Background: an optimization exercise with open tools, aiming at small area. Do not read the settings as production practice. At most, simulation tests tie the RTL to the original design; equivalence was not proved. Not every run is shown, and edits may drop behaviour that the tests do not exercise. Only the layout flow was run in run 6; the RTL was not checked for function there.

--- flow/design.v: outline only ---
// module multiplier: 44 lines
// module multiplier_column8_p16: 485 lines
// module multiplier_column1_p16: 406 lines
// module multiplier_column2_p16: 444 lines
// module multiplier_column3_p16: 468 lines
// module multiplier_column4_p16: 480 lines
// module multiplier_column5_p16: 477 lines
// module multiplier_column6_p16: 470 lines
// module multiplier_column7_p16: 486 lines
// module multiply_7934: 18 lines
// module multiply_3196: 18 lines
// module multiply_3453: 18 lines
// module multiply_3710: 18 lines
// module multiply_3967: 18 lines
// module multiply_7163: 18 lines
// module multiply_7420: 18 lines
// module multiply_7677: 18 lines
// module mux_13_2to1: 7 lines
// module mux13_13: 19 lines
// module mux_1_2to1: 7 lines
// module mux_5: 7 lines
// module mux_5_2to1: 7 lines
// module mux_13: 7 lines
// module feedback_ckt: 23 lines
// module degree_computation: 64 lines
// module euclidean_cell: 85 lines
// module euclidean_4cells: 287 lines
// module chien_search_p16_t8: 130 lines
// module correct_module_4cells_p16: 531 lines
// module bch_kes_chien: 13 lines
module bch_kes_chien(clk, rstn, start, gsynd,
                     aadd1, aadd2, aadd3, aadd4, aadd5, aadd6, aadd7, aadd8);
  // ...
==> flow/run.sh <==
#!/bin/bash
# synth_recipe.tcl (not shown) runs the flow's synth.tcl, then flattens the netlist and writes it again
# the make line also repeats each setting of config.mk as NAME=value (left out here)
make -C /OpenROAD-flow-scripts/flow DESIGN_CONFIG=/design/flow/config.mk WORK_HOME=/design/flow/orfs CLKGATE_MAP_FILE= SYNTH_SCRIPT=/design/flow/synth_recipe.tcl finish
==> flow/config.mk <==
export PLATFORM = sky130hd
export DESIGN_NAME = bch_kes_chien
export DESIGN_NICKNAME = bch_kes_chien
export VERILOG_FILES = /design/flow/design.v
export SDC_FILE = /design/flow/constraint.sdc
export NUM_CORES = 4
export LEC_CHECK = 0
export CAP_MARGIN = 20
export CORE_MARGIN = 2
export CORE_UTILIZATION = 40
export SLEW_MARGIN = 20
==> flow/constraint.sdc <==
create_clock -name core_clock -period 8.0 [get_ports {clk}]
set_input_delay 1.6000 -clock core_clock [delete_from_list [all_inputs] [get_ports {clk}]]
set_output_delay 1.6000 -clock core_clock [all_outputs]
set_load 0.01 [all_outputs]
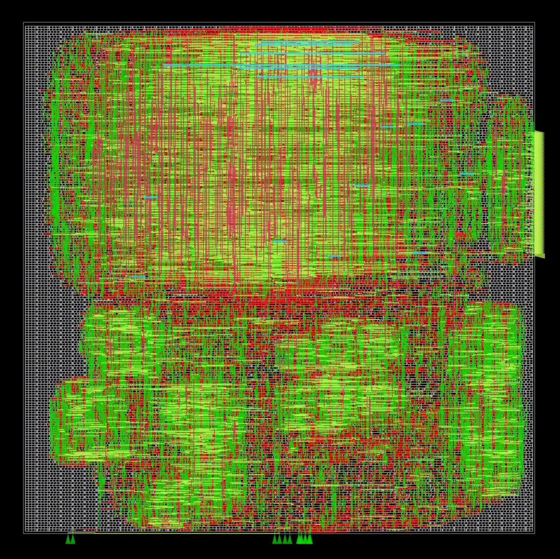
Run 1: signal routing as the flow saved it
wire length on met2: 249000 um
gr usage total: 36.4%
Detailed Route WL: 650000 um
wire per inst: 33.4 um

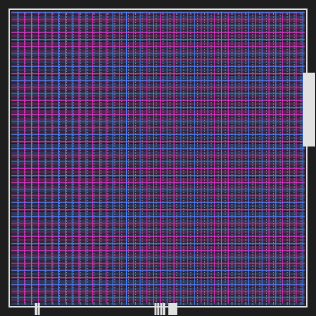
Run 1: supply network
Drawn at 0.5 px/um. Pins as bars on the die edge. Tap cells in grey.
| colour | net |
|---|---|
| blue | VSS |
| magenta | VDD |
met4 straps: 43
met5 straps: 43
signal pins: 120
rows: 215

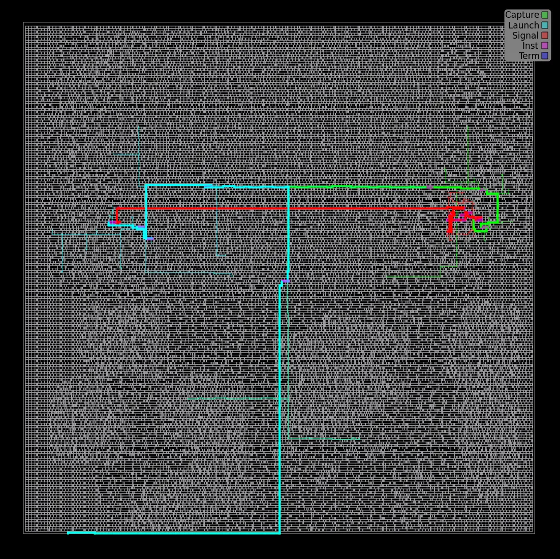
Run 1: the worst timing path
setup_tns: 0 ns
fin util: 45.0%
minimum clock period: 6.86 ns
worst setup margin: 1.14 ns
fin cells: 19.5k

==> impl_metrics.tcl, run 1 <==
set metrics [dict create \
    r2r_setup_slack_ns 1.14 \
    crit_path_end_kind "flip-flop" \
    drv_slew 0 \
    crit_top_cell "fa_1" \
    syn-cell-area_um2 138000 \
    critical_path_class "flip-flop to flip-flop" \
    clock_area_share_pct 4.55 \
    crit_path_max_fanout 35 \
    fillCellCount 32711 \
    timing.final.hold_violations 0 \
    clock_path_buffers 4 \
    antenna_found_initial 37 \
    drt_iter0_drc 14643 \
    status "finished clean" \
    synth_fa_ha_area_share_pct 0.534 \
    io_pins 120 \
    grt_max_degree 187 \
    fin_area_um2 155000 \
    synth.mux.area_fraction_pct 5.86 \
    diodes 20 \
    largestClassByArea "multi-input combinational cells" \
    root_buffer "clkbuf_16" \
    hold_depth 0 \
]
## run 1: synthesized netlist by cell type, drive strengths merged (19+ instances only)
master / count / area, um2
dfstp: 169 / 4440
a21oi: 147 / 736
nand4: 25 / 156
o211ai: 39 / 293
mux2: 682 / 7680
nor2: 151 / 567
clkbuf: 715 / 2680
and2: 20 / 125
ha: 43 / 538
nand2b: 21 / 131
mux2i: 42 / 420
a31oi: 20 / 125
nand3: 57 / 285
xnor3: 44 / 991
dfrtp: 1636 / 40900
xnor2: 5047 / 44700
nor2b: 66 / 413
inv: 85 / 319
o21ai: 450 / 2250
a22oi: 19 / 143
nand2: 3306 / 12400
xor2: 1354 / 12200
a21boi: 47 / 353
nor3: 34 / 170
and3: 20 / 125
dfxtp: 117 / 2340
nor4: 50 / 313
buf: 271 / 1210
## Run 2: large edit since run 1, in outline
flow/design.v: 5091 -> 2723 lines; modules unchanged: 0
  gf_mac: new, 21 lines
  feedback_ckt: edited, 23 -> 10 lines
  degree_computation: edited, 64 -> 41 lines
  euclidean_cell: edited, 85 -> 56 lines
  euclidean_4cells: edited, 287 -> 92 lines
  chien_search_p16_t8: edited, 130 -> 2007 lines
  correct_module_4cells_p16: edited, 531 -> 486 lines
  bch_kes_chien: edited, 13 -> 10 lines
  removed: multiplier, multiplier_column8_p16, multiplier_column1_p16, multiplier_column2_p16, multiplier_column3_p16, multiplier_column4_p16, multiplier_column5_p16, multiplier_column6_p16, multiplier_column7_p16, multiply_7934, multiply_3196, multiply_3453, multiply_3710, multiply_3967, multiply_7163, multiply_7420, multiply_7677, mux_13_2to1, mux13_13, mux_1_2to1, mux_5, mux_5_2to1, mux_13
==> module gf_mac as of run 2 <==
module gf_mac(a,b,c,d,y);
input  [12:0] a,b,c,d;
output [12:0] y;
reg [24:0] p;
integer i,j;
always @*
begin
  p = 25'd0;
  for (i=0;i<13;i=i+1)
    for (j=0;j<13;j=j+1)
      p[i+j] = p[i+j] ^ (a[i]&b[j]) ^ (c[i]&d[j]);
  for (i=24;i>=13;i=i-1)
  begin
    p[i-13] = p[i-13] ^ p[i];
    p[i-12] = p[i-12] ^ p[i];
    p[i-10] = p[i-10] ^ p[i];
    p[i-9]  = p[i-9]  ^ p[i];
  end
end
assign y = p[12:0];
endmodule
==> module degree_computation as of run 2 <==
module degree_computation(deg_Ri,deg_Qi,stop_i,d1out,start, 
                          deg_Ro,deg_Qo,stop_o,sw, 
                          clk,reset);
input [4:0]deg_Ri,deg_Qi;
input [12:0]d1out;
input stop_i,clk,start,reset;
output [4:0]deg_Ro,deg_Qo;
output stop_o,sw;
reg sw_reg,start_reg;
reg [4:0]DR1,DR2,DR3,DQ1,DQ2,DQ3;
wire [4:0] rmux_signal = sw_reg ? DQ1 : DR1;
wire [4:0] qmux_signal = sw_reg ? DR1 : DQ1;
wire z_lead = start_reg & (d1out==13'd0);
wire [4:0] mr_signal = z_lead ? DR2 : DR2-5'd1;
wire [4:0] mq_signal = z_lead ? DQ2-5'd1 : DQ2;
assign sw=sw_reg;
assign deg_Ro=DR3;
assign deg_Qo=DQ3;
assign stop_o=((mr_signal<5'd8) || (mq_signal<5'd8)) && start_reg;
always@(posedge clk or negedge reset)
begin
  if(!reset)
  begin
    sw_reg <= 1'b0;
    start_reg <= 1'b1;
    DR1 <= 5'd0; DR2 <= 5'd0; DR3 <= 5'd0;
    DQ1 <= 5'd0; DQ2 <= 5'd0; DQ3 <= 5'd0;
  end
  else
  begin
    sw_reg <= (deg_Ri<deg_Qi);
    DR1 <= deg_Ri;
    DQ1 <= deg_Qi;
    DR2 <= rmux_signal;
    DQ2 <= qmux_signal;
    DR3 <= stop_i ? DR2 : mr_signal;
    DQ3 <= stop_i ? DQ2 : mq_signal;
    start_reg <= start;
  end
end
endmodule
==> module euclidean_cell as of run 2 <==
module euclidean_cell(deg_Ri,deg_Qi,stop_i,
                      Rin,Qin,Lin,Uin,start, 
                      deg_Ro,deg_Qo,stop_o,
                      Rout,Qout,Lout,Uout,st_out, 
                      clk,reset);
input clk,reset;
input stop_i;
input [4:0]deg_Ri,deg_Qi;
input [12:0]Rin,Qin,Lin,Uin;
input start;
output [4:0]deg_Ro,deg_Qo;
output stop_o;
output [12:0]Rout,Qout,Lout,Uout;
output st_out;
wire [12:0]r_mux,q_mux,l_mux,u_mux;
wire [12:0]lcq,lcr;
wire [12:0]add1out,add2out;
wire sw;
reg [12:0]R1,R2,Q1,Q2,Q3,L1,L2,U1,U2,U3;
reg S1,S2,S3;
degree_computation degree1(.deg_Ri(deg_Ri),.deg_Qi(deg_Qi),.stop_i(stop_i),
                           .d1out(lcq),.start(start),
                           .deg_Ro(deg_Ro),.deg_Qo(deg_Qo),.stop_o(stop_o),
                           .sw(sw),.clk(clk),.reset(reset));
assign r_mux = sw ? Q1 : R1;
assign q_mux = sw ? R1 : Q1;
assign l_mux = sw ? U1 : L1;
assign u_mux = sw ? L1 : U1;
assign st_out=S3;
feedback_ckt D1(.Din(q_mux),.start(S1),.Qout(lcq),.clk(clk),.reset(reset));
feedback_ckt D2(.Din(r_mux),.start(S1),.Qout(lcr),.clk(clk),.reset(reset));
gf_mac mac1(.a(R2),.b(lcq),.c(lcr),.d(Q2),.y(add1out));
gf_mac mac2(.a(L2),.b(lcq),.c(lcr),.d(U2),.y(add2out));
assign Rout = stop_i ? R2 : add1out;
assign Qout = stop_i ? Q2 : Q3;
assign Lout = stop_i ? L2 : add2out;
assign Uout = stop_i ? U2 : U3;
always@(posedge clk or negedge reset)
begin
  if(!reset)
  begin
    R1 <= 13'b0; R2 <= 13'b0;
    Q1 <= 13'b0; Q2 <= 13'b0; Q3 <= 13'b0;
    L1 <= 13'b0; L2 <= 13'b0;
    U1 <= 13'b0; U2 <= 13'b0; U3 <= 13'b0;
    S1 <= 1'b1; S2 <= 1'b1; S3 <= 1'b1;
  end
  else
  begin
    R1 <= Rin; Q1 <= Qin; L1 <= Lin; U1 <= Uin;
    R2 <= r_mux; Q2 <= q_mux; L2 <= l_mux; U2 <= u_mux;
    Q3 <= Q2; U3 <= U2;
    S1 <= start; S2 <= S1; S3 <= S2;
  end
end
endmodule
==> module bch_kes_chien as of run 2 <==
module bch_kes_chien(clk, rstn, start, gsynd,
                     aadd1, aadd2, aadd3, aadd4, aadd5, aadd6, aadd7, aadd8);
input clk, rstn, start;
input [12:0] gsynd;
output [12:0] aadd1, aadd2, aadd3, aadd4, aadd5, aadd6, aadd7, aadd8;
correct_module_4cells_p16 u_core(
  .rstn(rstn), .clk(clk), .start(start), .gsynd(gsynd),
  .aadd1(aadd1), .aadd2(aadd2), .aadd3(aadd3), .aadd4(aadd4),
  .aadd5(aadd5), .aadd6(aadd6), .aadd7(aadd7), .aadd8(aadd8));
endmodule
==> module euclidean_4cells as of run 2 <==
module euclidean_4cells(stop_i,Rin,Qin,Uin,start,close_loop,Lout,clk,reset);
input clk,reset;
input stop_i;
input close_loop;    
input [12:0]Rin,Qin,Uin;
input start;
output [12:0]Lout;
wire [4:0]L_dR1,L_dR2,L_dR3,L_dQ1,L_dQ2,L_dQ3,dRo,dQo;
wire [12:0]LR1,LR2,LR3,LQ1,LQ2,LQ3,LL1,LL2,LL3,LU1,LU2,LU3;
wire LS1,LS2,LS3,Lstop1,Lstop2,Lstop3,stop_o,st_out;
wire [12:0]Rout,Qout,Lout_temp,Uout;
wire [12:0]out_sel;
reg [2:0]stop1,stop2,stop3;
reg [12:0]L1,L2;
reg ST1,ST2;
reg [12:0]Uout_temp;
reg feedback_sel;
reg in_valid;            
reg St_reg,SS_reg;
reg [12:0]Rin_reg,Qin_reg,Uin_reg;
reg [2:0]s_reg;
reg [39:0]DR,DQ;      
reg [7:0]STOP,START;  
reg [103:0]R,Q,LLL,U;  
wire [4:0] dR = feedback_sel ? (in_valid ? 5'd16 : 5'd0) : DR[39:35];
wire [4:0] dQ = feedback_sel ? (in_valid ? 5'd15 : 5'd0) : DQ[39:35];
wire St = feedback_sel ? St_reg : s_reg[2];
wire [12:0] RR = feedback_sel ? Rin_reg : R[103:91];
wire [12:0] QQ = feedback_sel ? Qin_reg : Q[103:91];
wire [12:0] LL = feedback_sel ? 13'd0 : LLL[103:91];
wire [12:0] UU = feedback_sel ? Uin_reg : U[103:91];
wire SS = feedback_sel ? SS_reg : START[7];
euclidean_cell cell_1(.deg_Ri(dR),.deg_Qi(dQ),.stop_i(St),
  .Rin(RR),.Qin(QQ),.Lin(LL),.Uin(UU),.start(SS),
  .deg_Ro(L_dR1),.deg_Qo(L_dQ1),.stop_o(Lstop1),
  .Rout(LR1),.Qout(LQ1),.Lout(LL1),.Uout(LU1),.st_out(LS1),
  .clk(clk),.reset(reset));
euclidean_cell cell_2(.deg_Ri(L_dR1),.deg_Qi(L_dQ1),.stop_i(stop1[2]),
  .Rin(LR1),.Qin(LQ1),.Lin(LL1),.Uin(LU1),.start(LS1),
  .deg_Ro(L_dR2),.deg_Qo(L_dQ2),.stop_o(Lstop2),
  .Rout(LR2),.Qout(LQ2),.Lout(LL2),.Uout(LU2),.st_out(LS2),
  .clk(clk),.reset(reset));
euclidean_cell cell_3(.deg_Ri(L_dR2),.deg_Qi(L_dQ2),.stop_i(stop2[2]),
  .Rin(LR2),.Qin(LQ2),.Lin(LL2),.Uin(LU2),.start(LS2),
  .deg_Ro(L_dR3),.deg_Qo(L_dQ3),.stop_o(Lstop3),
  .Rout(LR3),.Qout(LQ3),.Lout(LL3),.Uout(LU3),.st_out(LS3),
  .clk(clk),.reset(reset));
euclidean_cell cell_4(.deg_Ri(L_dR3),.deg_Qi(L_dQ3),.stop_i(stop3[2]),
  .Rin(LR3),.Qin(LQ3),.Lin(LL3),.Uin(LU3),.start(LS3),
  .deg_Ro(dRo),.deg_Qo(dQo),.stop_o(stop_o),
  .Rout(Rout),.Qout(Qout),.Lout(Lout_temp),.Uout(Uout),.st_out(st_out),
  .clk(clk),.reset(reset));
feedback_ckt F1(.Din(Qout),.start(ST2),.Qout(out_sel),.clk(clk),.reset(reset));
assign Lout = (out_sel!=13'd0) ? L2 : Uout_temp;
always@(posedge clk or negedge reset)
begin
  if(!reset)
  begin
    stop1 <= 3'b111; stop2 <= 3'b111; stop3 <= 3'b111;
    L1 <= 13'd0; L2 <= 13'd0;
    ST1 <= 1'b0; ST2 <= 1'b0;
    Uout_temp <= 13'b0;
    feedback_sel <= 1'b1;
    in_valid <= 1'b0;
    St_reg <= 1'b1;
    SS_reg <= 1'b1;
    Rin_reg <= 13'b0; Qin_reg <= 13'b0; Uin_reg <= 13'b0;
    s_reg <= 3'b111;
    DR <= 40'b0; DQ <= 40'b0; STOP <= 8'hff; START <= 8'hff;
    R <= 104'b0; Q <= 104'b0; LLL <= 104'b0; U <= 104'b0;
  end
  else
  begin
    stop1 <= {stop1[1:0],Lstop1};
    stop2 <= {stop2[1:0],Lstop2};
    stop3 <= {stop3[1:0],Lstop3};
    L1 <= Lout_temp; L2 <= L1;
    ST1 <= stop_o; ST2 <= ST1;
    Uout_temp <= Uout;
    in_valid <= 1'b1;
    St_reg <= stop_i;
    SS_reg <= start;
    Rin_reg <= Rin; Qin_reg <= Qin; Uin_reg <= Uin;
    DR <= {DR[34:0],dRo}; DQ <= {DQ[34:0],dQo};
    STOP <= {STOP[6:0],stop_o}; START <= {START[6:0],st_out};
    R <= {R[90:0],Rout}; Q <= {Q[90:0],Qout};
    LLL <= {LLL[90:0],Lout_temp}; U <= {U[90:0],Uout};
    s_reg <= {s_reg[1:0],STOP[7]};
    if(close_loop) feedback_sel <= 1'b0;
  end
end
endmodule
==> module feedback_ckt as of run 2 <==
module feedback_ckt(Din,start,Qout,clk,reset);
input [12:0]Din;
input start,clk,reset;
output reg [12:0]Qout;
always@(posedge clk or negedge reset)
begin
  if(!reset) Qout <= 13'd0;
  else if(!start) Qout <= Din;
end
endmodule
==> impl_metrics.tcl, run 2 <==
set metrics [dict create \
    synth_cell_types 73 \
    drt_iter0_drc 15153 \
    fillCellCount 31334 \
    synthTopCellsByArea "xnor2_1 32%, dfrtp_1 28%, nand2_1 9.2%, xor2_1 9.0%, mux2_2 5.4%" \
    gp_congestion 1.12 \
    synth_cells 13970 \
    crit_top_cell "fa_1" \
    min_period_ns 6.38 \
    hold_depth 0 \
    synth_ff_type "dfrtp_1" \
    yosysTopAreaCell "xnor2_1" \
    clkSlewWorstSetupHoldPaths_ns 0.06 \
    root_buffer "clkbuf_16" \
    wl_um 674000 \
    overflow 0 \
    synth_xor_area_share_pct 43.9 \
    r2r_setup_slack_ns 1.62 \
    timing.final.hold_violations 0 \
    finalNetCount 14011 \
    syn-cell-area_um2 130000 \
    synth_most_common_cell "xnor2_1" \
    post_drt_wl_per_cell_um 36.5 \
    drv_slew 0 \
    crit_path_max_fanout 8 \
    timing.final.ws_setup_ns 1.62 \
    finalSetupTns_ns 0 \
    synth_top_cell_area_share_pct 32.4 \
    ys_top_cells_by_count "4813 x xnor2_1, 3187 x nand2_1, 1434 x dfrtp_1" \
    grt_max_degree 175 \
    synth_fa_ha_area_share_pct 0.558 \
    synth.mux.area_fraction_pct 5.62 \
    layout_common_cells "4691 x xnor2_1, 3185 x nand2_1, 1421 x dfrtp_1" \
    rows 209 \
    final_core_utilization_pct 45.0 \
    holdWs_ns 0.309 \
    drc 0 \
    clock_path_buffers 4 \
    status "finished clean" \
    grt_usage_pct 40.0 \
    critical_path_class "flip-flop to flip-flop" \
    crit_path_end_kind "flip-flop" \
    antenna_found_initial 60 \
    io_pins 120 \
]
==> run 2: logic make-up after synthesis <==
group           count (synthesis)
xor+xnor                     6305
simple gates                 3576
flops                        1720
buf+inv                      1022
mux                           653
compound gates                641
fa+ha+maj                      52
other cells                     1
==> run 2: final cells by class <==
class,instances,area [um2],share of cell area [%]
repair buffers,733,5980,4.10
flip-flops and latches,1720,42800,29.3
diodes,16,40.0,0.0275
clock inverters,100,1330,0.911
well taps,4325,5410,3.71
multi-input cells,11228,84800,58.2
inverters,71,267,0.183
clock buffers,245,5190,3.56
==> run 2: per-stage QoR <==
| step | std cells | instance area, um2 |
|---|---|---|
| 2_1_floorplan | 13970 | 130000 |
| 3_3_place_gp | 18074 | 139000 |
| 3_5_place_dp | 18076 | 139000 |
| 4_1_cts | 18421 | 146000 |
| 5_1_grt | 18424 | 146000 |
| 6_report | 18438 | 146000 |
==> run 2: routing by layer <==
layer	vias to the layer above	GRT usage (%)	routed length, um
li1	43186	-	-
met1	51194	57.5	296000
met2	6141	53.9	261000
met3	1170	12.9	79600
met4	20	18.0	37100
met5	-	0	125
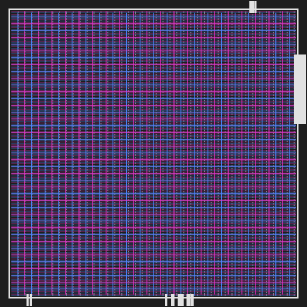
Run 2: supply network
Drawn at 0.5 px/um. Pins as bars on the die edge. Tap cells in grey.
| colour | net |
|---|---|
| blue | VSS |
| magenta | VDD |
met4 straps: 41
rows: 209

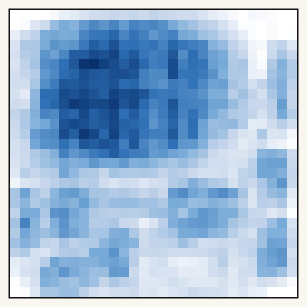
Run 2: wiring heat map
Drawn at 0.5 px/um. 29 x 29 tiles, from white (low) to dark blue (high), scaled to the fullest tile. Values are wire area over tile area, all layers added.
fullest tile: 0.84
tiles over half the peak: 34%
nearly empty tiles: 2.7%

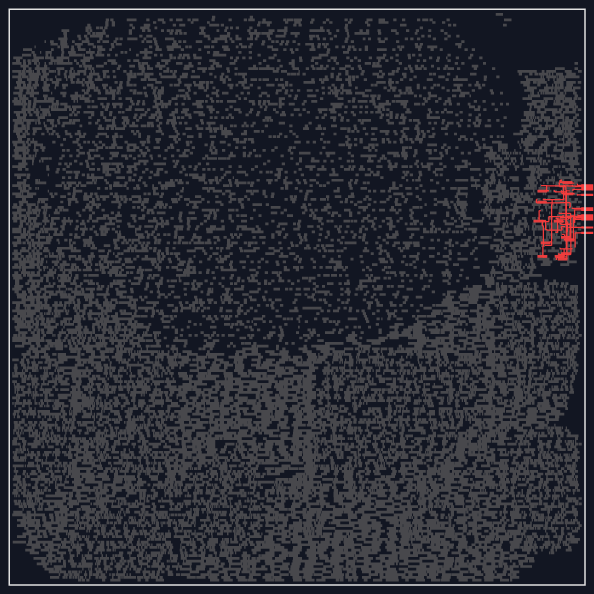
Run 2: port wiring
Drawn at 1 px/um.
| colour | port | bits | direction | edge | end cells | buffers | wire |
|---|---|---|---|---|---|---|---|
| red | `aadd7` | 13 | output | east | 13 | 13 | 889 um |

--- run 3 (diff from run 2) ---
--- a/flow/design.v
+++ b/flow/design.v
@@ -23,10 +23,9 @@
 input [12:0]Din;
 input start,clk,reset;
 output reg [12:0]Qout;
-always@(posedge clk or negedge reset)
+always@(posedge clk)
 begin
-  if(!reset) Qout <= 13'd0;
-  else if(!start) Qout <= Din;
+  Qout <= start ? Qout : Din;
 end
 endmodule
 module degree_computation(deg_Ri,deg_Qi,stop_i,d1out,start, 
@@ -52,23 +51,23 @@
 begin
   if(!reset)
   begin
-    sw_reg <= 1'b0;
     start_reg <= 1'b1;
-    DR1 <= 5'd0; DR2 <= 5'd0; DR3 <= 5'd0;
-    DQ1 <= 5'd0; DQ2 <= 5'd0; DQ3 <= 5'd0;
   end
   else
   begin
-    sw_reg <= (deg_Ri<deg_Qi);
-    DR1 <= deg_Ri;
-    DQ1 <= deg_Qi;
-    DR2 <= rmux_signal;
-    DQ2 <= qmux_signal;
-    DR3 <= stop_i ? DR2 : mr_signal;
-    DQ3 <= stop_i ? DQ2 : mq_signal;
     start_reg <= start;
   end
 end
+always@(posedge clk)
+begin
+  sw_reg <= (deg_Ri<deg_Qi);
+  DR1 <= deg_Ri;
+  DQ1 <= deg_Qi;
+  DR2 <= rmux_signal;
+  DQ2 <= qmux_signal;
+  DR3 <= stop_i ? DR2 : mr_signal;
+  DQ3 <= stop_i ? DQ2 : mq_signal;
+end
 endmodule
 module euclidean_cell(deg_Ri,deg_Qi,stop_i,
                       Rin,Qin,Lin,Uin,start, 
@@ -111,20 +110,19 @@
 begin
   if(!reset)
   begin
-    R1 <= 13'b0; R2 <= 13'b0;
-    Q1 <= 13'b0; Q2 <= 13'b0; Q3 <= 13'b0;
-    L1 <= 13'b0; L2 <= 13'b0;
-    U1 <= 13'b0; U2 <= 13'b0; U3 <= 13'b0;
     S1 <= 1'b1; S2 <= 1'b1; S3 <= 1'b1;
   end
   else
   begin
-    R1 <= Rin; Q1 <= Qin; L1 <= Lin; U1 <= Uin;
-    R2 <= r_mux; Q2 <= q_mux; L2 <= l_mux; U2 <= u_mux;
-    Q3 <= Q2; U3 <= U2;
     S1 <= start; S2 <= S1; S3 <= S2;
   end
 end
+always@(posedge clk)
+begin
+  R1 <= Rin; Q1 <= Qin; L1 <= Lin; U1 <= Uin;
+  R2 <= r_mux; Q2 <= q_mux; L2 <= l_mux; U2 <= u_mux;
+  Q3 <= Q2; U3 <= U2;
+end
 endmodule
 module euclidean_4cells(stop_i,Rin,Qin,Uin,start,close_loop,Lout,clk,reset);
 input clk,reset;
@@ -184,39 +182,34 @@
 begin
   if(!reset)
   begin
-    stop1 <= 3'b111; stop2 <= 3'b111; stop3 <= 3'b111;
-    L1 <= 13'd0; L2 <= 13'd0;
-    ST1 <= 1'b0; ST2 <= 1'b0;
-    Uout_temp <= 13'b0;
     feedback_sel <= 1'b1;
     in_valid <= 1'b0;
     St_reg <= 1'b1;
     SS_reg <= 1'b1;
-    Rin_reg <= 13'b0; Qin_reg <= 13'b0; Uin_reg <= 13'b0;
-    s_reg <= 3'b111;
-    DR <= 40'b0; DQ <= 40'b0; STOP <= 8'hff; START <= 8'hff;
-    R <= 104'b0; Q <= 104'b0; LLL <= 104'b0; U <= 104'b0;
   end
   else
   begin
-    stop1 <= {stop1[1:0],Lstop1};
-    stop2 <= {stop2[1:0],Lstop2};
-    stop3 <= {stop3[1:0],Lstop3};
-    L1 <= Lout_temp; L2 <= L1;
-    ST1 <= stop_o; ST2 <= ST1;
-    Uout_temp <= Uout;
     in_valid <= 1'b1;
     St_reg <= stop_i;
     SS_reg <= start;
-    Rin_reg <= Rin; Qin_reg <= Qin; Uin_reg <= Uin;
-    DR <= {DR[34:0],dRo}; DQ <= {DQ[34:0],dQo};
-    STOP <= {STOP[6:0],stop_o}; START <= {START[6:0],st_out};
-    R <= {R[90:0],Rout}; Q <= {Q[90:0],Qout};
-    LLL <= {LLL[90:0],Lout_temp}; U <= {U[90:0],Uout};
-    s_reg <= {s_reg[1:0],STOP[7]};
     if(close_loop) feedback_sel <= 1'b0;
   end
 end
+always@(posedge clk)
+begin
+  DR <= {DR[34:0],dRo}; DQ <= {DQ[34:0],dQo};
+  STOP <= {STOP[6:0],stop_o}; START <= {START[6:0],st_out};
+  R <= {R[90:0],Rout}; Q <= {Q[90:0],Qout};
+  LLL <= {LLL[90:0],Lout_temp}; U <= {U[90:0],Uout};
+  s_reg <= {s_reg[1:0],STOP[7]};
+  stop1 <= {stop1[1:0],Lstop1};
+  stop2 <= {stop2[1:0],Lstop2};
+  stop3 <= {stop3[1:0],Lstop3};
+  L1 <= Lout_temp; L2 <= L1;
+  ST1 <= stop_o; ST2 <= ST1;
+  Uout_temp <= Uout;
+  Rin_reg <= Rin; Qin_reg <= Qin; Uin_reg <= Uin;
+end
 endmodule
 module chien_search_p16_t8(lambda0,lambda1,lambda2,lambda3,lambda4,lambda5,lambda6,lambda7,lambda8,
                            enable,sel,clk,reset,x);
@@ -2197,17 +2190,7 @@
 wire [12:0] s16=col0^p1_16^p2_16^p3_16^p4_16^p5_16^p6_16^p7_16^p8_16;
 always@(posedge clk)
 begin
-  if(!reset) begin
-    col0<=13'd0;
-    col1<=13'd0;
-    col2<=13'd0;
-    col3<=13'd0;
-    col4<=13'd0;
-    col5<=13'd0;
-    col6<=13'd0;
-    col7<=13'd0;
-    col8<=13'd0;
-  end else if(enable) begin
+  if(enable) begin
     col0<=sel?lambda0:col0;
     col1<=sel?ld1:u1;
     col2<=sel?ld2:u2;
@@ -2219,10 +2202,16 @@
     col8<=sel?ld8:u8;
   end
 end
+reg loaded;
+always@(posedge clk or negedge reset)
+begin
+  if(!reset) loaded<=1'b0;
+  else if(enable&sel) loaded<=1'b1;
+end
 always@(posedge clk or negedge reset)
 begin
   if(!reset) x<=16'd0;
-  else if(enable) x<={|s16,|s15,|s14,|s13,|s12,|s11,|s10,|s9,|s8,|s7,|s6,|s5,|s4,|s3,|s2,|s1};
+  else if(enable) x<=loaded ? {|s16,|s15,|s14,|s13,|s12,|s11,|s10,|s9,|s8,|s7,|s6,|s5,|s4,|s3,|s2,|s1} : 16'd0;
 end
 endmodule
 module correct_module_4cells_p16(rstn,clk,start,gsynd,
@@ -2369,58 +2358,30 @@
       stop_i   <= stop_i;
 end
 end 
-always@(posedge clk or negedge rstn)
-begin
-if(!rstn)
-begin
-err_loc0 <= 13'b0;
-err_loc1 <= 13'b0;
-err_loc2 <= 13'b0;
-err_loc3 <= 13'b0;
-err_loc4 <= 13'b0;
-err_loc5 <= 13'b0;
-err_loc6 <= 13'b0;
-err_loc7 <= 13'b0;
-err_loc8 <= 13'b0;
-sel_ch <= 1'b0;
-end
-else if(start==1 & enable_cs)
-begin
-err_loc0 <= Lout;
-err_loc1 <= err_loc0;
-err_loc2 <= err_loc1;
-err_loc3 <= err_loc2;
-err_loc4 <= err_loc3;
-err_loc5 <= err_loc4;
-err_loc6 <= err_loc5;
-err_loc7 <= err_loc6;
-err_loc8 <= err_loc7;
-if(count==10'd82) 
-begin
-   sel_ch <= 1'b1;
-end
-else
+always@(posedge clk)
 begin
-   sel_ch <= 1'b0;
+  err_loc0 <= Lout;
+  err_loc1 <= err_loc0;
+  err_loc2 <= err_loc1;
+  err_loc3 <= err_loc2;
+  err_loc4 <= err_loc3;
+  err_loc5 <= err_loc4;
+  err_loc6 <= err_loc5;
+  err_loc7 <= err_loc6;
+  err_loc8 <= err_loc7;
 end
-end  
-else
+always@(posedge clk or negedge rstn)
 begin
-err_loc0 <= err_loc0;
-err_loc1 <= err_loc1;
-err_loc2 <= err_loc2;
-err_loc3 <= err_loc3;
-err_loc4 <= err_loc4;
-err_loc5 <= err_loc5;
-err_loc6 <= err_loc6;
-err_loc7 <= err_loc7;
-err_loc8 <= err_loc8;
-sel_ch <= sel_ch;
+  if(!rstn)
+    sel_ch <= 1'b0;
+  else if(start==1 & enable_cs)
+    sel_ch <= (count==10'd82);
 end
-end 
 reg       start_aadd_d;
 reg enable_cs_r;
-reg  [3:0]e_sum_r; 
+reg e_sum_ok;
+wire [15:0] nzx = ~{x16,x15,x14,x13,x12,x11,x10,x9,x8,x7,x6,x5,x4,x3,x2,x1};
+wire nzx_le1 = ((nzx & (nzx - 16'd1)) == 16'd0) | (&nzx);
 reg [15:0]e_vecter_r; 
 always@(posedge clk or negedge rstn)
 begin
@@ -2431,7 +2392,7 @@
    enable_cs_r<= enable_cs;
    end
 end
-assign   enable_cs = (err_count<=13'd4208 && error_number<=4'd8)?((e_sum_r<=3'd1)?1'b1:1'b0):(1'b0);  
+assign   enable_cs = (err_count<=13'd4208 && error_number<=4'd8)?e_sum_ok:(1'b0);  
 assign x1 =(enable_cs==1&&sig_all_zero==1)?(x1_w ):e1;
 assign x2 =(enable_cs==1&&sig_all_zero==1)?(x2_w ):e2;          
 assign x3 =(enable_cs==1&&sig_all_zero==1)?(x3_w ):e3;          
@@ -2492,15 +2453,14 @@
      aadd[5]  <= 13'd8191;
      aadd[6]  <= 13'd8191;
      aadd[7]  <= 13'd8191;
-     e_sum_r <= 3'b0;
+     e_sum_ok <= 1'b1;
      err_count  <= 13'd4208;  
      error_number  <= 4'b0;
      start_aadd  <= 1'b0;
 end
 else if(start==1 )
 begin
-    e_sum_r <= {3'd0,~x1}+{3'd0,~x2}+{3'd0,~x3}+{3'd0,~x4}+{3'd0,~x5}+{3'd0,~x6}+{3'd0,~x7}+{3'd0,~x8}+{3'd0,~x9}
-          +{3'd0,~x10}+{3'd0,~x11}+{3'd0,~x12}+{3'd0,~x13}+{3'd0,~x14}+{3'd0,~x15}+{3'd0,~x16};
+    e_sum_ok <= nzx_le1;
   if(start_aadd==1)
         begin  
            if(e1go)
@@ -2607,7 +2567,7 @@
      aadd[5]  <= aadd[5];
      aadd[6]  <= aadd[6];
      aadd[7]  <= aadd[7];
-     e_sum_r <= e_sum_r;
+     e_sum_ok <= e_sum_ok;
      err_count  <= err_count;  
      error_number  <= error_number ;
      start_aadd  <= start_aadd;
==> impl_metrics.tcl, run 3 <==
set metrics [dict create \
    fillCellCount 29291 \
    synth_most_common_cell "xnor2_1" \
    layout_common_cells "4594 x xnor2_1, 2989 x nand2_1, 1345 x xor2_1" \
    ys_top_cells_by_count "4697 x xnor2_1, 2989 x nand2_1, 1380 x xor2_1" \
    hpwl_um 491000 \
    grt_max_degree 136 \
    synth_fa_ha_area_share_pct 0.415 \
    critical_path_class "flip-flop to flip-flop" \
    gp_congestion 1.15 \
    synth_xor_area_share_pct 47.5 \
    finalSetupTns_ns 0 \
    synth.mux.area_fraction_pct 4.27 \
    crit_path_end_kind "flip-flop" \
    rows 202 \
    synth_ff_type "dfxtp_1" \
    final_common_cell "xnor2_1" \
    cts_setup_buffers 0 \
    core_um2 302000 \
    io_pins 120 \
    placed_area_um2 129000 \
    clkSlewWorstSetupHoldPaths_ns 0.06 \
    finClkSkew_ns 0.168 \
    crit_top_cell "xnor2_1" \
    holdWs_ns 0.287 \
    synth_cell_types 79 \
    cts.sinks 1717 \
    grt_usage_pct 40.9 \
    root_buffer "clkbuf_16" \
    synthTopCellsByArea "xnor2_1 34%, dfxtp_1 21%, xor2_1 10%, nand2_1 9.3%, edfxtp_1 5.8%" \
    antenna_found_initial 47 \
    place_ws_ns 2.78 \
    finalNetCount 13413 \
    cts_tree "done" \
    clock_path_buffers 4 \
    status "finished clean" \
    drc 0 \
    crit_path_max_fanout 9 \
    cp_slowest_cell "xor2_1" \
    die_h_um 555 \
    overflow 0 \
    max_freq_mhz 184 \
    drt_iter0_drc 14698 \
    timing.final.hold_violations 0 \
    synth_cells 13341 \
    cp-start-kind "flip-flop" \
    syn-cell-area_um2 121000 \
    r2r_setup_slack_ns 2.57 \
    ctsHoldBuffers 0 \
    synth_seq_cells 1717 \
    yosysTopAreaCell "xnor2_1" \
    dp_cells 17149 \
    fin_area_um2 136000 \
    hold_depth 0 \
    drv_slew 0 \
    reg2regPathDepth 10 \
    synth_top_cell_area_share_pct 33.9 \
]
[run 3: cell count changes after synthesis, moves of 46 or more]
cell and change:
xor2_1 +46, o211ai_1 -71, a21boi_0 -68, edfxtp_1 +234, nand2_1 -198, clkbuf_1 -81, dfxtp_1 +1183, dfrtp_1 -1393
xnor2_1 -116, mux2_2 -179
[run 3: cell type report]
type | count | area (um2) | share of cell area (%)
diodes | 13 | 32.5 | 0.0239
flip-flops and latches | 1717 | 37800 | 27.8
multi-input cells | 10695 | 80900 | 59.5
inverters | 70 | 265 | 0.195
repair buffers | 690 | 5560 | 4.09
well taps | 3978 | 4980 | 3.66
clock inverters | 84 | 1050 | 0.769
clock buffers | 261 | 5430 | 3.99
[run 3: layer usage]
layer	track usage [%]	share of wire, %	vias up
met5	0	0.021	-
met4	16.6	5.1	20
met3	12.7	12	1040
met2	55.6	39	6129
met1	58.9	44	47678
li1	-	-	41240
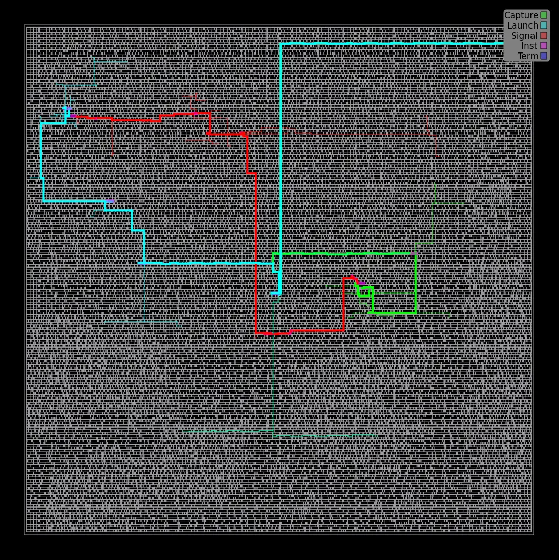
Run 3: the worst timing path
worst setup margin: 2.57 ns
fin util: 45.0%
minimum clock period: 5.43 ns
fin cells: 17.5k

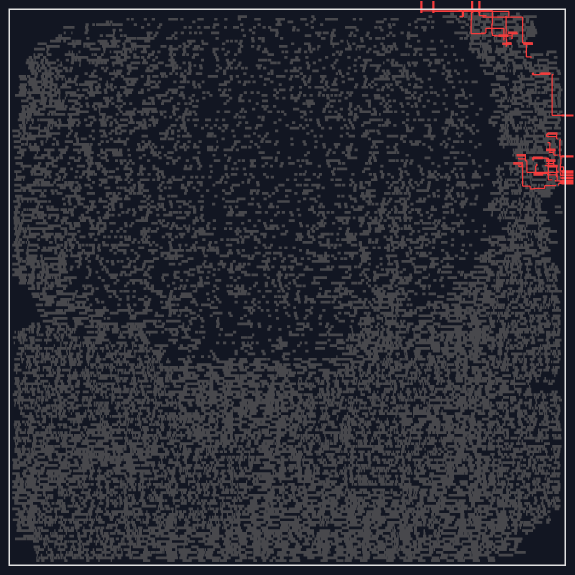
Run 3: port wiring
Drawn at 1 px/um.
| colour | port | bits | direction | edge | end cells | buffers | wire |
|---|---|---|---|---|---|---|---|
| red | `aadd7` | 13 | output | 9 east, 4 north | 13 | 13 | 917 um |

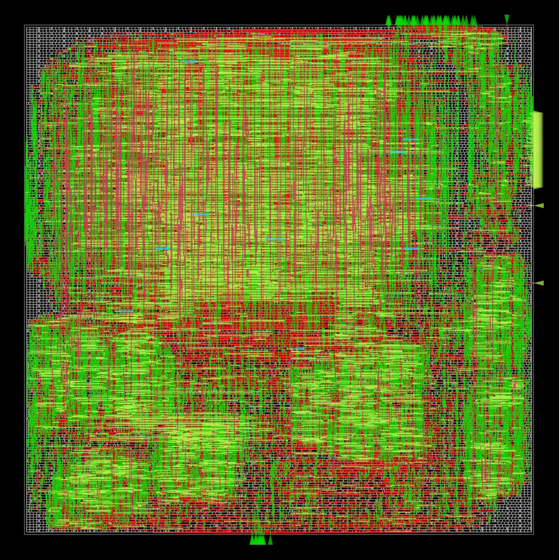
Run 3: signal routing as the flow saved it
wire length on met2: 250000 um
Detailed Route WL: 647000 um
wire per inst: 36.9 um
routed metal-1 wire length: 286000 um

## Run 4: large edit since run 3, in outline
flow/design.v: 2683 -> 2413 lines; modules unchanged: 7
  chien_search_p16_t8: edited, 2003 -> 1733 lines
--- a/flow/config.mk
+++ b/flow/config.mk
@@ -9,3 +9,4 @@
 export CORE_MARGIN = 2
 export CORE_UTILIZATION = 40
+export GPL_TIMING_DRIVEN = 0
 export SLEW_MARGIN = 20
==> impl_metrics.tcl, run 4 <==
set metrics [dict create \
    syn-cell-area_um2 117000 \
    synth_ff_type "dfxtp_1" \
    core_um2 291000 \
    met2_usage_pct 48.5 \
    clkSlewWorstSetupHoldPaths_ns 0.07 \
    synth_cells 12902 \
    cts_setup_buffers 0 \
    synth_xor_area_share_pct 45.7 \
    synth.mux.area_fraction_pct 4.30 \
    overflow 0 \
    crit_path_max_fanout 4 \
    routed-wl-met2_um 210000 \
    wl_um 525000 \
    highest_layer "met5" \
    cp_slowest_cell "xnor2_1" \
    synth_fa_ha_area_share_pct 0.421 \
    r2r_setup_slack_ns 2.64 \
    seqCellArea_um2 37800 \
    die_h_um 545 \
    timing.final.hold_violations 0 \
    rows 198 \
    crit_top_cell "xnor2_1" \
    io_pins 120 \
    finalNetCount 13312 \
    grt_max_degree 101 \
    reg2regPathDepth 10 \
    synth_most_common_cell "xnor2_1" \
    status "finished clean" \
    yosysTopAreaCell "xnor2_1" \
    synth_cell_types 75 \
    drc 0 \
    max_freq_mhz 187 \
    crit_path_end_kind "flip-flop" \
    cp-start-kind "flip-flop" \
    layout_common_cells "4370 x xnor2_1, 2975 x nand2_1, 1300 x dfxtp_1" \
    grtUsageMet3_pct 11.4 \
    hpwl_um 397000 \
]
run 4: logic make-up (layout without fill, tap and decap cells):
family                   after synthesis  in the layout
adder cells (fa/ha/maj)               40             40
other                                  1             13
multiplexers                         449            449
flip-flops                          1717           1717
AND/OR/NAND/NOR                     3410           3410
XOR/XNOR                            5856           5856
AO/OA/AOI/OAI                        518            518
buffers and inverters                911           1410
run 4: final cells by class:
class	instances	area share, %
Multi-Input combinational cell	10274	58.2
Sequential cell	1717	28.8
Clock buffer	242	3.92
Tap cell	3900	3.72
Buffer	842	2.73
Timing Repair Buffer	173	1.57
Clock inverter	84	0.845
Inverter	69	0.203
Antenna cell	12	0.0229
run 4: per-stage QoR:
stage	worst slack, ns	hold slack, ns	instances	setup TNS [ns]	cell area [um2]
floorplan	3.99	0.310	12902	0	117000
global placement	-3.03	0.310	16921	-183.34	123000
detailed placement	3.02	0.312	16975	0	125000
CTS	2.96	0.234	17301	0	131000
global route	2.81	0.236	17303	0	131000
finish	2.64	0.251	17313	0	131000
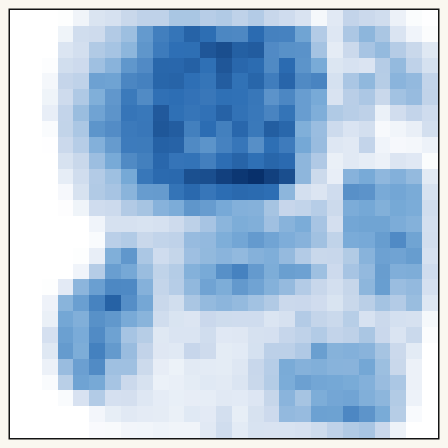
Run 4: wiring heat map
27 x 27 tiles, from white (low) to dark blue (high), scaled to the fullest tile. Values are wire area over tile area, all layers added.
tiles over half the peak: 28%
mean over tiles: 0.31
densest ninth of the die: north
fullest tile: 0.90
nearly empty tiles: 13%

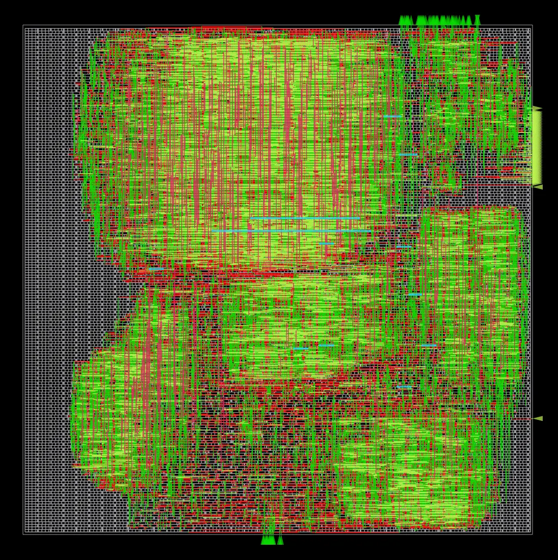
Run 4: signal routing as the flow saved it
routed metal-1 wire length: 218000 um
routed wl met3: 68100 um
vias: 92.1k
wire per inst: 30.3 um

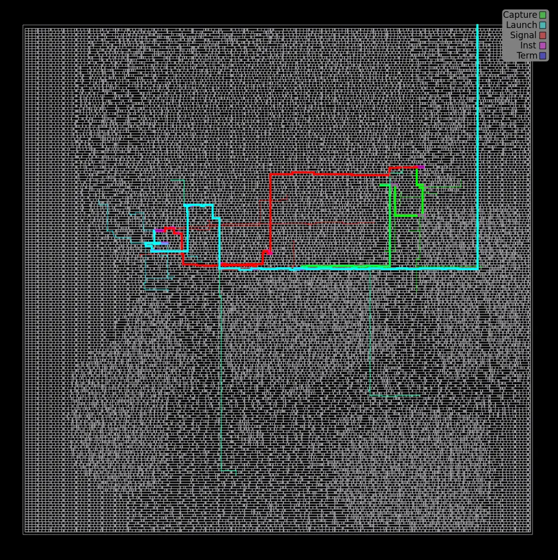
Run 4: the worst timing path
fin util: 45.1%
fin cells: 17.3k
minimum clock period: 5.36 ns
worst setup margin: 2.64 ns

--- run 5 (diff from run 4) ---
--- a/flow/config.mk
+++ b/flow/config.mk
@@ -8,5 +8,4 @@
 export CAP_MARGIN = 20
 export CORE_MARGIN = 2
 export CORE_UTILIZATION = 40
-export GPL_TIMING_DRIVEN = 0
 export SLEW_MARGIN = 20
==> impl_metrics.tcl, run 5 <==
set metrics [dict create \
    status "finished clean" \
    r2r_setup_slack_ns 3.50 \
    synth.mux.area_fraction_pct 4.30 \
    diodes 6 \
    antenna_found_initial 24 \
    synth_cells 12902 \
    clkbuf_count 253 \
    clkSlewWorstSetupHoldPaths_ns 0.06 \
    fin_area_um2 130000 \
    seq-cell-share_pct 29.1 \
    synth_cell_types 75 \
    n_all_buffers 567 \
    holdWs_ns 0.286 \
    finalNetCount 12867 \
    drt_iter0_drc 12513 \
    gr-max-usage-layer "met1" \
    root_buffer "clkbuf_16" \
    synthTopCellsByArea "xnor2_1 33%, dfxtp_1 22%, nand2_1 9.5%, xor2_1 9.1%, edfxtp_1 6.0%" \
    inverters 69 \
    hold_depth 0 \
    cp-start-kind "flip-flop" \
    placed_area_um2 124000 \
    finalSetupTns_ns 0 \
    layout_common_cells "4394 x xnor2_1, 2975 x nand2_1, 1293 x dfxtp_1" \
    nWellTaps 3900 \
    clock_path_buffers 4 \
    final_common_cell "xnor2_1" \
    synth_most_common_cell "xnor2_1" \
    gp_congestion 1.07 \
    cts_tree "done" \
    nFlopsAndLatches 1717 \
    max_freq_mhz 222 \
    multi_input_area_um2 76000 \
    clock_area_share_pct 4.87 \
    grtUsageMet3_pct 7.52 \
    seqCellArea_um2 37800 \
    wl_um 510000 \
    yosysTopAreaCell "xnor2_1" \
    cts.sinks 1717 \
    synth_fa_ha_area_share_pct 0.421 \
    io_pins 120 \
    grt_max_degree 98 \
    nMultiInputCombCells 10274 \
    vias 88764 \
    hpwl_um 369000 \
    cts_setup_buffers 0 \
    multi_input_area_share_pct 58.5 \
    timing.final.hold_violations 0 \
]
-- run 5: layer usage --
layer  share of wire, %  up-vias
li1                   -    39720
met1                 45    43464
met2                 40     4784
met3                 11      786
met4                4.0       10
met5              0.013        -
-- run 5: worst max-delay path, delay by kind of cell (launching register included) --
family | cells | cell delay [ns]
xor+xnor | 6 | 1.87
flops | 1 | 1.15
buf+inv | 2 | 0.65
simple gates | 2 | 0.47
compound gates | 1 | 0.16
-- run 5: per-stage QoR --
step / cells / setup WS, ns
after global routing: 16864 / 3.50
after floorplan: 12902 / 3.99
after CTS: 16862 / 3.60
after global placement: 16524 / 3.40
final: 16869 / 3.50
after detailed placement: 16526 / 3.63
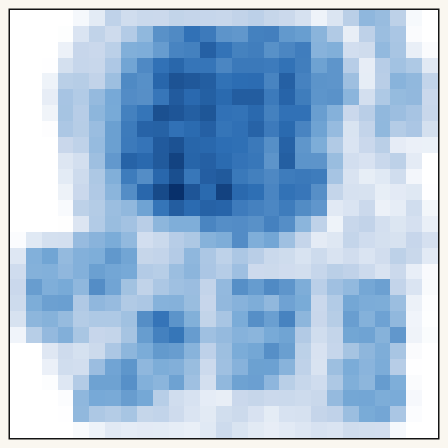
Run 5: wiring heat map
27 x 27 tiles, from white (low) to dark blue (high), scaled to the fullest tile. Values are wire area over tile area, all layers added.
densest ninth of the die: north
mean over tiles: 0.29
fullest tile: 0.77
tiles over half the peak: 30%
nearly empty tiles: 11%

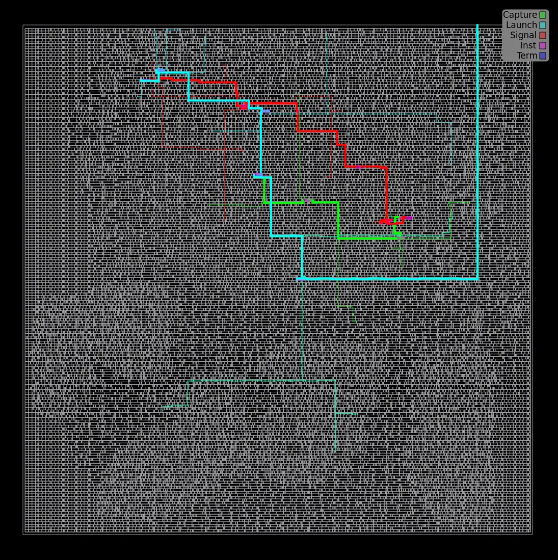
Run 5: the worst timing path
fin util: 44.6%
minimum clock period: 4.50 ns
worst setup margin: 3.50 ns
fin cells: 16.9k

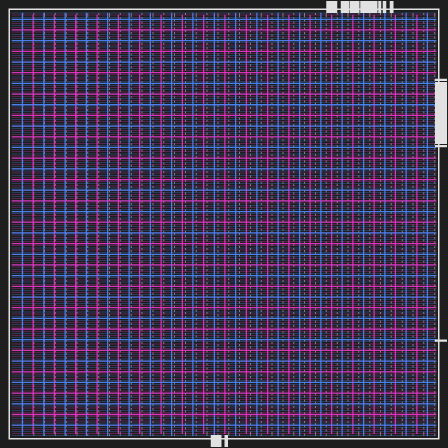
Run 5: supply network
Pins as bars on the die edge. Tap cells in grey.
| colour | net |
|---|---|
| magenta | VDD |
| blue | VSS |
rows: 198
met4 straps: 39
signal pins: 120
met5 straps: 39
tap cells: 3900

## Run 6: large edit since run 5, in outline
flow/design.v: 2413 -> 2660 lines; modules unchanged: 5
  euclidean_cell: edited, 55 -> 57 lines
  chien_search_p16_t8: edited, 1733 -> 1995 lines
  correct_module_4cells_p16: edited, 457 -> 440 lines
==> module euclidean_cell as of run 6 <==
module euclidean_cell(deg_Ri,deg_Qi,stop_i,
                      Rin,Qin,Lin,Uin,start, 
                      deg_Ro,deg_Qo,stop_o,
                      Rout,Qout,Lout,Uout,st_out, 
                      clk,reset);
input clk,reset;
input stop_i;
input [4:0]deg_Ri,deg_Qi;
input [12:0]Rin,Qin,Lin,Uin;
input start;
output [4:0]deg_Ro,deg_Qo;
output stop_o;
output [12:0]Rout,Qout,Lout,Uout;
output st_out;
wire [12:0]r_mux,q_mux,l_mux,u_mux;
wire [12:0]lcq,lcr;
wire [12:0]add1out,add2out;
wire sw;
reg [12:0]R1,R2,Q1,Q2,Q3,L1,L2,U1,U2,U3;
reg S1,S2,S3;
degree_computation degree1(.deg_Ri(deg_Ri),.deg_Qi(deg_Qi),.stop_i(stop_i),
                           .d1out(lcq),.start(start),
                           .deg_Ro(deg_Ro),.deg_Qo(deg_Qo),.stop_o(stop_o),
                           .sw(sw),.clk(clk),.reset(reset));
assign r_mux = sw ? Q1 : R1;
assign q_mux = sw ? R1 : Q1;
assign l_mux = sw ? U1 : L1;
assign u_mux = sw ? L1 : U1;
assign st_out=S3;
feedback_ckt D1(.Din(q_mux),.start(S1),.Qout(lcq),.clk(clk),.reset(reset));
feedback_ckt D2(.Din(r_mux),.start(S1),.Qout(lcr),.clk(clk),.reset(reset));
wire [12:0] mq = stop_i ? 13'd1 : lcq;
wire [12:0] mr = stop_i ? 13'd0 : lcr;
gf_mac mac1(.a(R2),.b(mq),.c(mr),.d(Q2),.y(add1out));
gf_mac mac2(.a(L2),.b(mq),.c(mr),.d(U2),.y(add2out));
assign Rout = add1out;
assign Qout = stop_i ? Q2 : Q3;
assign Lout = add2out;
assign Uout = stop_i ? U2 : U3;
always@(posedge clk or negedge reset)
begin
  if(!reset)
  begin
    S1 <= 1'b1; S2 <= 1'b1; S3 <= 1'b1;
  end
  else
  begin
    S1 <= start; S2 <= S1; S3 <= S2;
  end
end
always@(posedge clk)
begin
  R1 <= Rin; Q1 <= Qin; L1 <= Lin; U1 <= Uin;
  R2 <= r_mux; Q2 <= q_mux; L2 <= l_mux; U2 <= u_mux;
  Q3 <= Q2; U3 <= U2;
end
endmodule
==> module correct_module_4cells_p16 as of run 6 <==
module correct_module_4cells_p16(rstn,clk,start,gsynd,
                  aadd1,aadd2,aadd3,aadd4,aadd5,aadd6,aadd7,aadd8);
input rstn,clk,start; 
input [12:0]gsynd; 
output [12:0]aadd1,aadd2,aadd3,aadd4,aadd5,aadd6,aadd7,aadd8;
wire [12:0]Lout;
wire [16:1]xw;  
parameter DELAY =1;    
reg [9:0]count; 
reg [12:0]Rin,Uin;	 
reg start_eu;  
reg stop_i;
reg sel_ch;
wire x1,x2,x3,x4,x5,x6,x7,x8,x9,x10,
    x11,x12,x13,x14,x15,x16;
wire  x_1_w ,  
      x_2_w ,
      x_3_w ,
      x_4_w ,
      x_5_w ,
      x_6_w ,
      x_7_w ,
      x_8_w ,
      x_9_w ,
      x_10_w,
      x_11_w,
      x_12_w,
      x_13_w,
      x_14_w,
      x_15_w,
      x_16_w;
reg e1,e2,e3,e4,e5,e6,e7,e8,e9,e10,
    e11,e12,e13,e14,e15,e16;
reg [3:0]error_number;
reg [12:0]aadd[7:0]; 
reg [12:0]err_count;
reg start_aadd;
wire  enable_cs;
wire sig_all_zero;
euclidean_4cells euclidean(.stop_i(stop_i),.Rin(Rin),.Qin(gsynd),.Uin(Uin),
                  .start(start_eu),.close_loop(count==10'd20),.Lout(Lout),
                  .clk(clk),.reset(rstn));
chien_search_p16_t8 chien(.Lin(Lout),.x(xw),
     .sel(sel_ch),.enable(enable_cs),.clk(clk),.reset(rstn));
wire x1_w = xw[1];
wire x2_w = xw[2];
wire x3_w = xw[3];
wire x4_w = xw[4];
wire x5_w = xw[5];
wire x6_w = xw[6];
wire x7_w = xw[7];
wire x8_w = xw[8];
wire x9_w = xw[9];
wire x10_w = xw[10];
wire x11_w = xw[11];
wire x12_w = xw[12];
wire x13_w = xw[13];
wire x14_w = xw[14];
wire x15_w = xw[15];
wire x16_w = xw[16];
assign sig_all_zero=|xw;
assign aadd1=aadd[0];
assign aadd2=aadd[1];
assign aadd3=aadd[2];
assign aadd4=aadd[3];
assign aadd5=aadd[4];
assign aadd6=aadd[5];
assign aadd7=aadd[6];
assign aadd8=aadd[7];
always@(posedge clk or negedge rstn) 
begin
  if(!rstn)
    begin
      Rin <= 13'b1;
      Uin <= 13'b0;
      start_eu <= 1'b0;
      count    <= 10'b0;
      stop_i   <= 1'b1;
    end
else if(start==1)
begin 
    if(count== 10'd0) 
    begin
	    Rin <= 13'b0;
	    Uin <= 13'b0;
	    start_eu <= 1'b1;
	    stop_i <= 1'b1;
    end
    else if(count==10'd1)
    begin
      Rin <= 13'b0;
	    Uin <= 13'b0;
	    start_eu <= 1'b1;
	    stop_i <= 1'b0;
    end
    else if(count>10'd1 && count<10'd14)
    begin
      Rin <= 13'b0;
	    Uin <= 13'b0;
	    start_eu <= 1'b1;
	    stop_i <= 1'b0;
    end
    else if(count==10'd14)
    begin
      Rin <= 13'b0;
	    Uin <= 13'b1;
	    start_eu <= 1'b1;
	    stop_i <= 1'b0;
    end
    else if(count==10'd15)
    begin
      Rin <= 13'b0;
	    Uin <= 13'b0;
	    start_eu <= 1'b1;
	    stop_i <= 1'b0;
    end
    else if(count>10'd15)
    begin
      Rin <= 13'b0;
	    Uin <= 13'b0;
	    start_eu <= 1'b1;
	    stop_i <= 1'b0;
    end
    if(count==10'd1000)
    begin
       count <= 10'b0;
    end
    else
    	 count <= count+10'b1;
end  
else
begin
      Rin <= Rin;
      Uin <= Uin;
      start_eu <= start_eu;
      count    <= count;
      stop_i   <= stop_i;
end
end 
always@(posedge clk or negedge rstn)
begin
  if(!rstn)
    sel_ch <= 1'b0;
  else if(start==1 & enable_cs)
    sel_ch <= (count==10'd82);
end
reg       start_aadd_d;
reg enable_cs_r;
reg e_sum_ok;
wire [15:0] nzx = ~{x16,x15,x14,x13,x12,x11,x10,x9,x8,x7,x6,x5,x4,x3,x2,x1};
wire nzx_le1 = ((nzx & (nzx - 16'd1)) == 16'd0) | (&nzx);
reg [15:0]e_vecter_r; 
always@(posedge clk or negedge rstn)
begin
	if(!rstn) begin
   enable_cs_r<= 1'b0;
	end
	else begin
   enable_cs_r<= enable_cs;
   end
end
assign   enable_cs = (err_count<=13'd4208 && error_number<=4'd8)?e_sum_ok:(1'b0);  
assign x1 =(enable_cs==1&&sig_all_zero==1)?(x1_w ):e1;
assign x2 =(enable_cs==1&&sig_all_zero==1)?(x2_w ):e2;          
assign x3 =(enable_cs==1&&sig_all_zero==1)?(x3_w ):e3;          
assign x4 =(enable_cs==1&&sig_all_zero==1)?(x4_w ):e4;          
assign x5 =(enable_cs==1&&sig_all_zero==1)?(x5_w ):e5;          
assign x6 =(enable_cs==1&&sig_all_zero==1)?(x6_w ):e6;          
assign x7 =(enable_cs==1&&sig_all_zero==1)?(x7_w ):e7;          
assign x8 =(enable_cs==1&&sig_all_zero==1)?(x8_w ):e8;          
assign x9 =(enable_cs==1&&sig_all_zero==1)?(x9_w ):e9;          
assign x10=(enable_cs==1&&sig_all_zero==1)?(x10_w):e10;         
assign x11=(enable_cs==1&&sig_all_zero==1)?(x11_w):e11;         
assign x12=(enable_cs==1&&sig_all_zero==1)?(x12_w):e12;         
assign x13=(enable_cs==1&&sig_all_zero==1)?(x13_w):e13;         
assign x14=(enable_cs==1&&sig_all_zero==1)?(x14_w):e14;         
assign x15=(enable_cs==1&&sig_all_zero==1)?(x15_w):e15;         
assign x16=(enable_cs==1&&sig_all_zero==1)?(x16_w):e16;         
wire	e1go;
wire	e2go;
wire	e3go;
wire	e4go;
wire	e5go;
wire	e6go;
wire	e7go;
wire	e8go;
wire	e9go;
wire	e10go;
wire	e11go;
wire	e12go;
wire	e13go;
wire	e14go;
wire	e15go;
wire	e16go;
assign e1go = !e1;
assign e2go = (e1 && !e2);
assign e3go = (e1 && e2 && !e3);
assign e4go = (e1 && e2 && e3 && !e4);
assign e5go = (e1 && e2 && e3 && e4 && !e5);
assign e6go = (e1 && e2 && e3 && e4 && e5 && !e6);
assign e7go = (e1 && e2 && e3 && e4 && e5 && e6 && !e7);
assign e8go = (e1 && e2 && e3 && e4 && e5 && e6 && e7 && !e8);
assign e9go = (e1 && e2 && e3 && e4 && e5 && e6 && e7 && e8 && !e9);
assign e10go = (e1 && e2 && e3 && e4 && e5 && e6 && e7 && e8 && e9 && !e10);
assign e11go = (e1 && e2 && e3 && e4 && e5 && e6 && e7 && e8 && e9 && e10 && !e11);
assign e12go = (e1 && e2 && e3 && e4 && e5 && e6 && e7 && e8 && e9 && e10 && e11 && !e12); 
assign e13go = (e1 && e2 && e3 && e4 && e5 && e6 && e7 && e8 && e9 && e10 && e11 && e12 && !e13); 
assign e14go = (e1 && e2 && e3 && e4 && e5 && e6 && e7 && e8 && e9 && e10 && e11 && e12 && e13 && !e14);
assign e15go = (e1 && e2 && e3 && e4 && e5 && e6 && e7 && e8 && e9 && e10 && e11 && e12 && e13 && e14 && !e15);
assign e16go = (e1 && e2 && e3 && e4 && e5 && e6 && e7 && e8 && e9 && e10 && e11 && e12 && e13 && e14 && e15 && !e16);
always@(posedge clk or negedge rstn)
begin
if(!rstn)
begin
     aadd[0]  <= 13'd8191;
     aadd[1]  <= 13'd8191;
     aadd[2]  <= 13'd8191;
     aadd[3]  <= 13'd8191;
     aadd[4]  <= 13'd8191;
     aadd[5]  <= 13'd8191;
     aadd[6]  <= 13'd8191;
     aadd[7]  <= 13'd8191;
     e_sum_ok <= 1'b1;
     err_count  <= 13'd4208;  
     error_number  <= 4'b0;
     start_aadd  <= 1'b0;
end
else if(start==1 )
begin
    e_sum_ok <= nzx_le1;
  if(start_aadd==1)
        begin  
           if(e1go)
                 begin
                     aadd[error_number]  <= {err_count[12:4], 4'd15}; 
                     error_number        <= error_number+4'b1;
                 end
				else if(e2go)
                 begin
                     aadd[error_number]  <= {err_count[12:4], 4'd14}; 
                     error_number        <= error_number+4'b1;
                 end
        else if(e3go)
                 begin
                     aadd[error_number]  <= {err_count[12:4], 4'd13}; 
                     error_number        <= error_number+4'b1;
                 end
        else if(e4go)
                 begin
                     aadd[error_number]  <= {err_count[12:4], 4'd12}; 
                     error_number        <= error_number+4'b1;
                 end
        else if(e5go)
                 begin
                     aadd[error_number]  <= {err_count[12:4], 4'd11}; 
                     error_number        <= error_number+4'b1;
                 end
        else if(e6go)  
                 begin
                     aadd[error_number]  <= {err_count[12:4], 4'd10}; 
                     error_number        <= error_number+4'b1;
                 end
        else if(e7go)  
                 begin
                     aadd[error_number]  <= {err_count[12:4], 4'd9}; 
                     error_number        <= error_number+4'b1;
                 end
       else if(e8go)  
                 begin
                     aadd[error_number]  <= {err_count[12:4], 4'd8}; 
                     error_number        <= error_number+4'b1;
                 end
			  else if(e9go)  
                 begin
                     aadd[error_number]  <= {err_count[12:4], 4'd7}; 
                     error_number        <= error_number+4'b1;
                 end
       else if(e10go)  
                 begin
                     aadd[error_number]  <= {err_count[12:4], 4'd6}; 
                     error_number        <= error_number+4'b1;
                 end
      else if(e11go)  
                 begin
                     aadd[error_number]  <= {err_count[12:4], 4'd5}; 
                     error_number        <= error_number+4'b1;
                 end
      else if(e12go)  
                 begin
                     aadd[error_number]  <= {err_count[12:4], 4'd4}; 
                     error_number        <= error_number+4'b1;
                 end
     else if(e13go)  
                 begin
                     aadd[error_number]  <= {err_count[12:4], 4'd3}; 
                     error_number        <= error_number+4'b1;
                 end
     else if(e14go)  
                 begin
                     aadd[error_number]  <= {err_count[12:4], 4'd2}; 
                     error_number        <= error_number+4'b1;
                 end
    else if(e15go)  
                 begin
                     aadd[error_number]  <= {err_count[12:4], 4'd1}; 
                     error_number        <= error_number+4'b1;
                 end
    else if(e16go)  
                 begin
                     aadd[error_number]  <= {err_count[12:4], 4'd0}; 
                     error_number        <= error_number+4'b1;
                 end
               else
               begin
                  aadd[error_number]  <= aadd[error_number]; 
                     error_number        <= error_number;
               end
        end
	if(count>=10'd85) 
	begin
	     start_aadd  <= 1'b1;
	end
     if((count>=10'd86) && enable_cs)   
     begin
          err_count  <= err_count+ 13'b1111111110000;  
     end
end  
else begin
     aadd[0]  <= aadd[0];
     aadd[1]  <= aadd[1];
     aadd[2]  <= aadd[2];
     aadd[3]  <= aadd[3];
     aadd[4]  <= aadd[4];
     aadd[5]  <= aadd[5];
     aadd[6]  <= aadd[6];
     aadd[7]  <= aadd[7];
     e_sum_ok <= e_sum_ok;
     err_count  <= err_count;  
     error_number  <= error_number ;
     start_aadd  <= start_aadd;
end
end  
always@(posedge clk or negedge rstn)
begin
if(!rstn)
begin
   e1 <= 1'b1;
   e2 <= 1'b1;
   e3 <= 1'b1;
   e4 <= 1'b1;
   e5 <= 1'b1;
   e6 <= 1'b1;
   e7 <= 1'b1;
   e8 <= 1'b1;              
    e9 <= 1'b1;
   e10 <= 1'b1;
   e11 <= 1'b1;
   e12 <= 1'b1;
   e13 <= 1'b1;
   e14 <= 1'b1;
   e15 <= 1'b1;
   e16 <= 1'b1;
end 
else if(start==1 )
begin
   if(enable_cs==1&&sig_all_zero==1)
   begin
        e1 <= x1_w;
        e2 <= x2_w;
        e3 <= x3_w;
        e4 <= x4_w;
        e5 <= x5_w;
        e6 <= x6_w;
        e7 <= x7_w;
        e8 <= x8_w;  
        e9 <= x9_w;
        e10 <= x10_w;
        e11 <= x11_w;
        e12 <= x12_w;
        e13 <= x13_w;
        e14 <= x14_w;
        e15 <= x15_w;
        e16 <= x16_w;
   end
   else 
   begin
 	      if(e1go) e1 <= 1'b1;
 	      else    e1 <= e1;
 	      if(e2go) e2 <= 1'b1;
 	      else		 e2 <= e2;
 	      if(e3go) e3 <= 1'b1;
 	      else		 e3 <= e3;
 	      if(e4go) e4 <= 1'b1;
 	      else		 e4 <= e4;
 	      if(e5go) e5 <= 1'b1;
 	      else		 e5 <= e5;
 	      if(e6go) e6 <= 1'b1;
 	      else		 e6 <= e6;
 	      if(e7go) e7 <= 1'b1;
 	      else		 e7 <= e7;
 	      if(e8go) e8 <= 1'b1;
 	      else		 e8 <= e8;
 	      if(e9go) e9 <= 1'b1;
 	      else		 e9 <= e9;
  			if(e10go) e10 <= 1'b1;
 	      else		  e10 <= e10;
  			if(e11go) e11 <= 1'b1;
 	      else		  e11 <= e11;
 	      if(e12go) e12 <= 1'b1;
 	      else 		  e12 <= e12;
 	      if(e13go) e13 <= 1'b1;
 	      else 		  e13 <= e13;
 	      if(e14go) e14 <= 1'b1;
 	      else 		  e14 <= e14;
 	      if(e15go) e15 <= 1'b1;
 	      else 		  e15 <= e15;
 	      if(e16go) e16 <= 1'b1;
 	      else 		  e16 <= e16;
   end
end 
else begin
 	 e1 <= e1;
 	 e2 <= e2;
 	 e3 <= e3;
 	 e4 <= e4;
 	 e5 <= e5;
 	 e6 <= e6;
 	 e7 <= e7;
 	 e8 <= e8;
 	 e9 <= e8;
 	 e10 <= e10;
 	 e11 <= e11;
 	 e12 <= e12;
 	 e13 <= e13;
 	 e14 <= e14;
 	 e15 <= e15;
 	 e16 <= e16;
end
end 
endmodule
--- a/flow/config.mk
+++ b/flow/config.mk
@@ -9,3 +9,6 @@
 export CORE_MARGIN = 2
 export CORE_UTILIZATION = 40
+export CTS_CLUSTER_DIAMETER = 100
+export CTS_CLUSTER_SIZE = 20
+export PLACE_DENSITY = 0.72
 export SLEW_MARGIN = 20
==> impl_metrics.tcl, run 6 <==
set metrics [dict create \
    seqCellArea_um2 35500 \
    overflow 0 \
    finalSetupTns_ns 0 \
    max_freq_mhz 196 \
    hold_depth 0 \
    placed_area_um2 118000 \
    die_h_um 536 \
    critPathTopFamily "XOR/XNOR gates" \
    multi_input_area_um2 74400 \
    cts_setup_buffers 0 \
    reg2regPathDepth 12 \
    fin_area_um2 121000 \
    cp_slowest_cell "and2_1" \
    cts.sinks 1600 \
    clock_path_buffers 3 \
    layout_common_cells "4264 x xnor2_1, 2944 x nand2_1, 1176 x dfxtp_1" \
    cp-start-kind "flip-flop" \
    rows 195 \
    timing.final.hold_violations 0 \
    grt_max_degree 118 \
    clkSlewWorstSetupHoldPaths_ns 0.08 \
    hpwl_um 278000 \
    status "finished clean" \
    synth_cells 12535 \
    finalNetCount 12253 \
]
run 6: area by class of cell:
| type | instances | share of cell area, % |
|---|---|---|
| Antenna cell | 3 | 0.00619 |
| Clock buffer | 134 | 2.19 |
| Clock inverter | 26 | 0.327 |
| Inverter | 63 | 0.195 |
| Multi-Input combinational cell | 10026 | 61.4 |
| Sequential cell | 1600 | 29.3 |
| Tap cell | 3743 | 3.86 |
| Timing Repair Buffer | 411 | 2.79 |
run 6: metal layers:
metal  vias up  GRT usage [%]  wire [um]
met5         -              0         39
met4         6           12.2      22000
met3      1076           5.34      45700
met2      5335           40.4     168000
met1     40676           36.7     161000
li1      37955              -          -
run 6: kinds of logic after synthesis:
group	count (synthesis)	synth area share (%)
xor gates and xnor gates	5630	46.1
AOI/OAI and AO/OA	431	2.22
other	1	0.00332
buffers and inverters	909	3.23
adders and majority gates	40	0.436
and+or+nand+nor	3502	12.5
DFF	1600	31.4
muxes	422	4.18
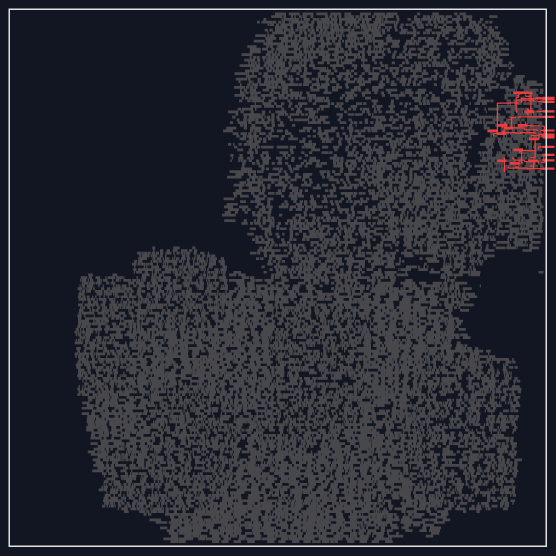
Run 6: port wiring
Drawn at 1 px/um.
| colour | port | bits | direction | edge | end cells | buffers | wire |
|---|---|---|---|---|---|---|---|
| red | `aadd7` | 13 | output | east | 13 | 13 | 580 um |

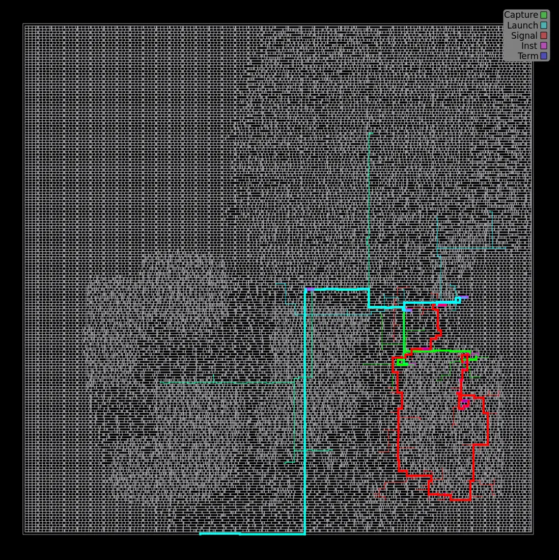
Run 6: the worst timing path
fin util: 43.0%
minimum clock period: 5.11 ns
worst setup margin: 2.89 ns
fin cells: 16.0k

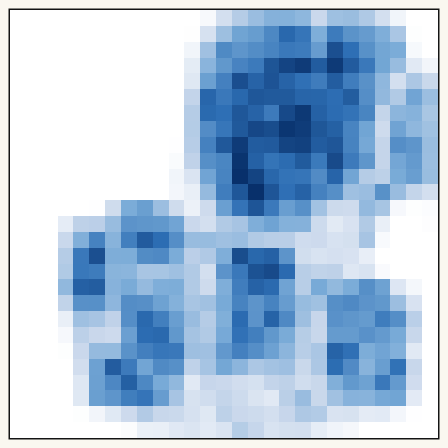
Run 6: wiring heat map
27 x 27 tiles, from white (low) to dark blue (high), scaled to the fullest tile. Values are wire area over tile area, all layers added.
Detailed Route WL: 397000 um
vias: 85.0k
gr usage total: 26.8%
wire per inst: 24.8 um

--- run 7 (diff from run 6) ---
--- a/flow/design.v
+++ b/flow/design.v
@@ -100,13 +100,11 @@
 assign st_out=S3;
 feedback_ckt D1(.Din(q_mux),.start(S1),.Qout(lcq),.clk(clk),.reset(reset));
 feedback_ckt D2(.Din(r_mux),.start(S1),.Qout(lcr),.clk(clk),.reset(reset));
-wire [12:0] mq = stop_i ? 13'd1 : lcq;
-wire [12:0] mr = stop_i ? 13'd0 : lcr;
-gf_mac mac1(.a(R2),.b(mq),.c(mr),.d(Q2),.y(add1out));
-gf_mac mac2(.a(L2),.b(mq),.c(mr),.d(U2),.y(add2out));
-assign Rout = add1out;
+gf_mac mac1(.a(R2),.b(lcq),.c(lcr),.d(Q2),.y(add1out));
+gf_mac mac2(.a(L2),.b(lcq),.c(lcr),.d(U2),.y(add2out));
+assign Rout = stop_i ? R2 : add1out;
 assign Qout = stop_i ? Q2 : Q3;
-assign Lout = add2out;
+assign Lout = stop_i ? L2 : add2out;
 assign Uout = stop_i ? U2 : U3;
 always@(posedge clk or negedge reset)
 begin
--- a/flow/config.mk
+++ b/flow/config.mk
@@ -10,5 +10,4 @@
 export CORE_UTILIZATION = 40
 export CTS_CLUSTER_DIAMETER = 100
 export CTS_CLUSTER_SIZE = 20
-export PLACE_DENSITY = 0.72
 export SLEW_MARGIN = 20
==> impl_metrics.tcl, run 7 <==
set metrics [dict create \
    status "finished clean" \
    layout_common_cells "4199 x xnor2_1, 2989 x nand2_1, 1176 x dfxtp_1" \
    cts_setup_buffers 0 \
    routed-wl-met2_um 180000 \
    yosysTopAreaCell "xnor2_1" \
    placed_area_um2 119000 \
    post_drt_wl_per_cell_um 26.3 \
    r2r_setup_slack_ns 2.74 \
    wl_met3_um 42900 \
    crit_path_end_kind "flip-flop" \
    met2_usage_pct 42.8 \
    fin_area_um2 123000 \
    synth_xor_area_share_pct 46.2 \
    core_um2 284000 \
    gp_congestion 1.04 \
    crit_buf_inv 0 \
    final_common_cell "xnor2_1" \
    synth_cells 12593 \
    drt_iter0_drc 10257 \
    ys_top_cells_by_count "4212 x xnor2_1, 2989 x nand2_1, 1183 x dfxtp_1" \
    timing.final.hold_violations 0 \
    hpwl_um 302000 \
    synth.mux.area_fraction_pct 4.42 \
    dp_cells 15969 \
    place_ws_ns 2.98 \
    rows 196 \
    finalNetCount 12366 \
    die_h_um 538 \
    cp-start-kind "flip-flop" \
    drc 0 \
    cp_slowest_cell "edfxtp_1" \
]
## run 7: changes by cell type after synthesis, moves of 26 or more
| cell | change |
|---|---|
| nor2b_1 | -79 |
| nor2_1 | +30 |
| buf_1 | -96 |
| xnor3_1 | +53 |
| nand3_1 | -26 |
| clkbuf_1 | +101 |
| mux2_2 | +26 |
| a21oi_1 | +56 |
| nand2_1 | +45 |
| xnor2_1 | -63 |
## run 7: final cells by class
cell class	count	area share (%)
diodes	5	0.0102
clock buffers	136	2.26
clock inverters	30	0.387
inverters	63	0.193
multi-input cells	10083	61.3
flip-flops and latches	1600	28.9
well taps	3762	3.84
repair buffers	461	3.09
## run 7: worst reg2reg max path, delay by kind of cell (launching register included)
kind,cells,cell delay (ns)
AO/OA/AOI/OAI,2,0.51
XOR/XNOR,5,2.68
flip-flops,1,1.01
multiplexers,1,0.27
AND/OR/NAND/NOR,2,0.58
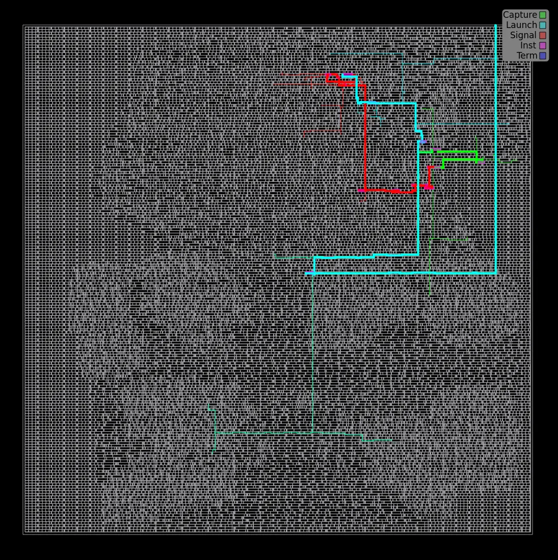
Run 7: the worst timing path
fin cells: 16.1k
worst setup margin: 2.74 ns
fin util: 43.1%
minimum clock period: 5.26 ns

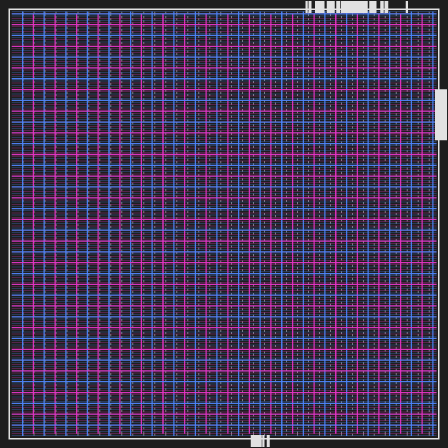
Run 7: supply network
Pins as bars on the die edge. Tap cells in grey.
| colour | net |
|---|---|
| blue | VSS |
| magenta | VDD |
rows: 196
met1 rails: 197
met5 straps: 39

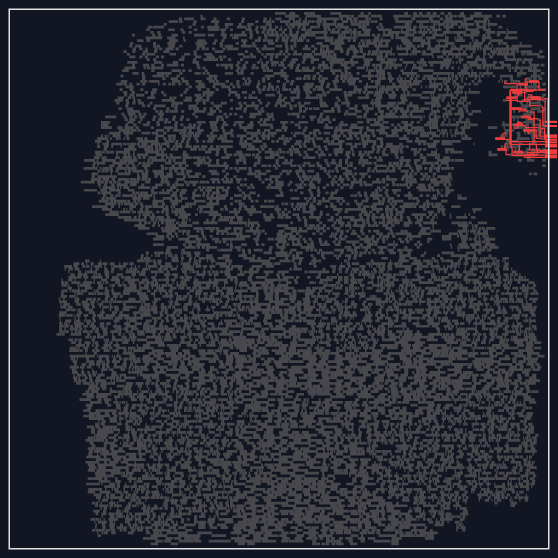
Run 7: port wiring
Drawn at 1 px/um.
| colour | port | bits | direction | edge | end cells | buffers | wire |
|---|---|---|---|---|---|---|---|
| red | `aadd7` | 13 | output | east | 13 | 13 | 889 um |

--- run 8 (diff from run 7) ---
--- a/flow/config.mk
+++ b/flow/config.mk
@@ -8,6 +8,4 @@
 export CAP_MARGIN = 20
 export CORE_MARGIN = 2
 export CORE_UTILIZATION = 40
-export CTS_CLUSTER_DIAMETER = 100
-export CTS_CLUSTER_SIZE = 20
 export SLEW_MARGIN = 20
==> impl_metrics.tcl, run 8 <==
set metrics [dict create \
    yosysTopAreaCell "xnor2_1" \
    max_freq_mhz 194 \
    crit_top_cell "xnor3_1" \
    place_ws_ns 2.98 \
    critical_path_class "flip-flop to flip-flop" \
    drv_slew 0 \
    overflow 0 \
    finalNetCount 12432 \
    critPathTopFamily "XOR/XNOR gates" \
    rows 196 \
    timing.final.hold_violations 0 \
    grtUsageMet3_pct 5.33 \
    crit_buf_inv 0 \
    synthTopCellsByArea "xnor2_1 32%, dfxtp_1 21%, nand2_1 9.8%, xor2_1 8.7%, edfxtp_1 6.2%" \
    highest_layer "met5" \
    syn-cell-area_um2 114000 \
    vias 84626 \
    fin_area_um2 125000 \
    antenna_found_initial 12 \
    synth_top_cell_area_share_pct 32.4 \
    cp_slowest_cell "edfxtp_1" \
    finalSetupTns_ns 0 \
    synth_most_common_cell "xnor2_1" \
    cts_setup_buffers 0 \
    cp.depth 10 \
    wl_met3_um 44100 \
    root_buffer "clkbuf_16" \
    clkSlewWorstSetupHoldPaths_ns 0.06 \
    ys_top_cells_by_count "4212 x xnor2_1, 2989 x nand2_1, 1183 x dfxtp_1" \
    gp_congestion 1.04 \
    layout_common_cells "4198 x xnor2_1, 2989 x nand2_1, 1176 x dfxtp_1" \
    placed_area_um2 119000 \
    met2_usage_pct 43.2 \
    crit_path_max_fanout 13 \
    cts.sinks 1600 \
    clock_path_buffers 4 \
    r2r_setup_slack_ns 2.84 \
    die_h_um 538 \
    status "finished clean" \
    dp_cells 15969 \
    synth_cell_types 87 \
    final_common_cell "xnor2_1" \
    use_met1_pct 41.7 \
    hold_depth 0 \
]
==> run 8: cell counts after synthesis <==
Identical to the previous run, type by type.
==> run 8: cells by family after synthesis <==
kind of cell | after synthesis | synth area share [%]
other | 1 | 0.00329
xor gates and xnor gates | 5619 | 46.2
DFF | 1600 | 31.1
muxes | 451 | 4.42
AOI/OAI and AO/OA | 531 | 2.74
and+or+nand+nor | 3442 | 11.9
buffers and inverters | 910 | 3.18
adders and majority gates | 39 | 0.424
==> run 8: metrics by stage <==
step,hold slack (ns),utilization [%]
6_report,0.273,43.9
5_1_grt,0.260,43.9
4_1_cts,0.262,43.9
3_5_place_dp,0.312,41.9
3_3_place_gp,0.310,41.9
2_1_floorplan,0.310,-
==> run 8: area by class of cell <==
cell class | instances | area, um2
fill | 27439 | 159000
timing repair buffer | 461 | 3790
clock buffer | 227 | 4820
multi-input combinational | 10083 | 75100
clock inverter | 74 | 870
sequential | 1600 | 35500
tap | 3762 | 4710
antenna | 3 | 7.51
inverter | 63 | 236
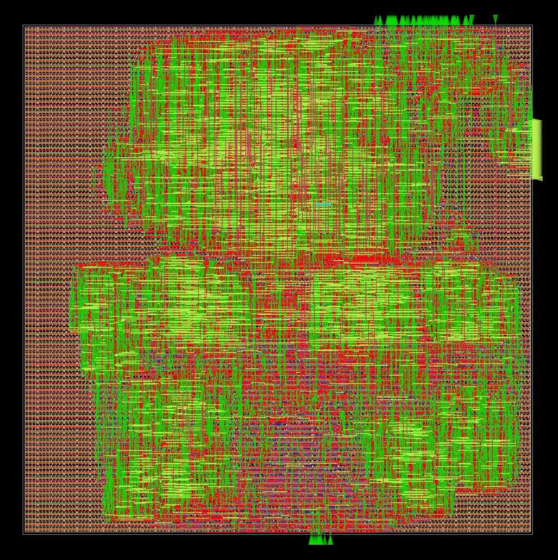
Run 8: signal routing as the flow saved it
wire per inst: 26.2 um
routed metal-1 wire length: 187000 um
gr usage total: 28.7%
Detailed Route WL: 426000 um

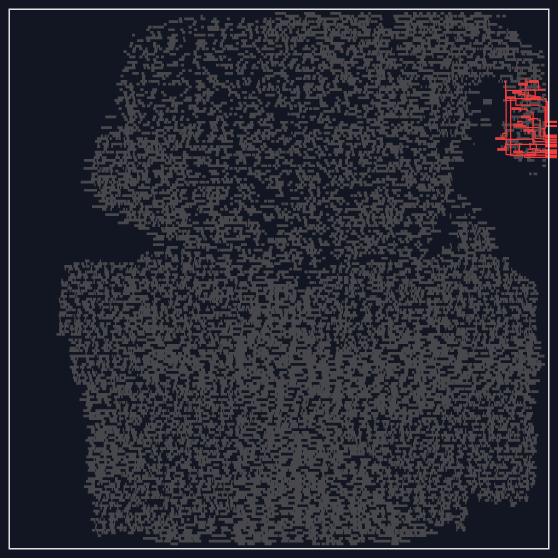
Run 8: port wiring
Drawn at 1 px/um.
Port-buffer cells: 119
io pins: 120

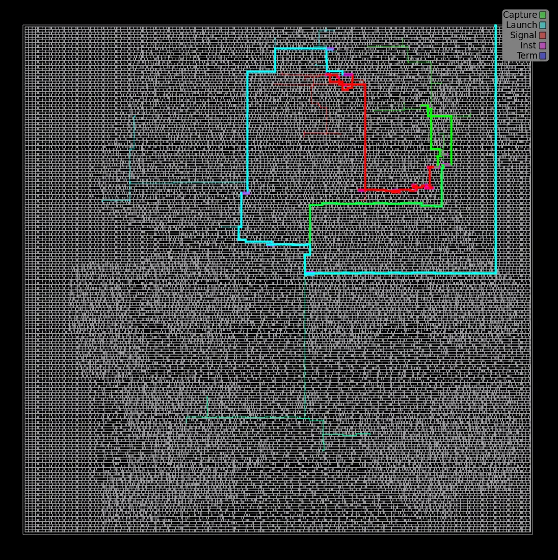
Run 8: the worst timing path
fin util: 43.9%
minimum clock period: 5.16 ns

--- run 9 (diff from run 8) ---
--- a/flow/design.v
+++ b/flow/design.v
@@ -1,14 +1,29 @@
 module gf_mac(a,b,c,d,y);
 input  [12:0] a,b,c,d;
 output [12:0] y;
+reg [12:0] lo, mid;    
+reg [10:0] hi;         
+reg [6:0] as, bs, cs, ds;
 reg [24:0] p;
 integer i,j;
 always @*
 begin
-  p = 25'd0;
-  for (i=0;i<13;i=i+1)
-    for (j=0;j<13;j=j+1)
-      p[i+j] = p[i+j] ^ (a[i]&b[j]) ^ (c[i]&d[j]);
+  as = a[6:0] ^ {1'b0,a[12:7]};
+  bs = b[6:0] ^ {1'b0,b[12:7]};
+  cs = c[6:0] ^ {1'b0,c[12:7]};
+  ds = d[6:0] ^ {1'b0,d[12:7]};
+  lo = 13'd0; mid = 13'd0; hi = 11'd0;
+  for (i=0;i<7;i=i+1)
+    for (j=0;j<7;j=j+1)
+    begin
+      lo[i+j]  = lo[i+j]  ^ (a[i]&b[j]) ^ (c[i]&d[j]);
+      mid[i+j] = mid[i+j] ^ (as[i]&bs[j]) ^ (cs[i]&ds[j]);
+    end
+  for (i=0;i<6;i=i+1)
+    for (j=0;j<6;j=j+1)
+      hi[i+j] = hi[i+j] ^ (a[7+i]&b[7+j]) ^ (c[7+i]&d[7+j]);
+  mid = mid ^ lo ^ {2'b00,hi};
+  p = {12'd0,lo} ^ {5'd0,mid,7'd0} ^ {hi,14'd0};
   for (i=24;i>=13;i=i-1)
   begin
     p[i-13] = p[i-13] ^ p[i];
@@ -100,11 +115,13 @@
 assign st_out=S3;
 feedback_ckt D1(.Din(q_mux),.start(S1),.Qout(lcq),.clk(clk),.reset(reset));
 feedback_ckt D2(.Din(r_mux),.start(S1),.Qout(lcr),.clk(clk),.reset(reset));
-gf_mac mac1(.a(R2),.b(lcq),.c(lcr),.d(Q2),.y(add1out));
-gf_mac mac2(.a(L2),.b(lcq),.c(lcr),.d(U2),.y(add2out));
-assign Rout = stop_i ? R2 : add1out;
+wire [12:0] mq = stop_i ? 13'd1 : lcq;
+wire [12:0] mr = stop_i ? 13'd0 : lcr;
+gf_mac mac1(.a(R2),.b(mq),.c(mr),.d(Q2),.y(add1out));
+gf_mac mac2(.a(L2),.b(mq),.c(mr),.d(U2),.y(add2out));
+assign Rout = add1out;
 assign Qout = stop_i ? Q2 : Q3;
-assign Lout = stop_i ? L2 : add2out;
+assign Lout = add2out;
 assign Uout = stop_i ? U2 : U3;
 always@(posedge clk or negedge reset)
 begin
--- a/flow/config.mk
+++ b/flow/config.mk
@@ -8,4 +8,6 @@
 export CAP_MARGIN = 20
 export CORE_MARGIN = 2
 export CORE_UTILIZATION = 40
+export CTS_CLUSTER_DIAMETER = 100
+export CTS_CLUSTER_SIZE = 25
 export SLEW_MARGIN = 20
==> impl_metrics.tcl, run 9 <==
set metrics [dict create \
    rows 191 \
    synth-compound-area-share_pct 3.27 \
    final_core_utilization_pct 43.1 \
    hold_depth 0 \
    layout_common_cells "3872 x xnor2_1, 1917 x nand2_1, 1176 x dfxtp_1" \
    finalSetupTns_ns 0 \
    root_buffer "clkbuf_16" \
    fin_area_um2 117000 \
    synth_most_common_cell "xnor2_1" \
    synth_seq_cells 1600 \
    wl_um 409000 \
    overflow 0 \
    synth_xor_area_share_pct 45.1 \
    min_period_ns 5.35 \
    antenna_found_initial 20 \
    portBuffers 119 \
    cts.sinks 1600 \
    status "finished clean" \
    crit_path_end_kind "flip-flop" \
    io_pins 120 \
    cp-start-kind "flip-flop" \
    synth_cells 11793 \
    crit_path_max_fanout 11 \
    synth_fa_ha_area_share_pct 0.480 \
    cts_tree "done" \
    crit_top_cell "xnor3_1" \
    max_freq_mhz 187 \
    grt_max_degree 116 \
]
==> run 9: area by class of cell <==
cell class	instances	area [um2]	share of cell area [%]
repair buffers	382	3190	2.74
flip-flops and latches	1600	35500	30.4
diodes	9	22.5	0.0193
clock inverters	28	478	0.410
multi-input cells	9347	70400	60.4
clock buffers	117	2240	1.92
well taps	3570	4470	3.83
inverters	89	334	0.287
==> run 9: through the flow <==
stage	std cells	hold WS [ns]	setup WS, ns
final	15142	0.283	2.65
after global routing	15134	0.297	2.74
after CTS	15132	0.280	2.84
after detailed placement	14987	0.312	2.91
after global placement	14987	0.310	2.93
after floorplan	11793	0.310	2.24
==> run 9: worst reg2reg max path, delay by kind of cell (launching register included) <==
family,cells,cell delay [ns]
AOI/OAI and AO/OA,2,0.38
muxes,1,0.28
xor gates and xnor gates,6,3.63
DFF,1,0.89
==> run 9: metal layers <==
| metal | GRT usage, % | vias to the layer above |
|---|---|---|
| met5 | 0 | - |
| met4 | 9.94 | 4 |
| met3 | 6.01 | 790 |
| met2 | 43.1 | 4138 |
| met1 | 40.5 | 40002 |
| li1 | - | 36189 |
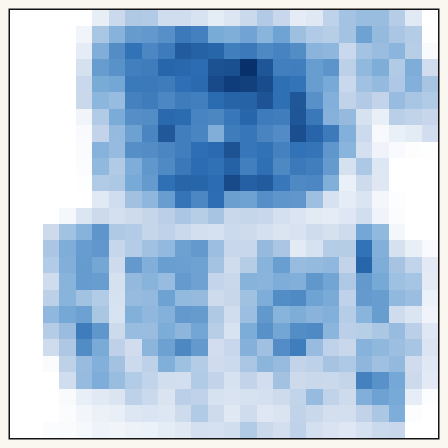
Run 9: wiring heat map
26 x 26 tiles, from white (low) to dark blue (high), scaled to the fullest tile. Values are wire area over tile area, all layers added.
fullest tile: 0.72
tiles over half the peak: 27%
densest ninth of the die: north
mean over tiles: 0.25
nearly empty tiles: 16%

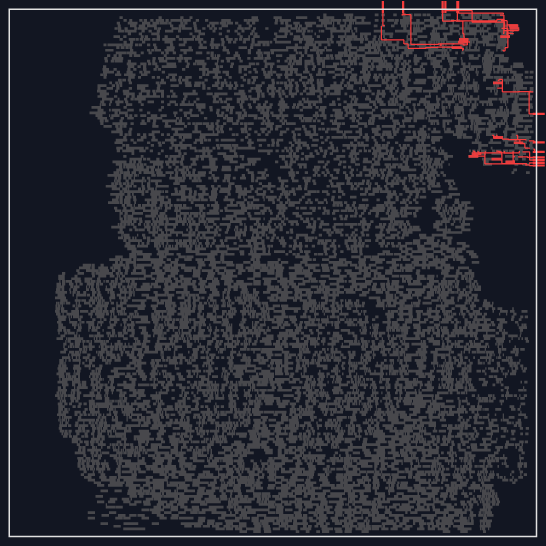
Run 9: port wiring
Drawn at 1 px/um.

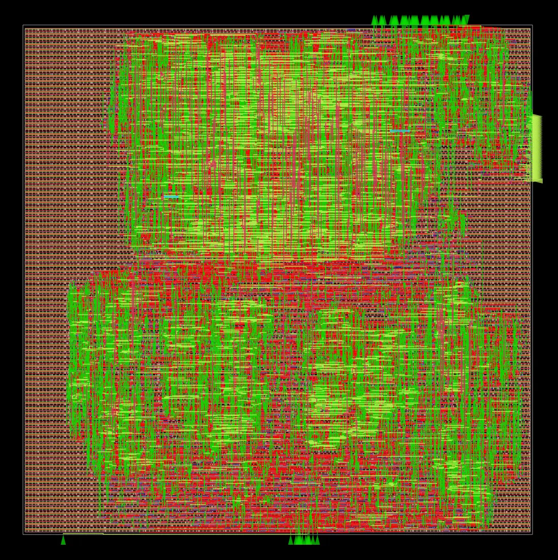
Run 9: signal routing as the flow saved it
routed wl met3: 39500 um
DR top layer: met5
vias: 81.1k

--- run 10 (diff from run 9) ---
--- a/flow/config.mk
+++ b/flow/config.mk
@@ -9,5 +9,5 @@
 export CORE_MARGIN = 2
 export CORE_UTILIZATION = 40
 export CTS_CLUSTER_DIAMETER = 100
-export CTS_CLUSTER_SIZE = 25
+export CTS_CLUSTER_SIZE = 20
 export SLEW_MARGIN = 20
==> impl_metrics.tcl, run 10 <==
set metrics [dict create \
    status "finished clean" \
    cp-start-kind "flip-flop" \
    synth_top_cell_area_share_pct 31.3 \
    r2r_setup_slack_ns 2.68 \
    crit_path_end_kind "flip-flop" \
    fin_area_um2 117000 \
    core_um2 271000 \
    reg2regPathDepth 9 \
    timing.final.ws_setup_ns 2.68 \
    syn-cell-area_um2 109000 \
    place_ws_ns 2.91 \
    final_common_cell "xnor2_1" \
    synth_ff_type "dfxtp_1" \
    synth_seq_cells 1600 \
    final_core_utilization_pct 43.2 \
    cts.sinks 1600 \
    portBuffers 119 \
    hold_depth 0 \
    finalSetupTns_ns 0 \
    placed_area_um2 114000 \
    wl_um 409000 \
    layout_common_cells "3872 x xnor2_1, 1917 x nand2_1, 1176 x dfxtp_1" \
    ys_top_cells_by_count "3893 x xnor2_1, 1917 x nand2_1, 1183 x dfxtp_1" \
    gp_congestion 1.05 \
    crit_top_cell "xnor3_1" \
    crit_buf_inv 0 \
    holdWs_ns 0.309 \
]
[run 10: kinds of logic after synthesis]
logic type | share of synthesized area [%]
compound gates | 3.27
xor+xnor | 45.1
fa+ha+maj | 0.480
buf+inv | 3.06
flops | 32.6
mux | 4.24
other cells | 0.00344
simple gates | 11.3
[run 10: layer usage]
layer	track usage (%)	up-vias	share of wire, %
li1	-	36247	-
met1	40.8	40031	44
met2	43.2	4092	43
met3	5.47	750	9.3
met4	9.98	4	4.0
met5	0	-	0.0081
[run 10: cell type report]
class	count	area, um2	area share, %
antenna	7	17.5	0.0150
clock buffer	136	2640	2.25
clock inverter	28	488	0.417
inverter	89	334	0.286
multi-input combinational	9347	70400	60.2
sequential	1600	35500	30.3
tap	3570	4470	3.82
timing repair buffer	382	3190	2.73
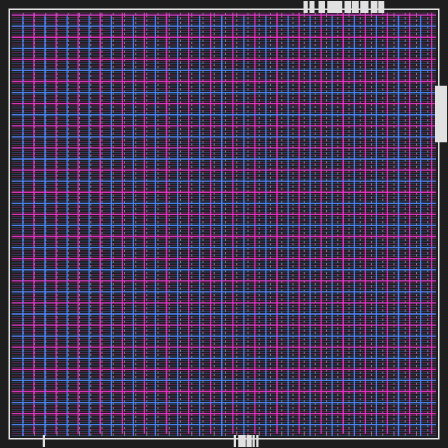
Run 10: supply network
Pins as bars on the die edge. Tap cells in grey.
| colour | net |
|---|---|
| magenta | VDD |
| blue | VSS |
met4 straps: 38
met5 straps: 38
tap cells: 3570

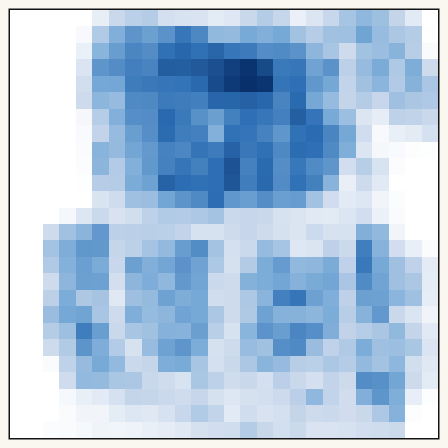
Run 10: wiring heat map
26 x 26 tiles, from white (low) to dark blue (high), scaled to the fullest tile. Values are wire area over tile area, all layers added.
mean over tiles: 0.25
nearly empty tiles: 16%
fullest tile: 0.73
tiles over half the peak: 27%

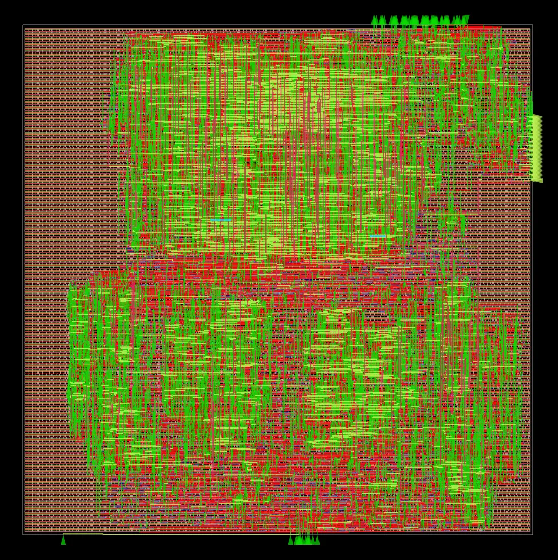
Run 10: signal routing as the flow saved it
routed metal-1 wire length: 181000 um
wire per inst: 27.0 um

--- run 11 (diff from run 10) ---
--- a/flow/config.mk
+++ b/flow/config.mk
@@ -7,7 +7,7 @@
 export LEC_CHECK = 0
 export CAP_MARGIN = 20
 export CORE_MARGIN = 2
-export CORE_UTILIZATION = 40
+export CORE_UTILIZATION = 50
 export CTS_CLUSTER_DIAMETER = 100
 export CTS_CLUSTER_SIZE = 20
 export SLEW_MARGIN = 20
==> impl_metrics.tcl, run 11 <==
set metrics [dict create \
    clock_path_buffers 3 \
    synth_cell_types 80 \
    crit_buf_inv 0 \
    core_um2 217000 \
    yosysTopAreaCell "xnor2_1" \
    finalNetCount 11556 \
    grt_usage_pct 35.5 \
    drc 0 \
    critical_path_class "flip-flop to flip-flop" \
    reg2regPathDepth 9 \
    status "finished clean" \
    synth_seq_cells 1600 \
    synth_most_common_cell "xnor2_1" \
    ys_top_cells_by_count "3893 x xnor2_1, 1917 x nand2_1, 1183 x dfxtp_1" \
    synth_xor_area_share_pct 45.1 \
    drv_slew 0 \
    crit_top_cell "xor3_1" \
    yosys.area_share.simple_pct 11.3 \
    final_common_cell "xnor2_1" \
    finClkSkew_ns 0.0667 \
    syn-cell-area_um2 109000 \
    hold_depth 0 \
    hpwl_um 299000 \
    synth_ff_type "dfxtp_1" \
    cts.sinks 1600 \
    die_h_um 471 \
    synth_fa_ha_area_share_pct 0.480 \
    portBuffers 119 \
    synth_cells 11793 \
    r2r_setup_slack_ns 2.61 \
    synth_top_family_by_area "XOR/XNOR gates" \
    wl_um 404000 \
    grt_max_degree 164 \
    crit_path_max_fanout 13 \
    root_buffer "clkbuf_16" \
    timing.final.hold_violations 0 \
    rows 171 \
    finalSetupTns_ns 0 \
    grt_pass1_wl_um 576000 \
    io_pins 120 \
    synth_top_cell_area_share_pct 31.3 \
    clkSlewWorstSetupHoldPaths_ns 0.09 \
    antenna_found_initial 12 \
    synthTopCellsByArea "xnor2_1 31%, dfxtp_1 22%, xor2_1 8.5%, nand2_1 6.6%, edfxtp_1 6.5%" \
    cp.depth 9 \
    fillCellCount 19681 \
    cp-start-kind "flip-flop" \
    critPathTopFamily "XOR/XNOR gates" \
    layout_common_cells "3873 x xnor2_1, 1917 x nand2_1, 1176 x dfxtp_1" \
    crit_path_end_kind "flip-flop" \
    max_freq_mhz 186 \
    cp_slowest_cell "xor2_1" \
    drt_iter0_drc 10424 \
    holdWs_ns 0.290 \
]
[run 11: cell type report]
class	instances	area (um2)	area share [%]
multi-input cells	9347	70300	60.7
flip-flops and latches	1600	35500	30.6
well taps	2854	3570	3.08
repair buffers	365	3070	2.65
clock buffers	140	2650	2.29
clock inverters	26	438	0.378
inverters	89	334	0.288
diodes	8	20.0	0.0173
[run 11: through the flow]
stage | setup slack [ns] | util [%] | instances | area [um2]
2_1_floorplan | 2.24 | - | 11793 | 109000
3_3_place_gp | 2.81 | 52.0 | 14254 | 113000
3_5_place_dp | 2.75 | 52.0 | 14255 | 113000
4_1_cts | 2.71 | 53.4 | 14421 | 116000
5_1_grt | 2.54 | 53.5 | 14422 | 116000
6_report | 2.61 | 53.5 | 14429 | 116000
[run 11: metal layers]
layer  global-route usage, %  vias up  wire length, um
met5                       0        -               69
met4                    13.7       10            17800
met3                    8.39      847            41900
met2                    52.7     4254           170000
met1                    49.6    39735           174000
li1                        -    36224                -
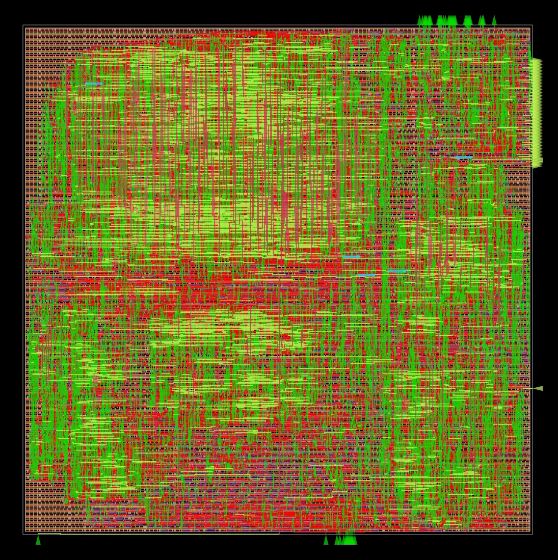
Run 11: signal routing as the flow saved it
vias: 81.1k
wire per inst: 28.0 um
routed wl met3: 41900 um

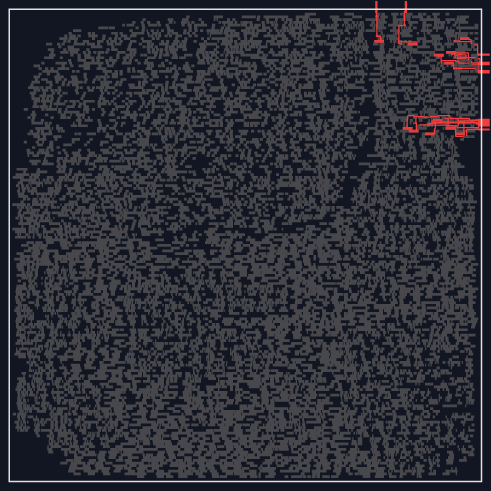
Run 11: port wiring
Drawn at 1 px/um.
| colour | port | bits | direction | edge | end cells | buffers | wire |
|---|---|---|---|---|---|---|---|
| red | `aadd7` | 13 | output | 11 east, 2 north | 13 | 13 | 706 um |

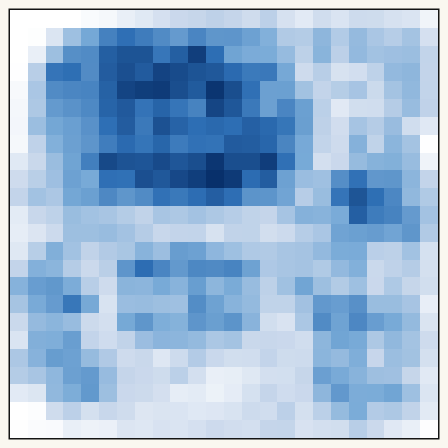
Run 11: wiring heat map
24 x 24 tiles, from white (low) to dark blue (high), scaled to the fullest tile. Values are wire area over tile area, all layers added.
tiles over half the peak: 34%
fullest tile: 0.73
nearly empty tiles: 2.3%
densest ninth of the die: north
mean over tiles: 0.31

--- run 12 (diff from run 11) ---
--- a/flow/design.v
+++ b/flow/design.v
@@ -152,7 +152,6 @@
 wire [12:0]LR1,LR2,LR3,LQ1,LQ2,LQ3,LL1,LL2,LL3,LU1,LU2,LU3;
 wire LS1,LS2,LS3,Lstop1,Lstop2,Lstop3,stop_o,st_out;
 wire [12:0]Rout,Qout,Lout_temp,Uout;
-wire [12:0]out_sel;
 reg [2:0]stop1,stop2,stop3;
 reg [12:0]L1,L2;
 reg ST1,ST2;
@@ -193,8 +192,10 @@
   .deg_Ro(dRo),.deg_Qo(dQo),.stop_o(stop_o),
   .Rout(Rout),.Qout(Qout),.Lout(Lout_temp),.Uout(Uout),.st_out(st_out),
   .clk(clk),.reset(reset));
-feedback_ckt F1(.Din(Qout),.start(ST2),.Qout(out_sel),.clk(clk),.reset(reset));
-assign Lout = (out_sel!=13'd0) ? L2 : Uout_temp;
+reg out_sel_nz;
+always@(posedge clk)
+  out_sel_nz <= ST2 ? out_sel_nz : (Qout!=13'd0);
+assign Lout = out_sel_nz ? L2 : Uout_temp;
 always@(posedge clk or negedge reset)
 begin
   if(!reset)
--- a/flow/config.mk
+++ b/flow/config.mk
@@ -7,7 +7,7 @@
 export LEC_CHECK = 0
 export CAP_MARGIN = 20
 export CORE_MARGIN = 2
-export CORE_UTILIZATION = 50
-export CTS_CLUSTER_DIAMETER = 100
-export CTS_CLUSTER_SIZE = 20
+export CORE_UTILIZATION = 40
+export CTS_CLUSTER_DIAMETER = 80
+export CTS_CLUSTER_SIZE = 30
 export SLEW_MARGIN = 20
==> impl_metrics.tcl, run 12 <==
set metrics [dict create \
    synth-compound-area-share_pct 3.32 \
    grt_pass1_wl_um 563000 \
    syn-cell-area_um2 107000 \
    synth_xor_area_share_pct 45.1 \
    holdWs_ns 0.285 \
    finalSetupTns_ns 0 \
    status "finished clean" \
    synth_top_cell_area_share_pct 33.7 \
    cts_setup_buffers 0 \
    synth_seq_cells 1588 \
    synthTopCellsByArea "xnor2_1 34%, dfxtp_1 22%, xor2_1 9.1%, nand2_1 6.6%, edfxtp_1 6.2%" \
    min_period_ns 5.16 \
    crit_path_end_kind "flip-flop" \
    place_ws_ns 2.95 \
    r2r_setup_slack_ns 2.84 \
    grt_max_degree 105 \
    yosys.area_share.simple_pct 11.3 \
    hold_depth 0 \
    synth_cell_types 79 \
    fin_area_um2 116000 \
    dp_cells 15095 \
    cp_slowest_cell "xnor2_1" \
    clock_path_buffers 3 \
    root_buffer "clkbuf_16" \
    portBuffers 119 \
    antenna_found_initial 18 \
    finClkSkew_ns 0.0690 \
    io_pins 120 \
]
[run 12: changes by cell type after synthesis, sizes merged, moves of 20 or more]
cell | before | now
nand2 | 1917 | 1896
xnor2 | 3924 | 4159
or2 | 40 | 5
xor3 | 36 | 8
mux2i | 41 | 20
nor2 | 779 | 815
xnor3 | 185 | 62
clkbuf | 600 | 580
xor2 | 1073 | 1123
[run 12: worst register-to-register path: stages, from the launching register on]
cell and delay, ns:
edfxtp_1 0.71, xnor2_1 0.88, buf_4 0.36, xnor3_1 0.57, xnor2_2 0.56, xnor2_1 0.35
xor2_1 0.39, xnor2_2 0.21, xnor2_1 0.13, or3_1 0.35, a221oi_1 0.34, a41oi_1 0.16
[run 12: per-layer routing]
layer / GRT usage [%] / share of wire (%)
met5: 0.562 / 0.0058
met4: 9.64 / 3.9
met3: 5.38 / 9.4
met2: 40.6 / 41
met1: 41.7 / 46
[run 12: area by class of cell]
class                   count  area, um2
diodes                     24       60.1
clock buffers             107       2270
clock inverters            51       1010
fillers                 26126     151000
inverters                  97        364
multi-input cells        9430      69100
flip-flops and latches   1588      35100
well taps                3552       4440
repair buffers            428       3510
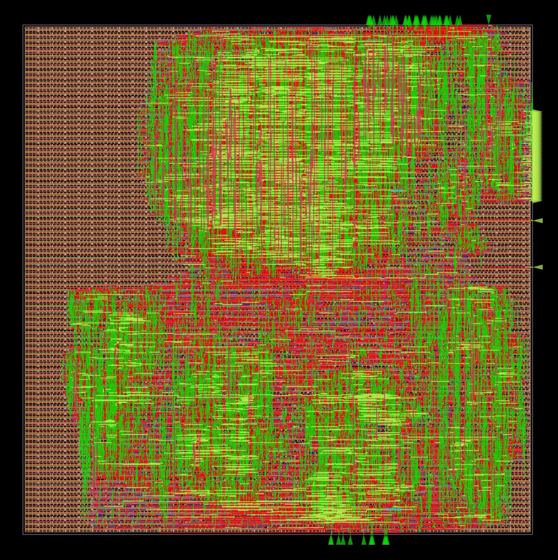
Run 12: signal routing as the flow saved it
Detailed Route WL: 396000 um
routed metal-1 wire length: 181000 um
wire per inst: 25.9 um
vias: 78.8k

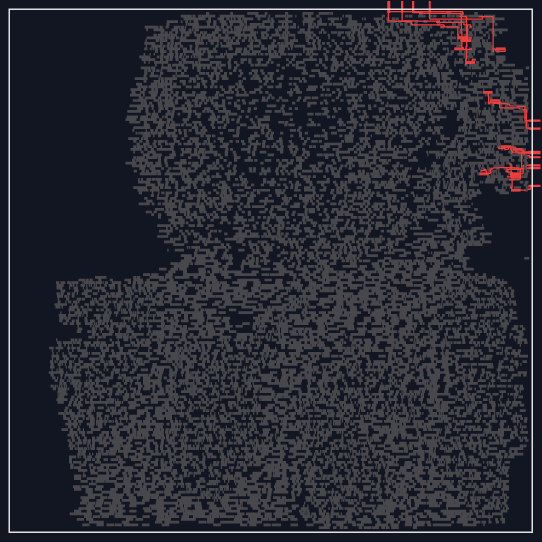
Run 12: port wiring
Drawn at 1 px/um.
| colour | port | bits | direction | edge | end cells | buffers | wire |
|---|---|---|---|---|---|---|---|
| red | `aadd7` | 13 | output | 8 east, 5 north | 13 | 13 | 1030 um |

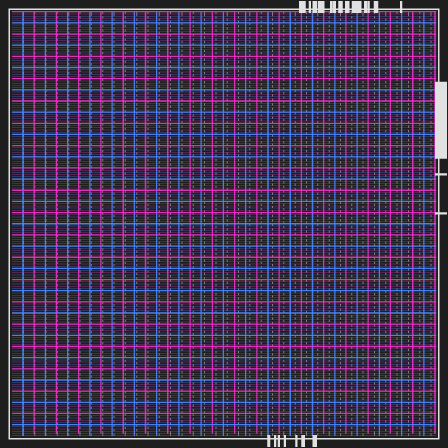
Run 12: supply network
Pins as bars on the die edge. Tap cells in grey.
die height: 522 um
core box area: 267000 um2

--- run 13 (diff from run 12) ---
--- a/flow/config.mk
+++ b/flow/config.mk
@@ -8,6 +8,6 @@
 export CAP_MARGIN = 20
 export CORE_MARGIN = 2
 export CORE_UTILIZATION = 40
-export CTS_CLUSTER_DIAMETER = 80
-export CTS_CLUSTER_SIZE = 30
+export CTS_CLUSTER_DIAMETER = 100
+export CTS_CLUSTER_SIZE = 25
 export SLEW_MARGIN = 20
==> impl_metrics.tcl, run 13 <==
set metrics [dict create \
    ys_top_cells_by_count "4120 x xnor2_1, 1896 x nand2_1, 1183 x dfxtp_1" \
    ctsHoldBuffers 0 \
    seq-cell-share_pct 30.4 \
    gp_congestion 1.07 \
    critical_path_class "flip-flop to flip-flop" \
    drt_iter0_drc 9999 \
    crit_path_max_fanout 12 \
    io_pins 120 \
    clock_area_share_pct 2.36 \
    bufAreaShareNonClock_pct 3.05 \
    drc 0 \
    synth.mux.area_fraction_pct 4.10 \
    nMultiInputCombCells 9430 \
    drv_slew 0 \
    timing.final.hold_violations 0 \
    synth_top_family_by_area "XOR/XNOR gates" \
    min_period_ns 5.17 \
    root_buffer "clkbuf_16" \
    crit_path_end_kind "flip-flop" \
    antenna_found_initial 16 \
    cp-start-kind "flip-flop" \
    layout_common_cells "4100 x xnor2_1, 1896 x nand2_1, 1176 x dfxtp_1" \
    synth-compound-area-share_pct 3.32 \
    core_um2 267000 \
    clkSlewWorstSetupHoldPaths_ns 0.10 \
    status "finished clean" \
    finalNetCount 11682 \
    n_all_buffers 428 \
]
[run 13: routing by layer]
metal | track usage (%) | wire, um | vias to the layer above
met5 | 0 | 46 | -
met4 | 8.55 | 13600 | 6
met3 | 5.29 | 38200 | 602
met2 | 41.1 | 163000 | 3858
met1 | 41.8 | 181000 | 37944
li1 | - | - | 36339
[run 13: through the flow]
stage | cell area (um2) | util [%]
6_report | 115000 | 43.2
5_1_grt | 115000 | 43.2
4_1_cts | 115000 | 43.1
3_5_place_dp | 113000 | 42.1
3_3_place_gp | 113000 | 42.1
2_1_floorplan | 107000 | -
[run 13: worst max-delay path, cell delays in order, from the launching register on]
cell and delay (ns):
edfxtp_1 0.77, xnor2_1 0.74, xor3_1 0.86, xnor2_1 0.20
xnor2_1 0.88, xor2_1 0.28, xnor2_2 0.31, xnor2_1 0.13
or3_1 0.35, a221oi_1 0.32, a41oi_1 0.15
[run 13: logic make-up after synthesis]
| kind of cell | count (synthesis) |
|---|---|
| buffers and inverters | 832 |
| adder cells (fa/ha/maj) | 39 |
| flip-flops | 1588 |
| AND/OR/NAND/NOR | 3027 |
| multiplexers | 392 |
| AO/OA/AOI/OAI | 619 |
| XOR/XNOR | 5352 |
| other | 1 |
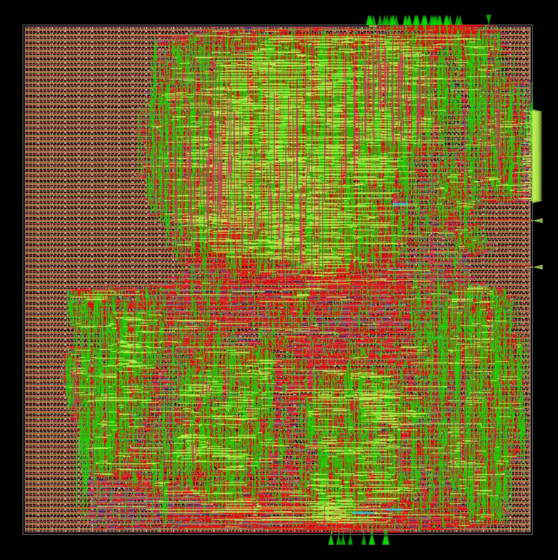
Run 13: signal routing as the flow saved it
wire length on met2: 163000 um
gr usage total: 28.3%

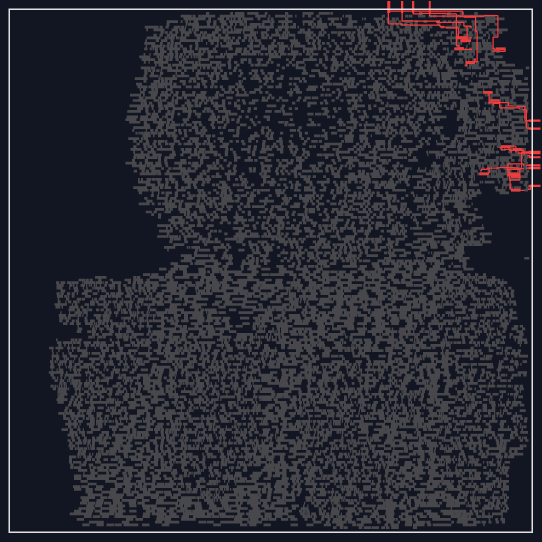
Run 13: port wiring
Drawn at 1 px/um.

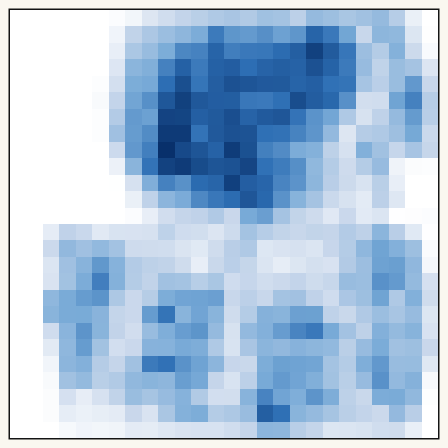
Run 13: wiring heat map
26 x 26 tiles, from white (low) to dark blue (high), scaled to the fullest tile. Values are wire area over tile area, all layers added.
wire per inst: 25.9 um
Detailed Route WL: 396000 um
vias: 78.7k

--- run 14 (diff from run 13) ---
==> flow/flow/run.sh (new file) <==
#!/bin/bash
# Standard layout, except that after the standard synthesis every 3-input
# XOR/XNOR cell is replaced by two 2-input cells (smaller area; same function,
# same registers). Each tool's output goes to a log file in this folder.
set -euo pipefail
here=$(pwd)
res="$here/orfs/results/${FLOW_PLATFORM:-sky130hd}/bch_kes_chien/base"
bash standard.sh synth > "$here/flow_synth.log" 2>&1
python3 flow/split3.py "$res/1_2_yosys.v" > "$here/flow_split3.log" 2>&1
rm -f "$res/1_synth.odb" "$res/1_synth.sdc"
bash standard.sh > "$here/flow_layout.log" 2>&1
==> flow/flow/split3.py (new file) <==
#!/usr/bin/env python3
"""Rewrite a Yosys-mapped sky130hd netlist in place: every 3-input XOR/XNOR
cell (xor3_N, xnor3_N) becomes two 2-input cells, which take less area:
  xor3(A,B,C)  -> xor2(A,B)=t ; xor2(t,C)
  xnor3(A,B,C) -> xor2(A,B)=t ; xnor2(t,C)
Nothing else changes (registers keep their names and cells)."""
import re, sys
path = sys.argv[1]
src = open(path).read()
inst = re.compile(r'(^[ \t]*)sky130_fd_sc_hd__(xor3|xnor3)_\d+\s+(\S+)\s*\((.*?)\);', re.S | re.M)
pin = re.compile(r'\.(\w+)\s*\(((?:[^()]|\([^()]*\))*)\)')
count = {'xor3': 0, 'xnor3': 0}
def repl(m):
    ind, kind, name, body = m.group(1), m.group(2), m.group(3), m.group(4)
    pins = {p: n.strip() for p, n in pin.findall(body)}
    a, b, c, x = pins['A'], pins['B'], pins['C'], pins['X']
    count[kind] += 1
    t = '_split3_%d_' % (count['xor3'] + count['xnor3'])
    base = name.rstrip()
    out = '%swire %s;\n' % (ind, t)
    out += '%ssky130_fd_sc_hd__xor2_1 %s_s1 (.A(%s ),\n    .B(%s ),\n    .X(%s ));\n' % (ind, base, a, b, t)
    if kind == 'xor3':
        out += '%ssky130_fd_sc_hd__xor2_1 %s_s2 (.A(%s ),\n    .B(%s ),\n    .X(%s ));' % (ind, base, t, c, x)
    else:
        out += '%ssky130_fd_sc_hd__xnor2_1 %s_s2 (.A(%s ),\n    .B(%s ),\n    .Y(%s ));' % (ind, base, t, c, x)
    return out
new = inst.sub(repl, src)
open(path, 'w').write(new)
print('split %d xor3 and %d xnor3 cells' % (count['xor3'], count['xnor3']))
==> flow/standard.sh (new file) <==
#!/bin/bash
# synth_recipe.tcl (not shown) runs the flow's synth.tcl, then flattens the netlist and writes it again
# the make line also repeats each setting of config.mk as NAME=value (left out here)
make -C /OpenROAD-flow-scripts/flow DESIGN_CONFIG=/design/flow/config.mk WORK_HOME=/design/flow/orfs CLKGATE_MAP_FILE= SYNTH_SCRIPT=/design/flow/synth_recipe.tcl "${@:-finish}"
removed: flow/run.sh
==> impl_metrics.tcl, run 14 <==
set metrics [dict create \
    status "finished clean" \
    place_ws_ns 3.09 \
    syn-cell-area_um2 107000 \
    cp.depth 12 \
    portBuffers 119 \
    finalSetupTns_ns 0 \
    layout_common_cells "4153 x xnor2_1, 1896 x nand2_1, 1176 x dfxtp_1" \
    timing.final.hold_violations 0 \
    io_pins 120 \
    die_h_um 521 \
    antenna_found_initial 12 \
    cts.sinks 1588 \
    placed_area_um2 112000 \
    final_common_cell "xnor2_1" \
    critPathTopFamily "XOR/XNOR gates" \
    drv_slew 0 \
    rows 189 \
    hpwl_um 295000 \
    core_um2 265000 \
    overflow 0 \
    ctsHoldBuffers 0 \
    dp_cells 15164 \
    synth_cells 11920 \
    finalNetCount 11772 \
    cp_slowest_cell "xor2_1" \
    clkSlewWorstSetupHoldPaths_ns 0.10 \
    finClkSkew_ns 0.0680 \
    cp-start-kind "flip-flop" \
    drc 0 \
    reg2regPathDepth 12 \
    final_core_utilization_pct 43.4 \
    grt_usage_pct 28.2 \
    drt_iter0_drc 9589 \
    min_period_ns 5.07 \
    clock_path_buffers 3 \
    final_cells 15317 \
    crit_path_end_kind "flip-flop" \
    grt_max_degree 93 \
    cts_setup_buffers 0 \
    fillCellCount 26147 \
    post_drt_wl_per_cell_um 25.7 \
]
## run 14: cell type report
type	instances	area (um2)	share of cell area [%]
antenna	10	25.0	0.0217
clock buffer	114	2210	1.92
clock inverter	26	447	0.388
inverter	97	364	0.316
multi-input combinational	9500	68800	59.8
sequential	1588	35100	30.5
tap	3533	4420	3.84
timing repair buffer	449	3680	3.19
## run 14: routing by layer
| layer | routed length (um) | share of wire [%] | GRT usage, % |
|---|---|---|---|
| met4 | 15100 | 3.8 | 9.53 |
| met2 | 163000 | 41 | 41.1 |
| met3 | 36600 | 9.3 | 5.69 |
| met5 | 13 | 0.0033 | 0 |
| met1 | 179000 | 46 | 41.1 |
## run 14: worst reg2reg max path, stage by stage, from the launching register on
cell	delay [ns]
edfxtp_1	0.74
xnor2_1	0.74
xor2_1	0.24
xnor2_1	0.33
xor2_1	0.86
xnor2_1	0.23
xnor2_1	0.30
xor2_1	0.21
xnor2_1	0.10
xor2_1	0.17
or3_1	0.37
a2111oi_1	0.48
a31oi_1	0.14
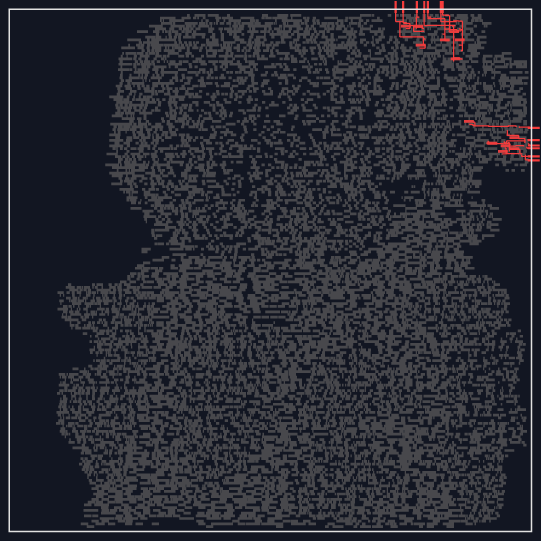
Run 14: port wiring
Drawn at 1 px/um.
| colour | port | bits | direction | edge | end cells | buffers | wire |
|---|---|---|---|---|---|---|---|
| red | `aadd7` | 13 | output | 7 north, 6 east | 13 | 13 | 689 um |

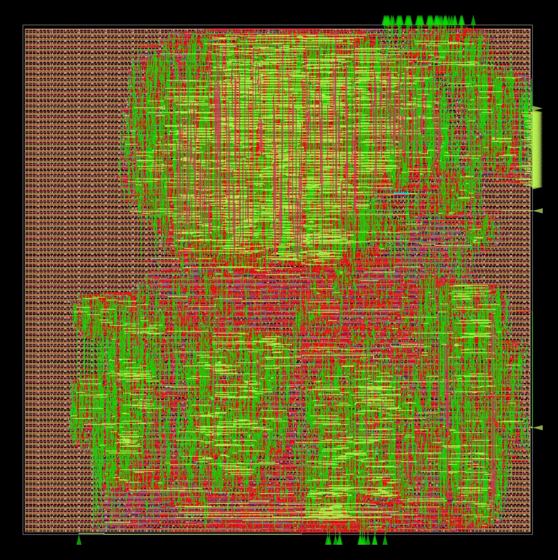
Run 14: signal routing as the flow saved it
routed wl met3: 36600 um
vias: 78.5k

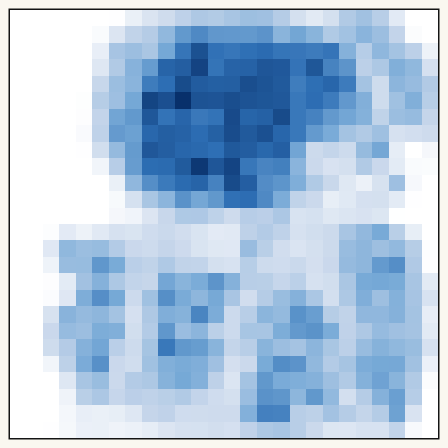
Run 14: wiring heat map
26 x 26 tiles, from white (low) to dark blue (high), scaled to the fullest tile. Values are wire area over tile area, all layers added.
fullest tile: 0.72
mean over tiles: 0.24
densest ninth of the die: north
nearly empty tiles: 18%


==> screenshots <==
Signal routing as the flow saved it.
panel A
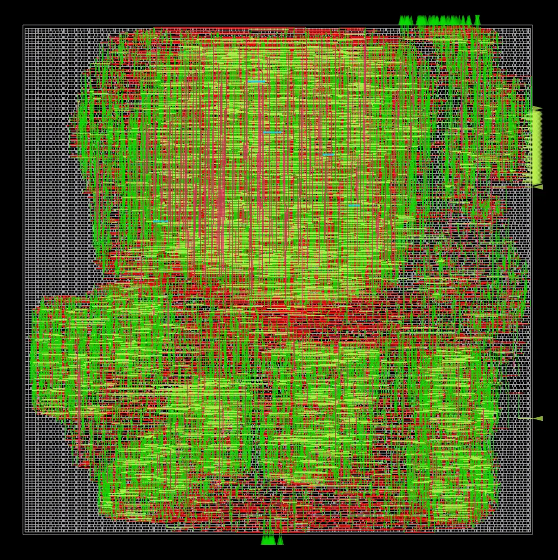
panel B
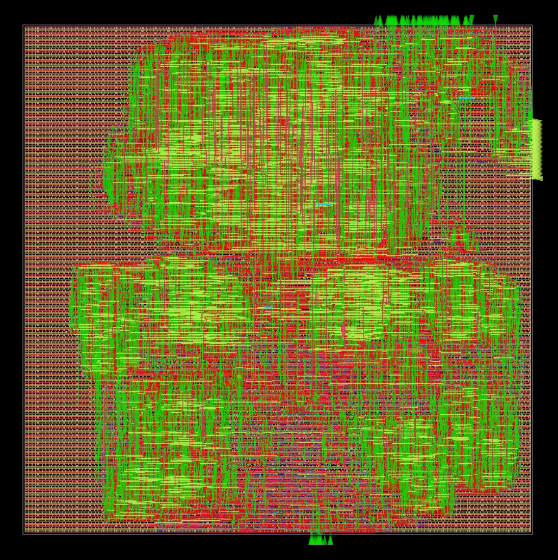
panel C
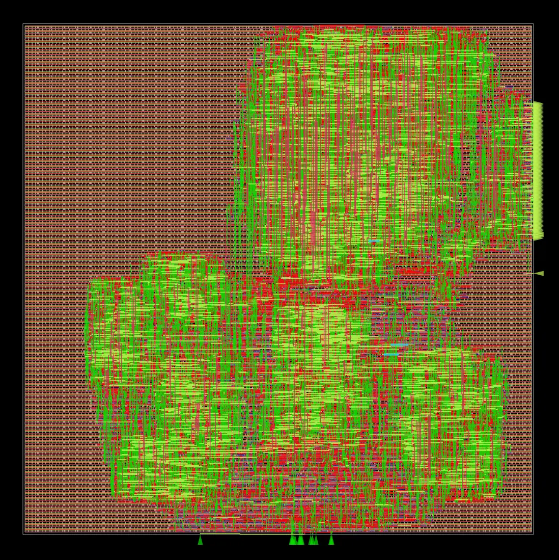
panel D
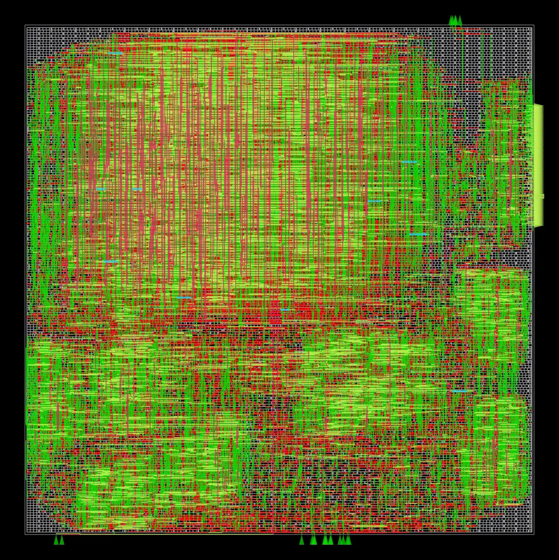
run 7 -> panel B
run 2 -> panel D
run 5 -> panel A
run 6 -> panel C
Of these, highest track usage: panel D
Of these, most wire: panel D


==> screenshots <==
Port wiring.
Drawn at 1 px/um.
image #1
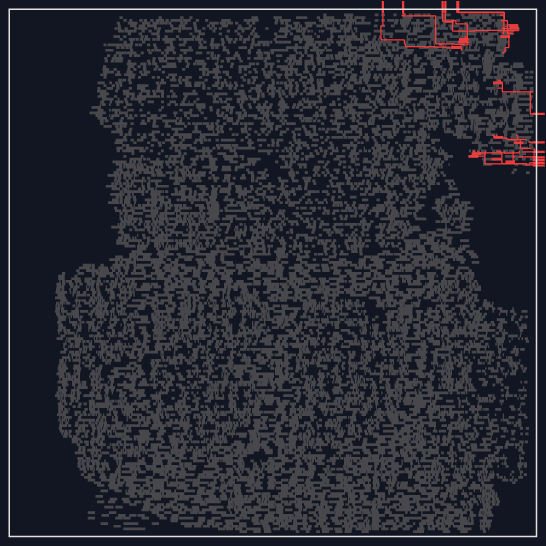
image #2
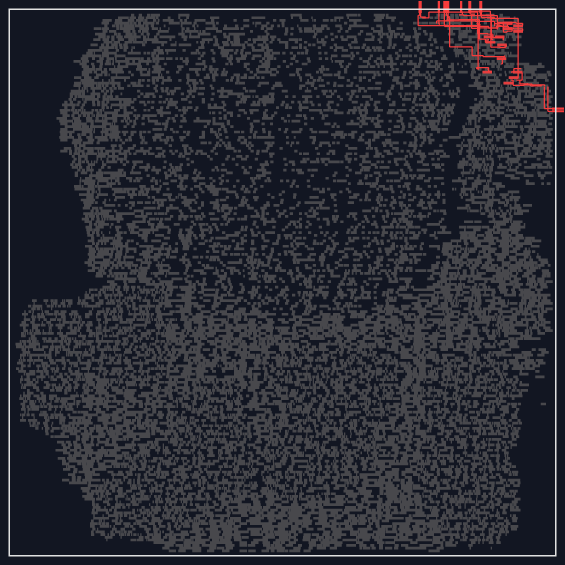
image #3
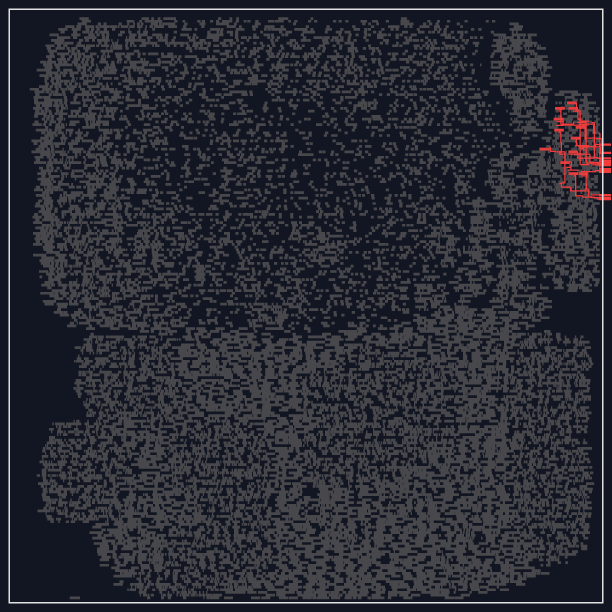
run 5 -> image #2
run 10 -> image #1
run 1 -> image #3

Key to image #1:
| colour | port | bits | direction | edge | end cells | buffers | wire |
|---|---|---|---|---|---|---|---|
| red | `aadd7` | 13 | output | 7 east, 6 north | 13 | 13 | 999 um |

==> port drivers added, routing unchanged <==
The results above use ideal ports. As a check the final layouts listed here were re-extracted and re-timed, cells and wires unchanged. Step 1 sets driving cells, clkbuf_16 on the clock port and buf_2 on the other inputs (assumed; they add their load-dependent delay and slew). Step 2 also shifts input and output timing later by t, the mid clock arrival at the registers, as if the neighbouring blocks saw the same clock. a / b / c = ideal / step 1 / step 2; a / b = the first two.
run	shift t [ns]	slack for setup (ns)	hold WS [ns]	worst setup path after step 2	latest minus earliest clock arrival (ns)
run 1	0.998	1.142 / 1.142 / 1.142	0.275 / 0.275 / 0.275	register to register	0.106 / 0.105
run 2	0.971	1.617 / 1.617 / 1.617	0.309 / 0.309 / 0.309	register to register	0.118 / 0.118
run 3	1.029	2.569 / 2.569 / 2.569	0.287 / 0.287 / 0.287	register to register	0.169 / 0.168
run 4	0.958	2.639 / 2.639 / 2.639	0.251 / 0.251 / 0.251	register to register	0.150 / 0.150
run 5	0.953	3.498 / 3.498 / 3.498	0.286 / 0.286 / 0.286	register to register	0.091 / 0.091
run 6	0.839	2.893 / 2.893 / 2.893	0.266 / 0.266 / 0.266	register to register	0.084 / 0.085
run 7	0.848	2.745 / 2.745 / 2.745	0.297 / 0.297 / 0.297	register to register	0.111 / 0.111
run 8	0.914	2.836 / 2.836 / 2.836	0.273 / 0.273 / 0.273	register to register	0.086 / 0.086
run 9	0.851	2.649 / 2.649 / 2.649	0.283 / 0.283 / 0.283	register to register	0.094 / 0.094
run 10	0.862	2.680 / 2.680 / 2.680	0.309 / 0.309 / 0.309	register to register	0.138 / 0.139
run 11	0.871	2.611 / 2.611 / 2.611	0.290 / 0.290 / 0.290	register to register	0.067 / 0.067
run 12	0.869	2.837 / 2.837 / 2.837	0.285 / 0.285 / 0.285	register to register	0.090 / 0.090
run 13	0.843	2.826 / 2.826 / 2.826	0.304 / 0.304 / 0.304	register to register	0.093 / 0.094
run 14	0.849	2.931 / 2.931 / 2.931	0.310 / 0.310 / 0.310	register to register	0.086 / 0.086
After both steps every run listed still meets setup and hold.
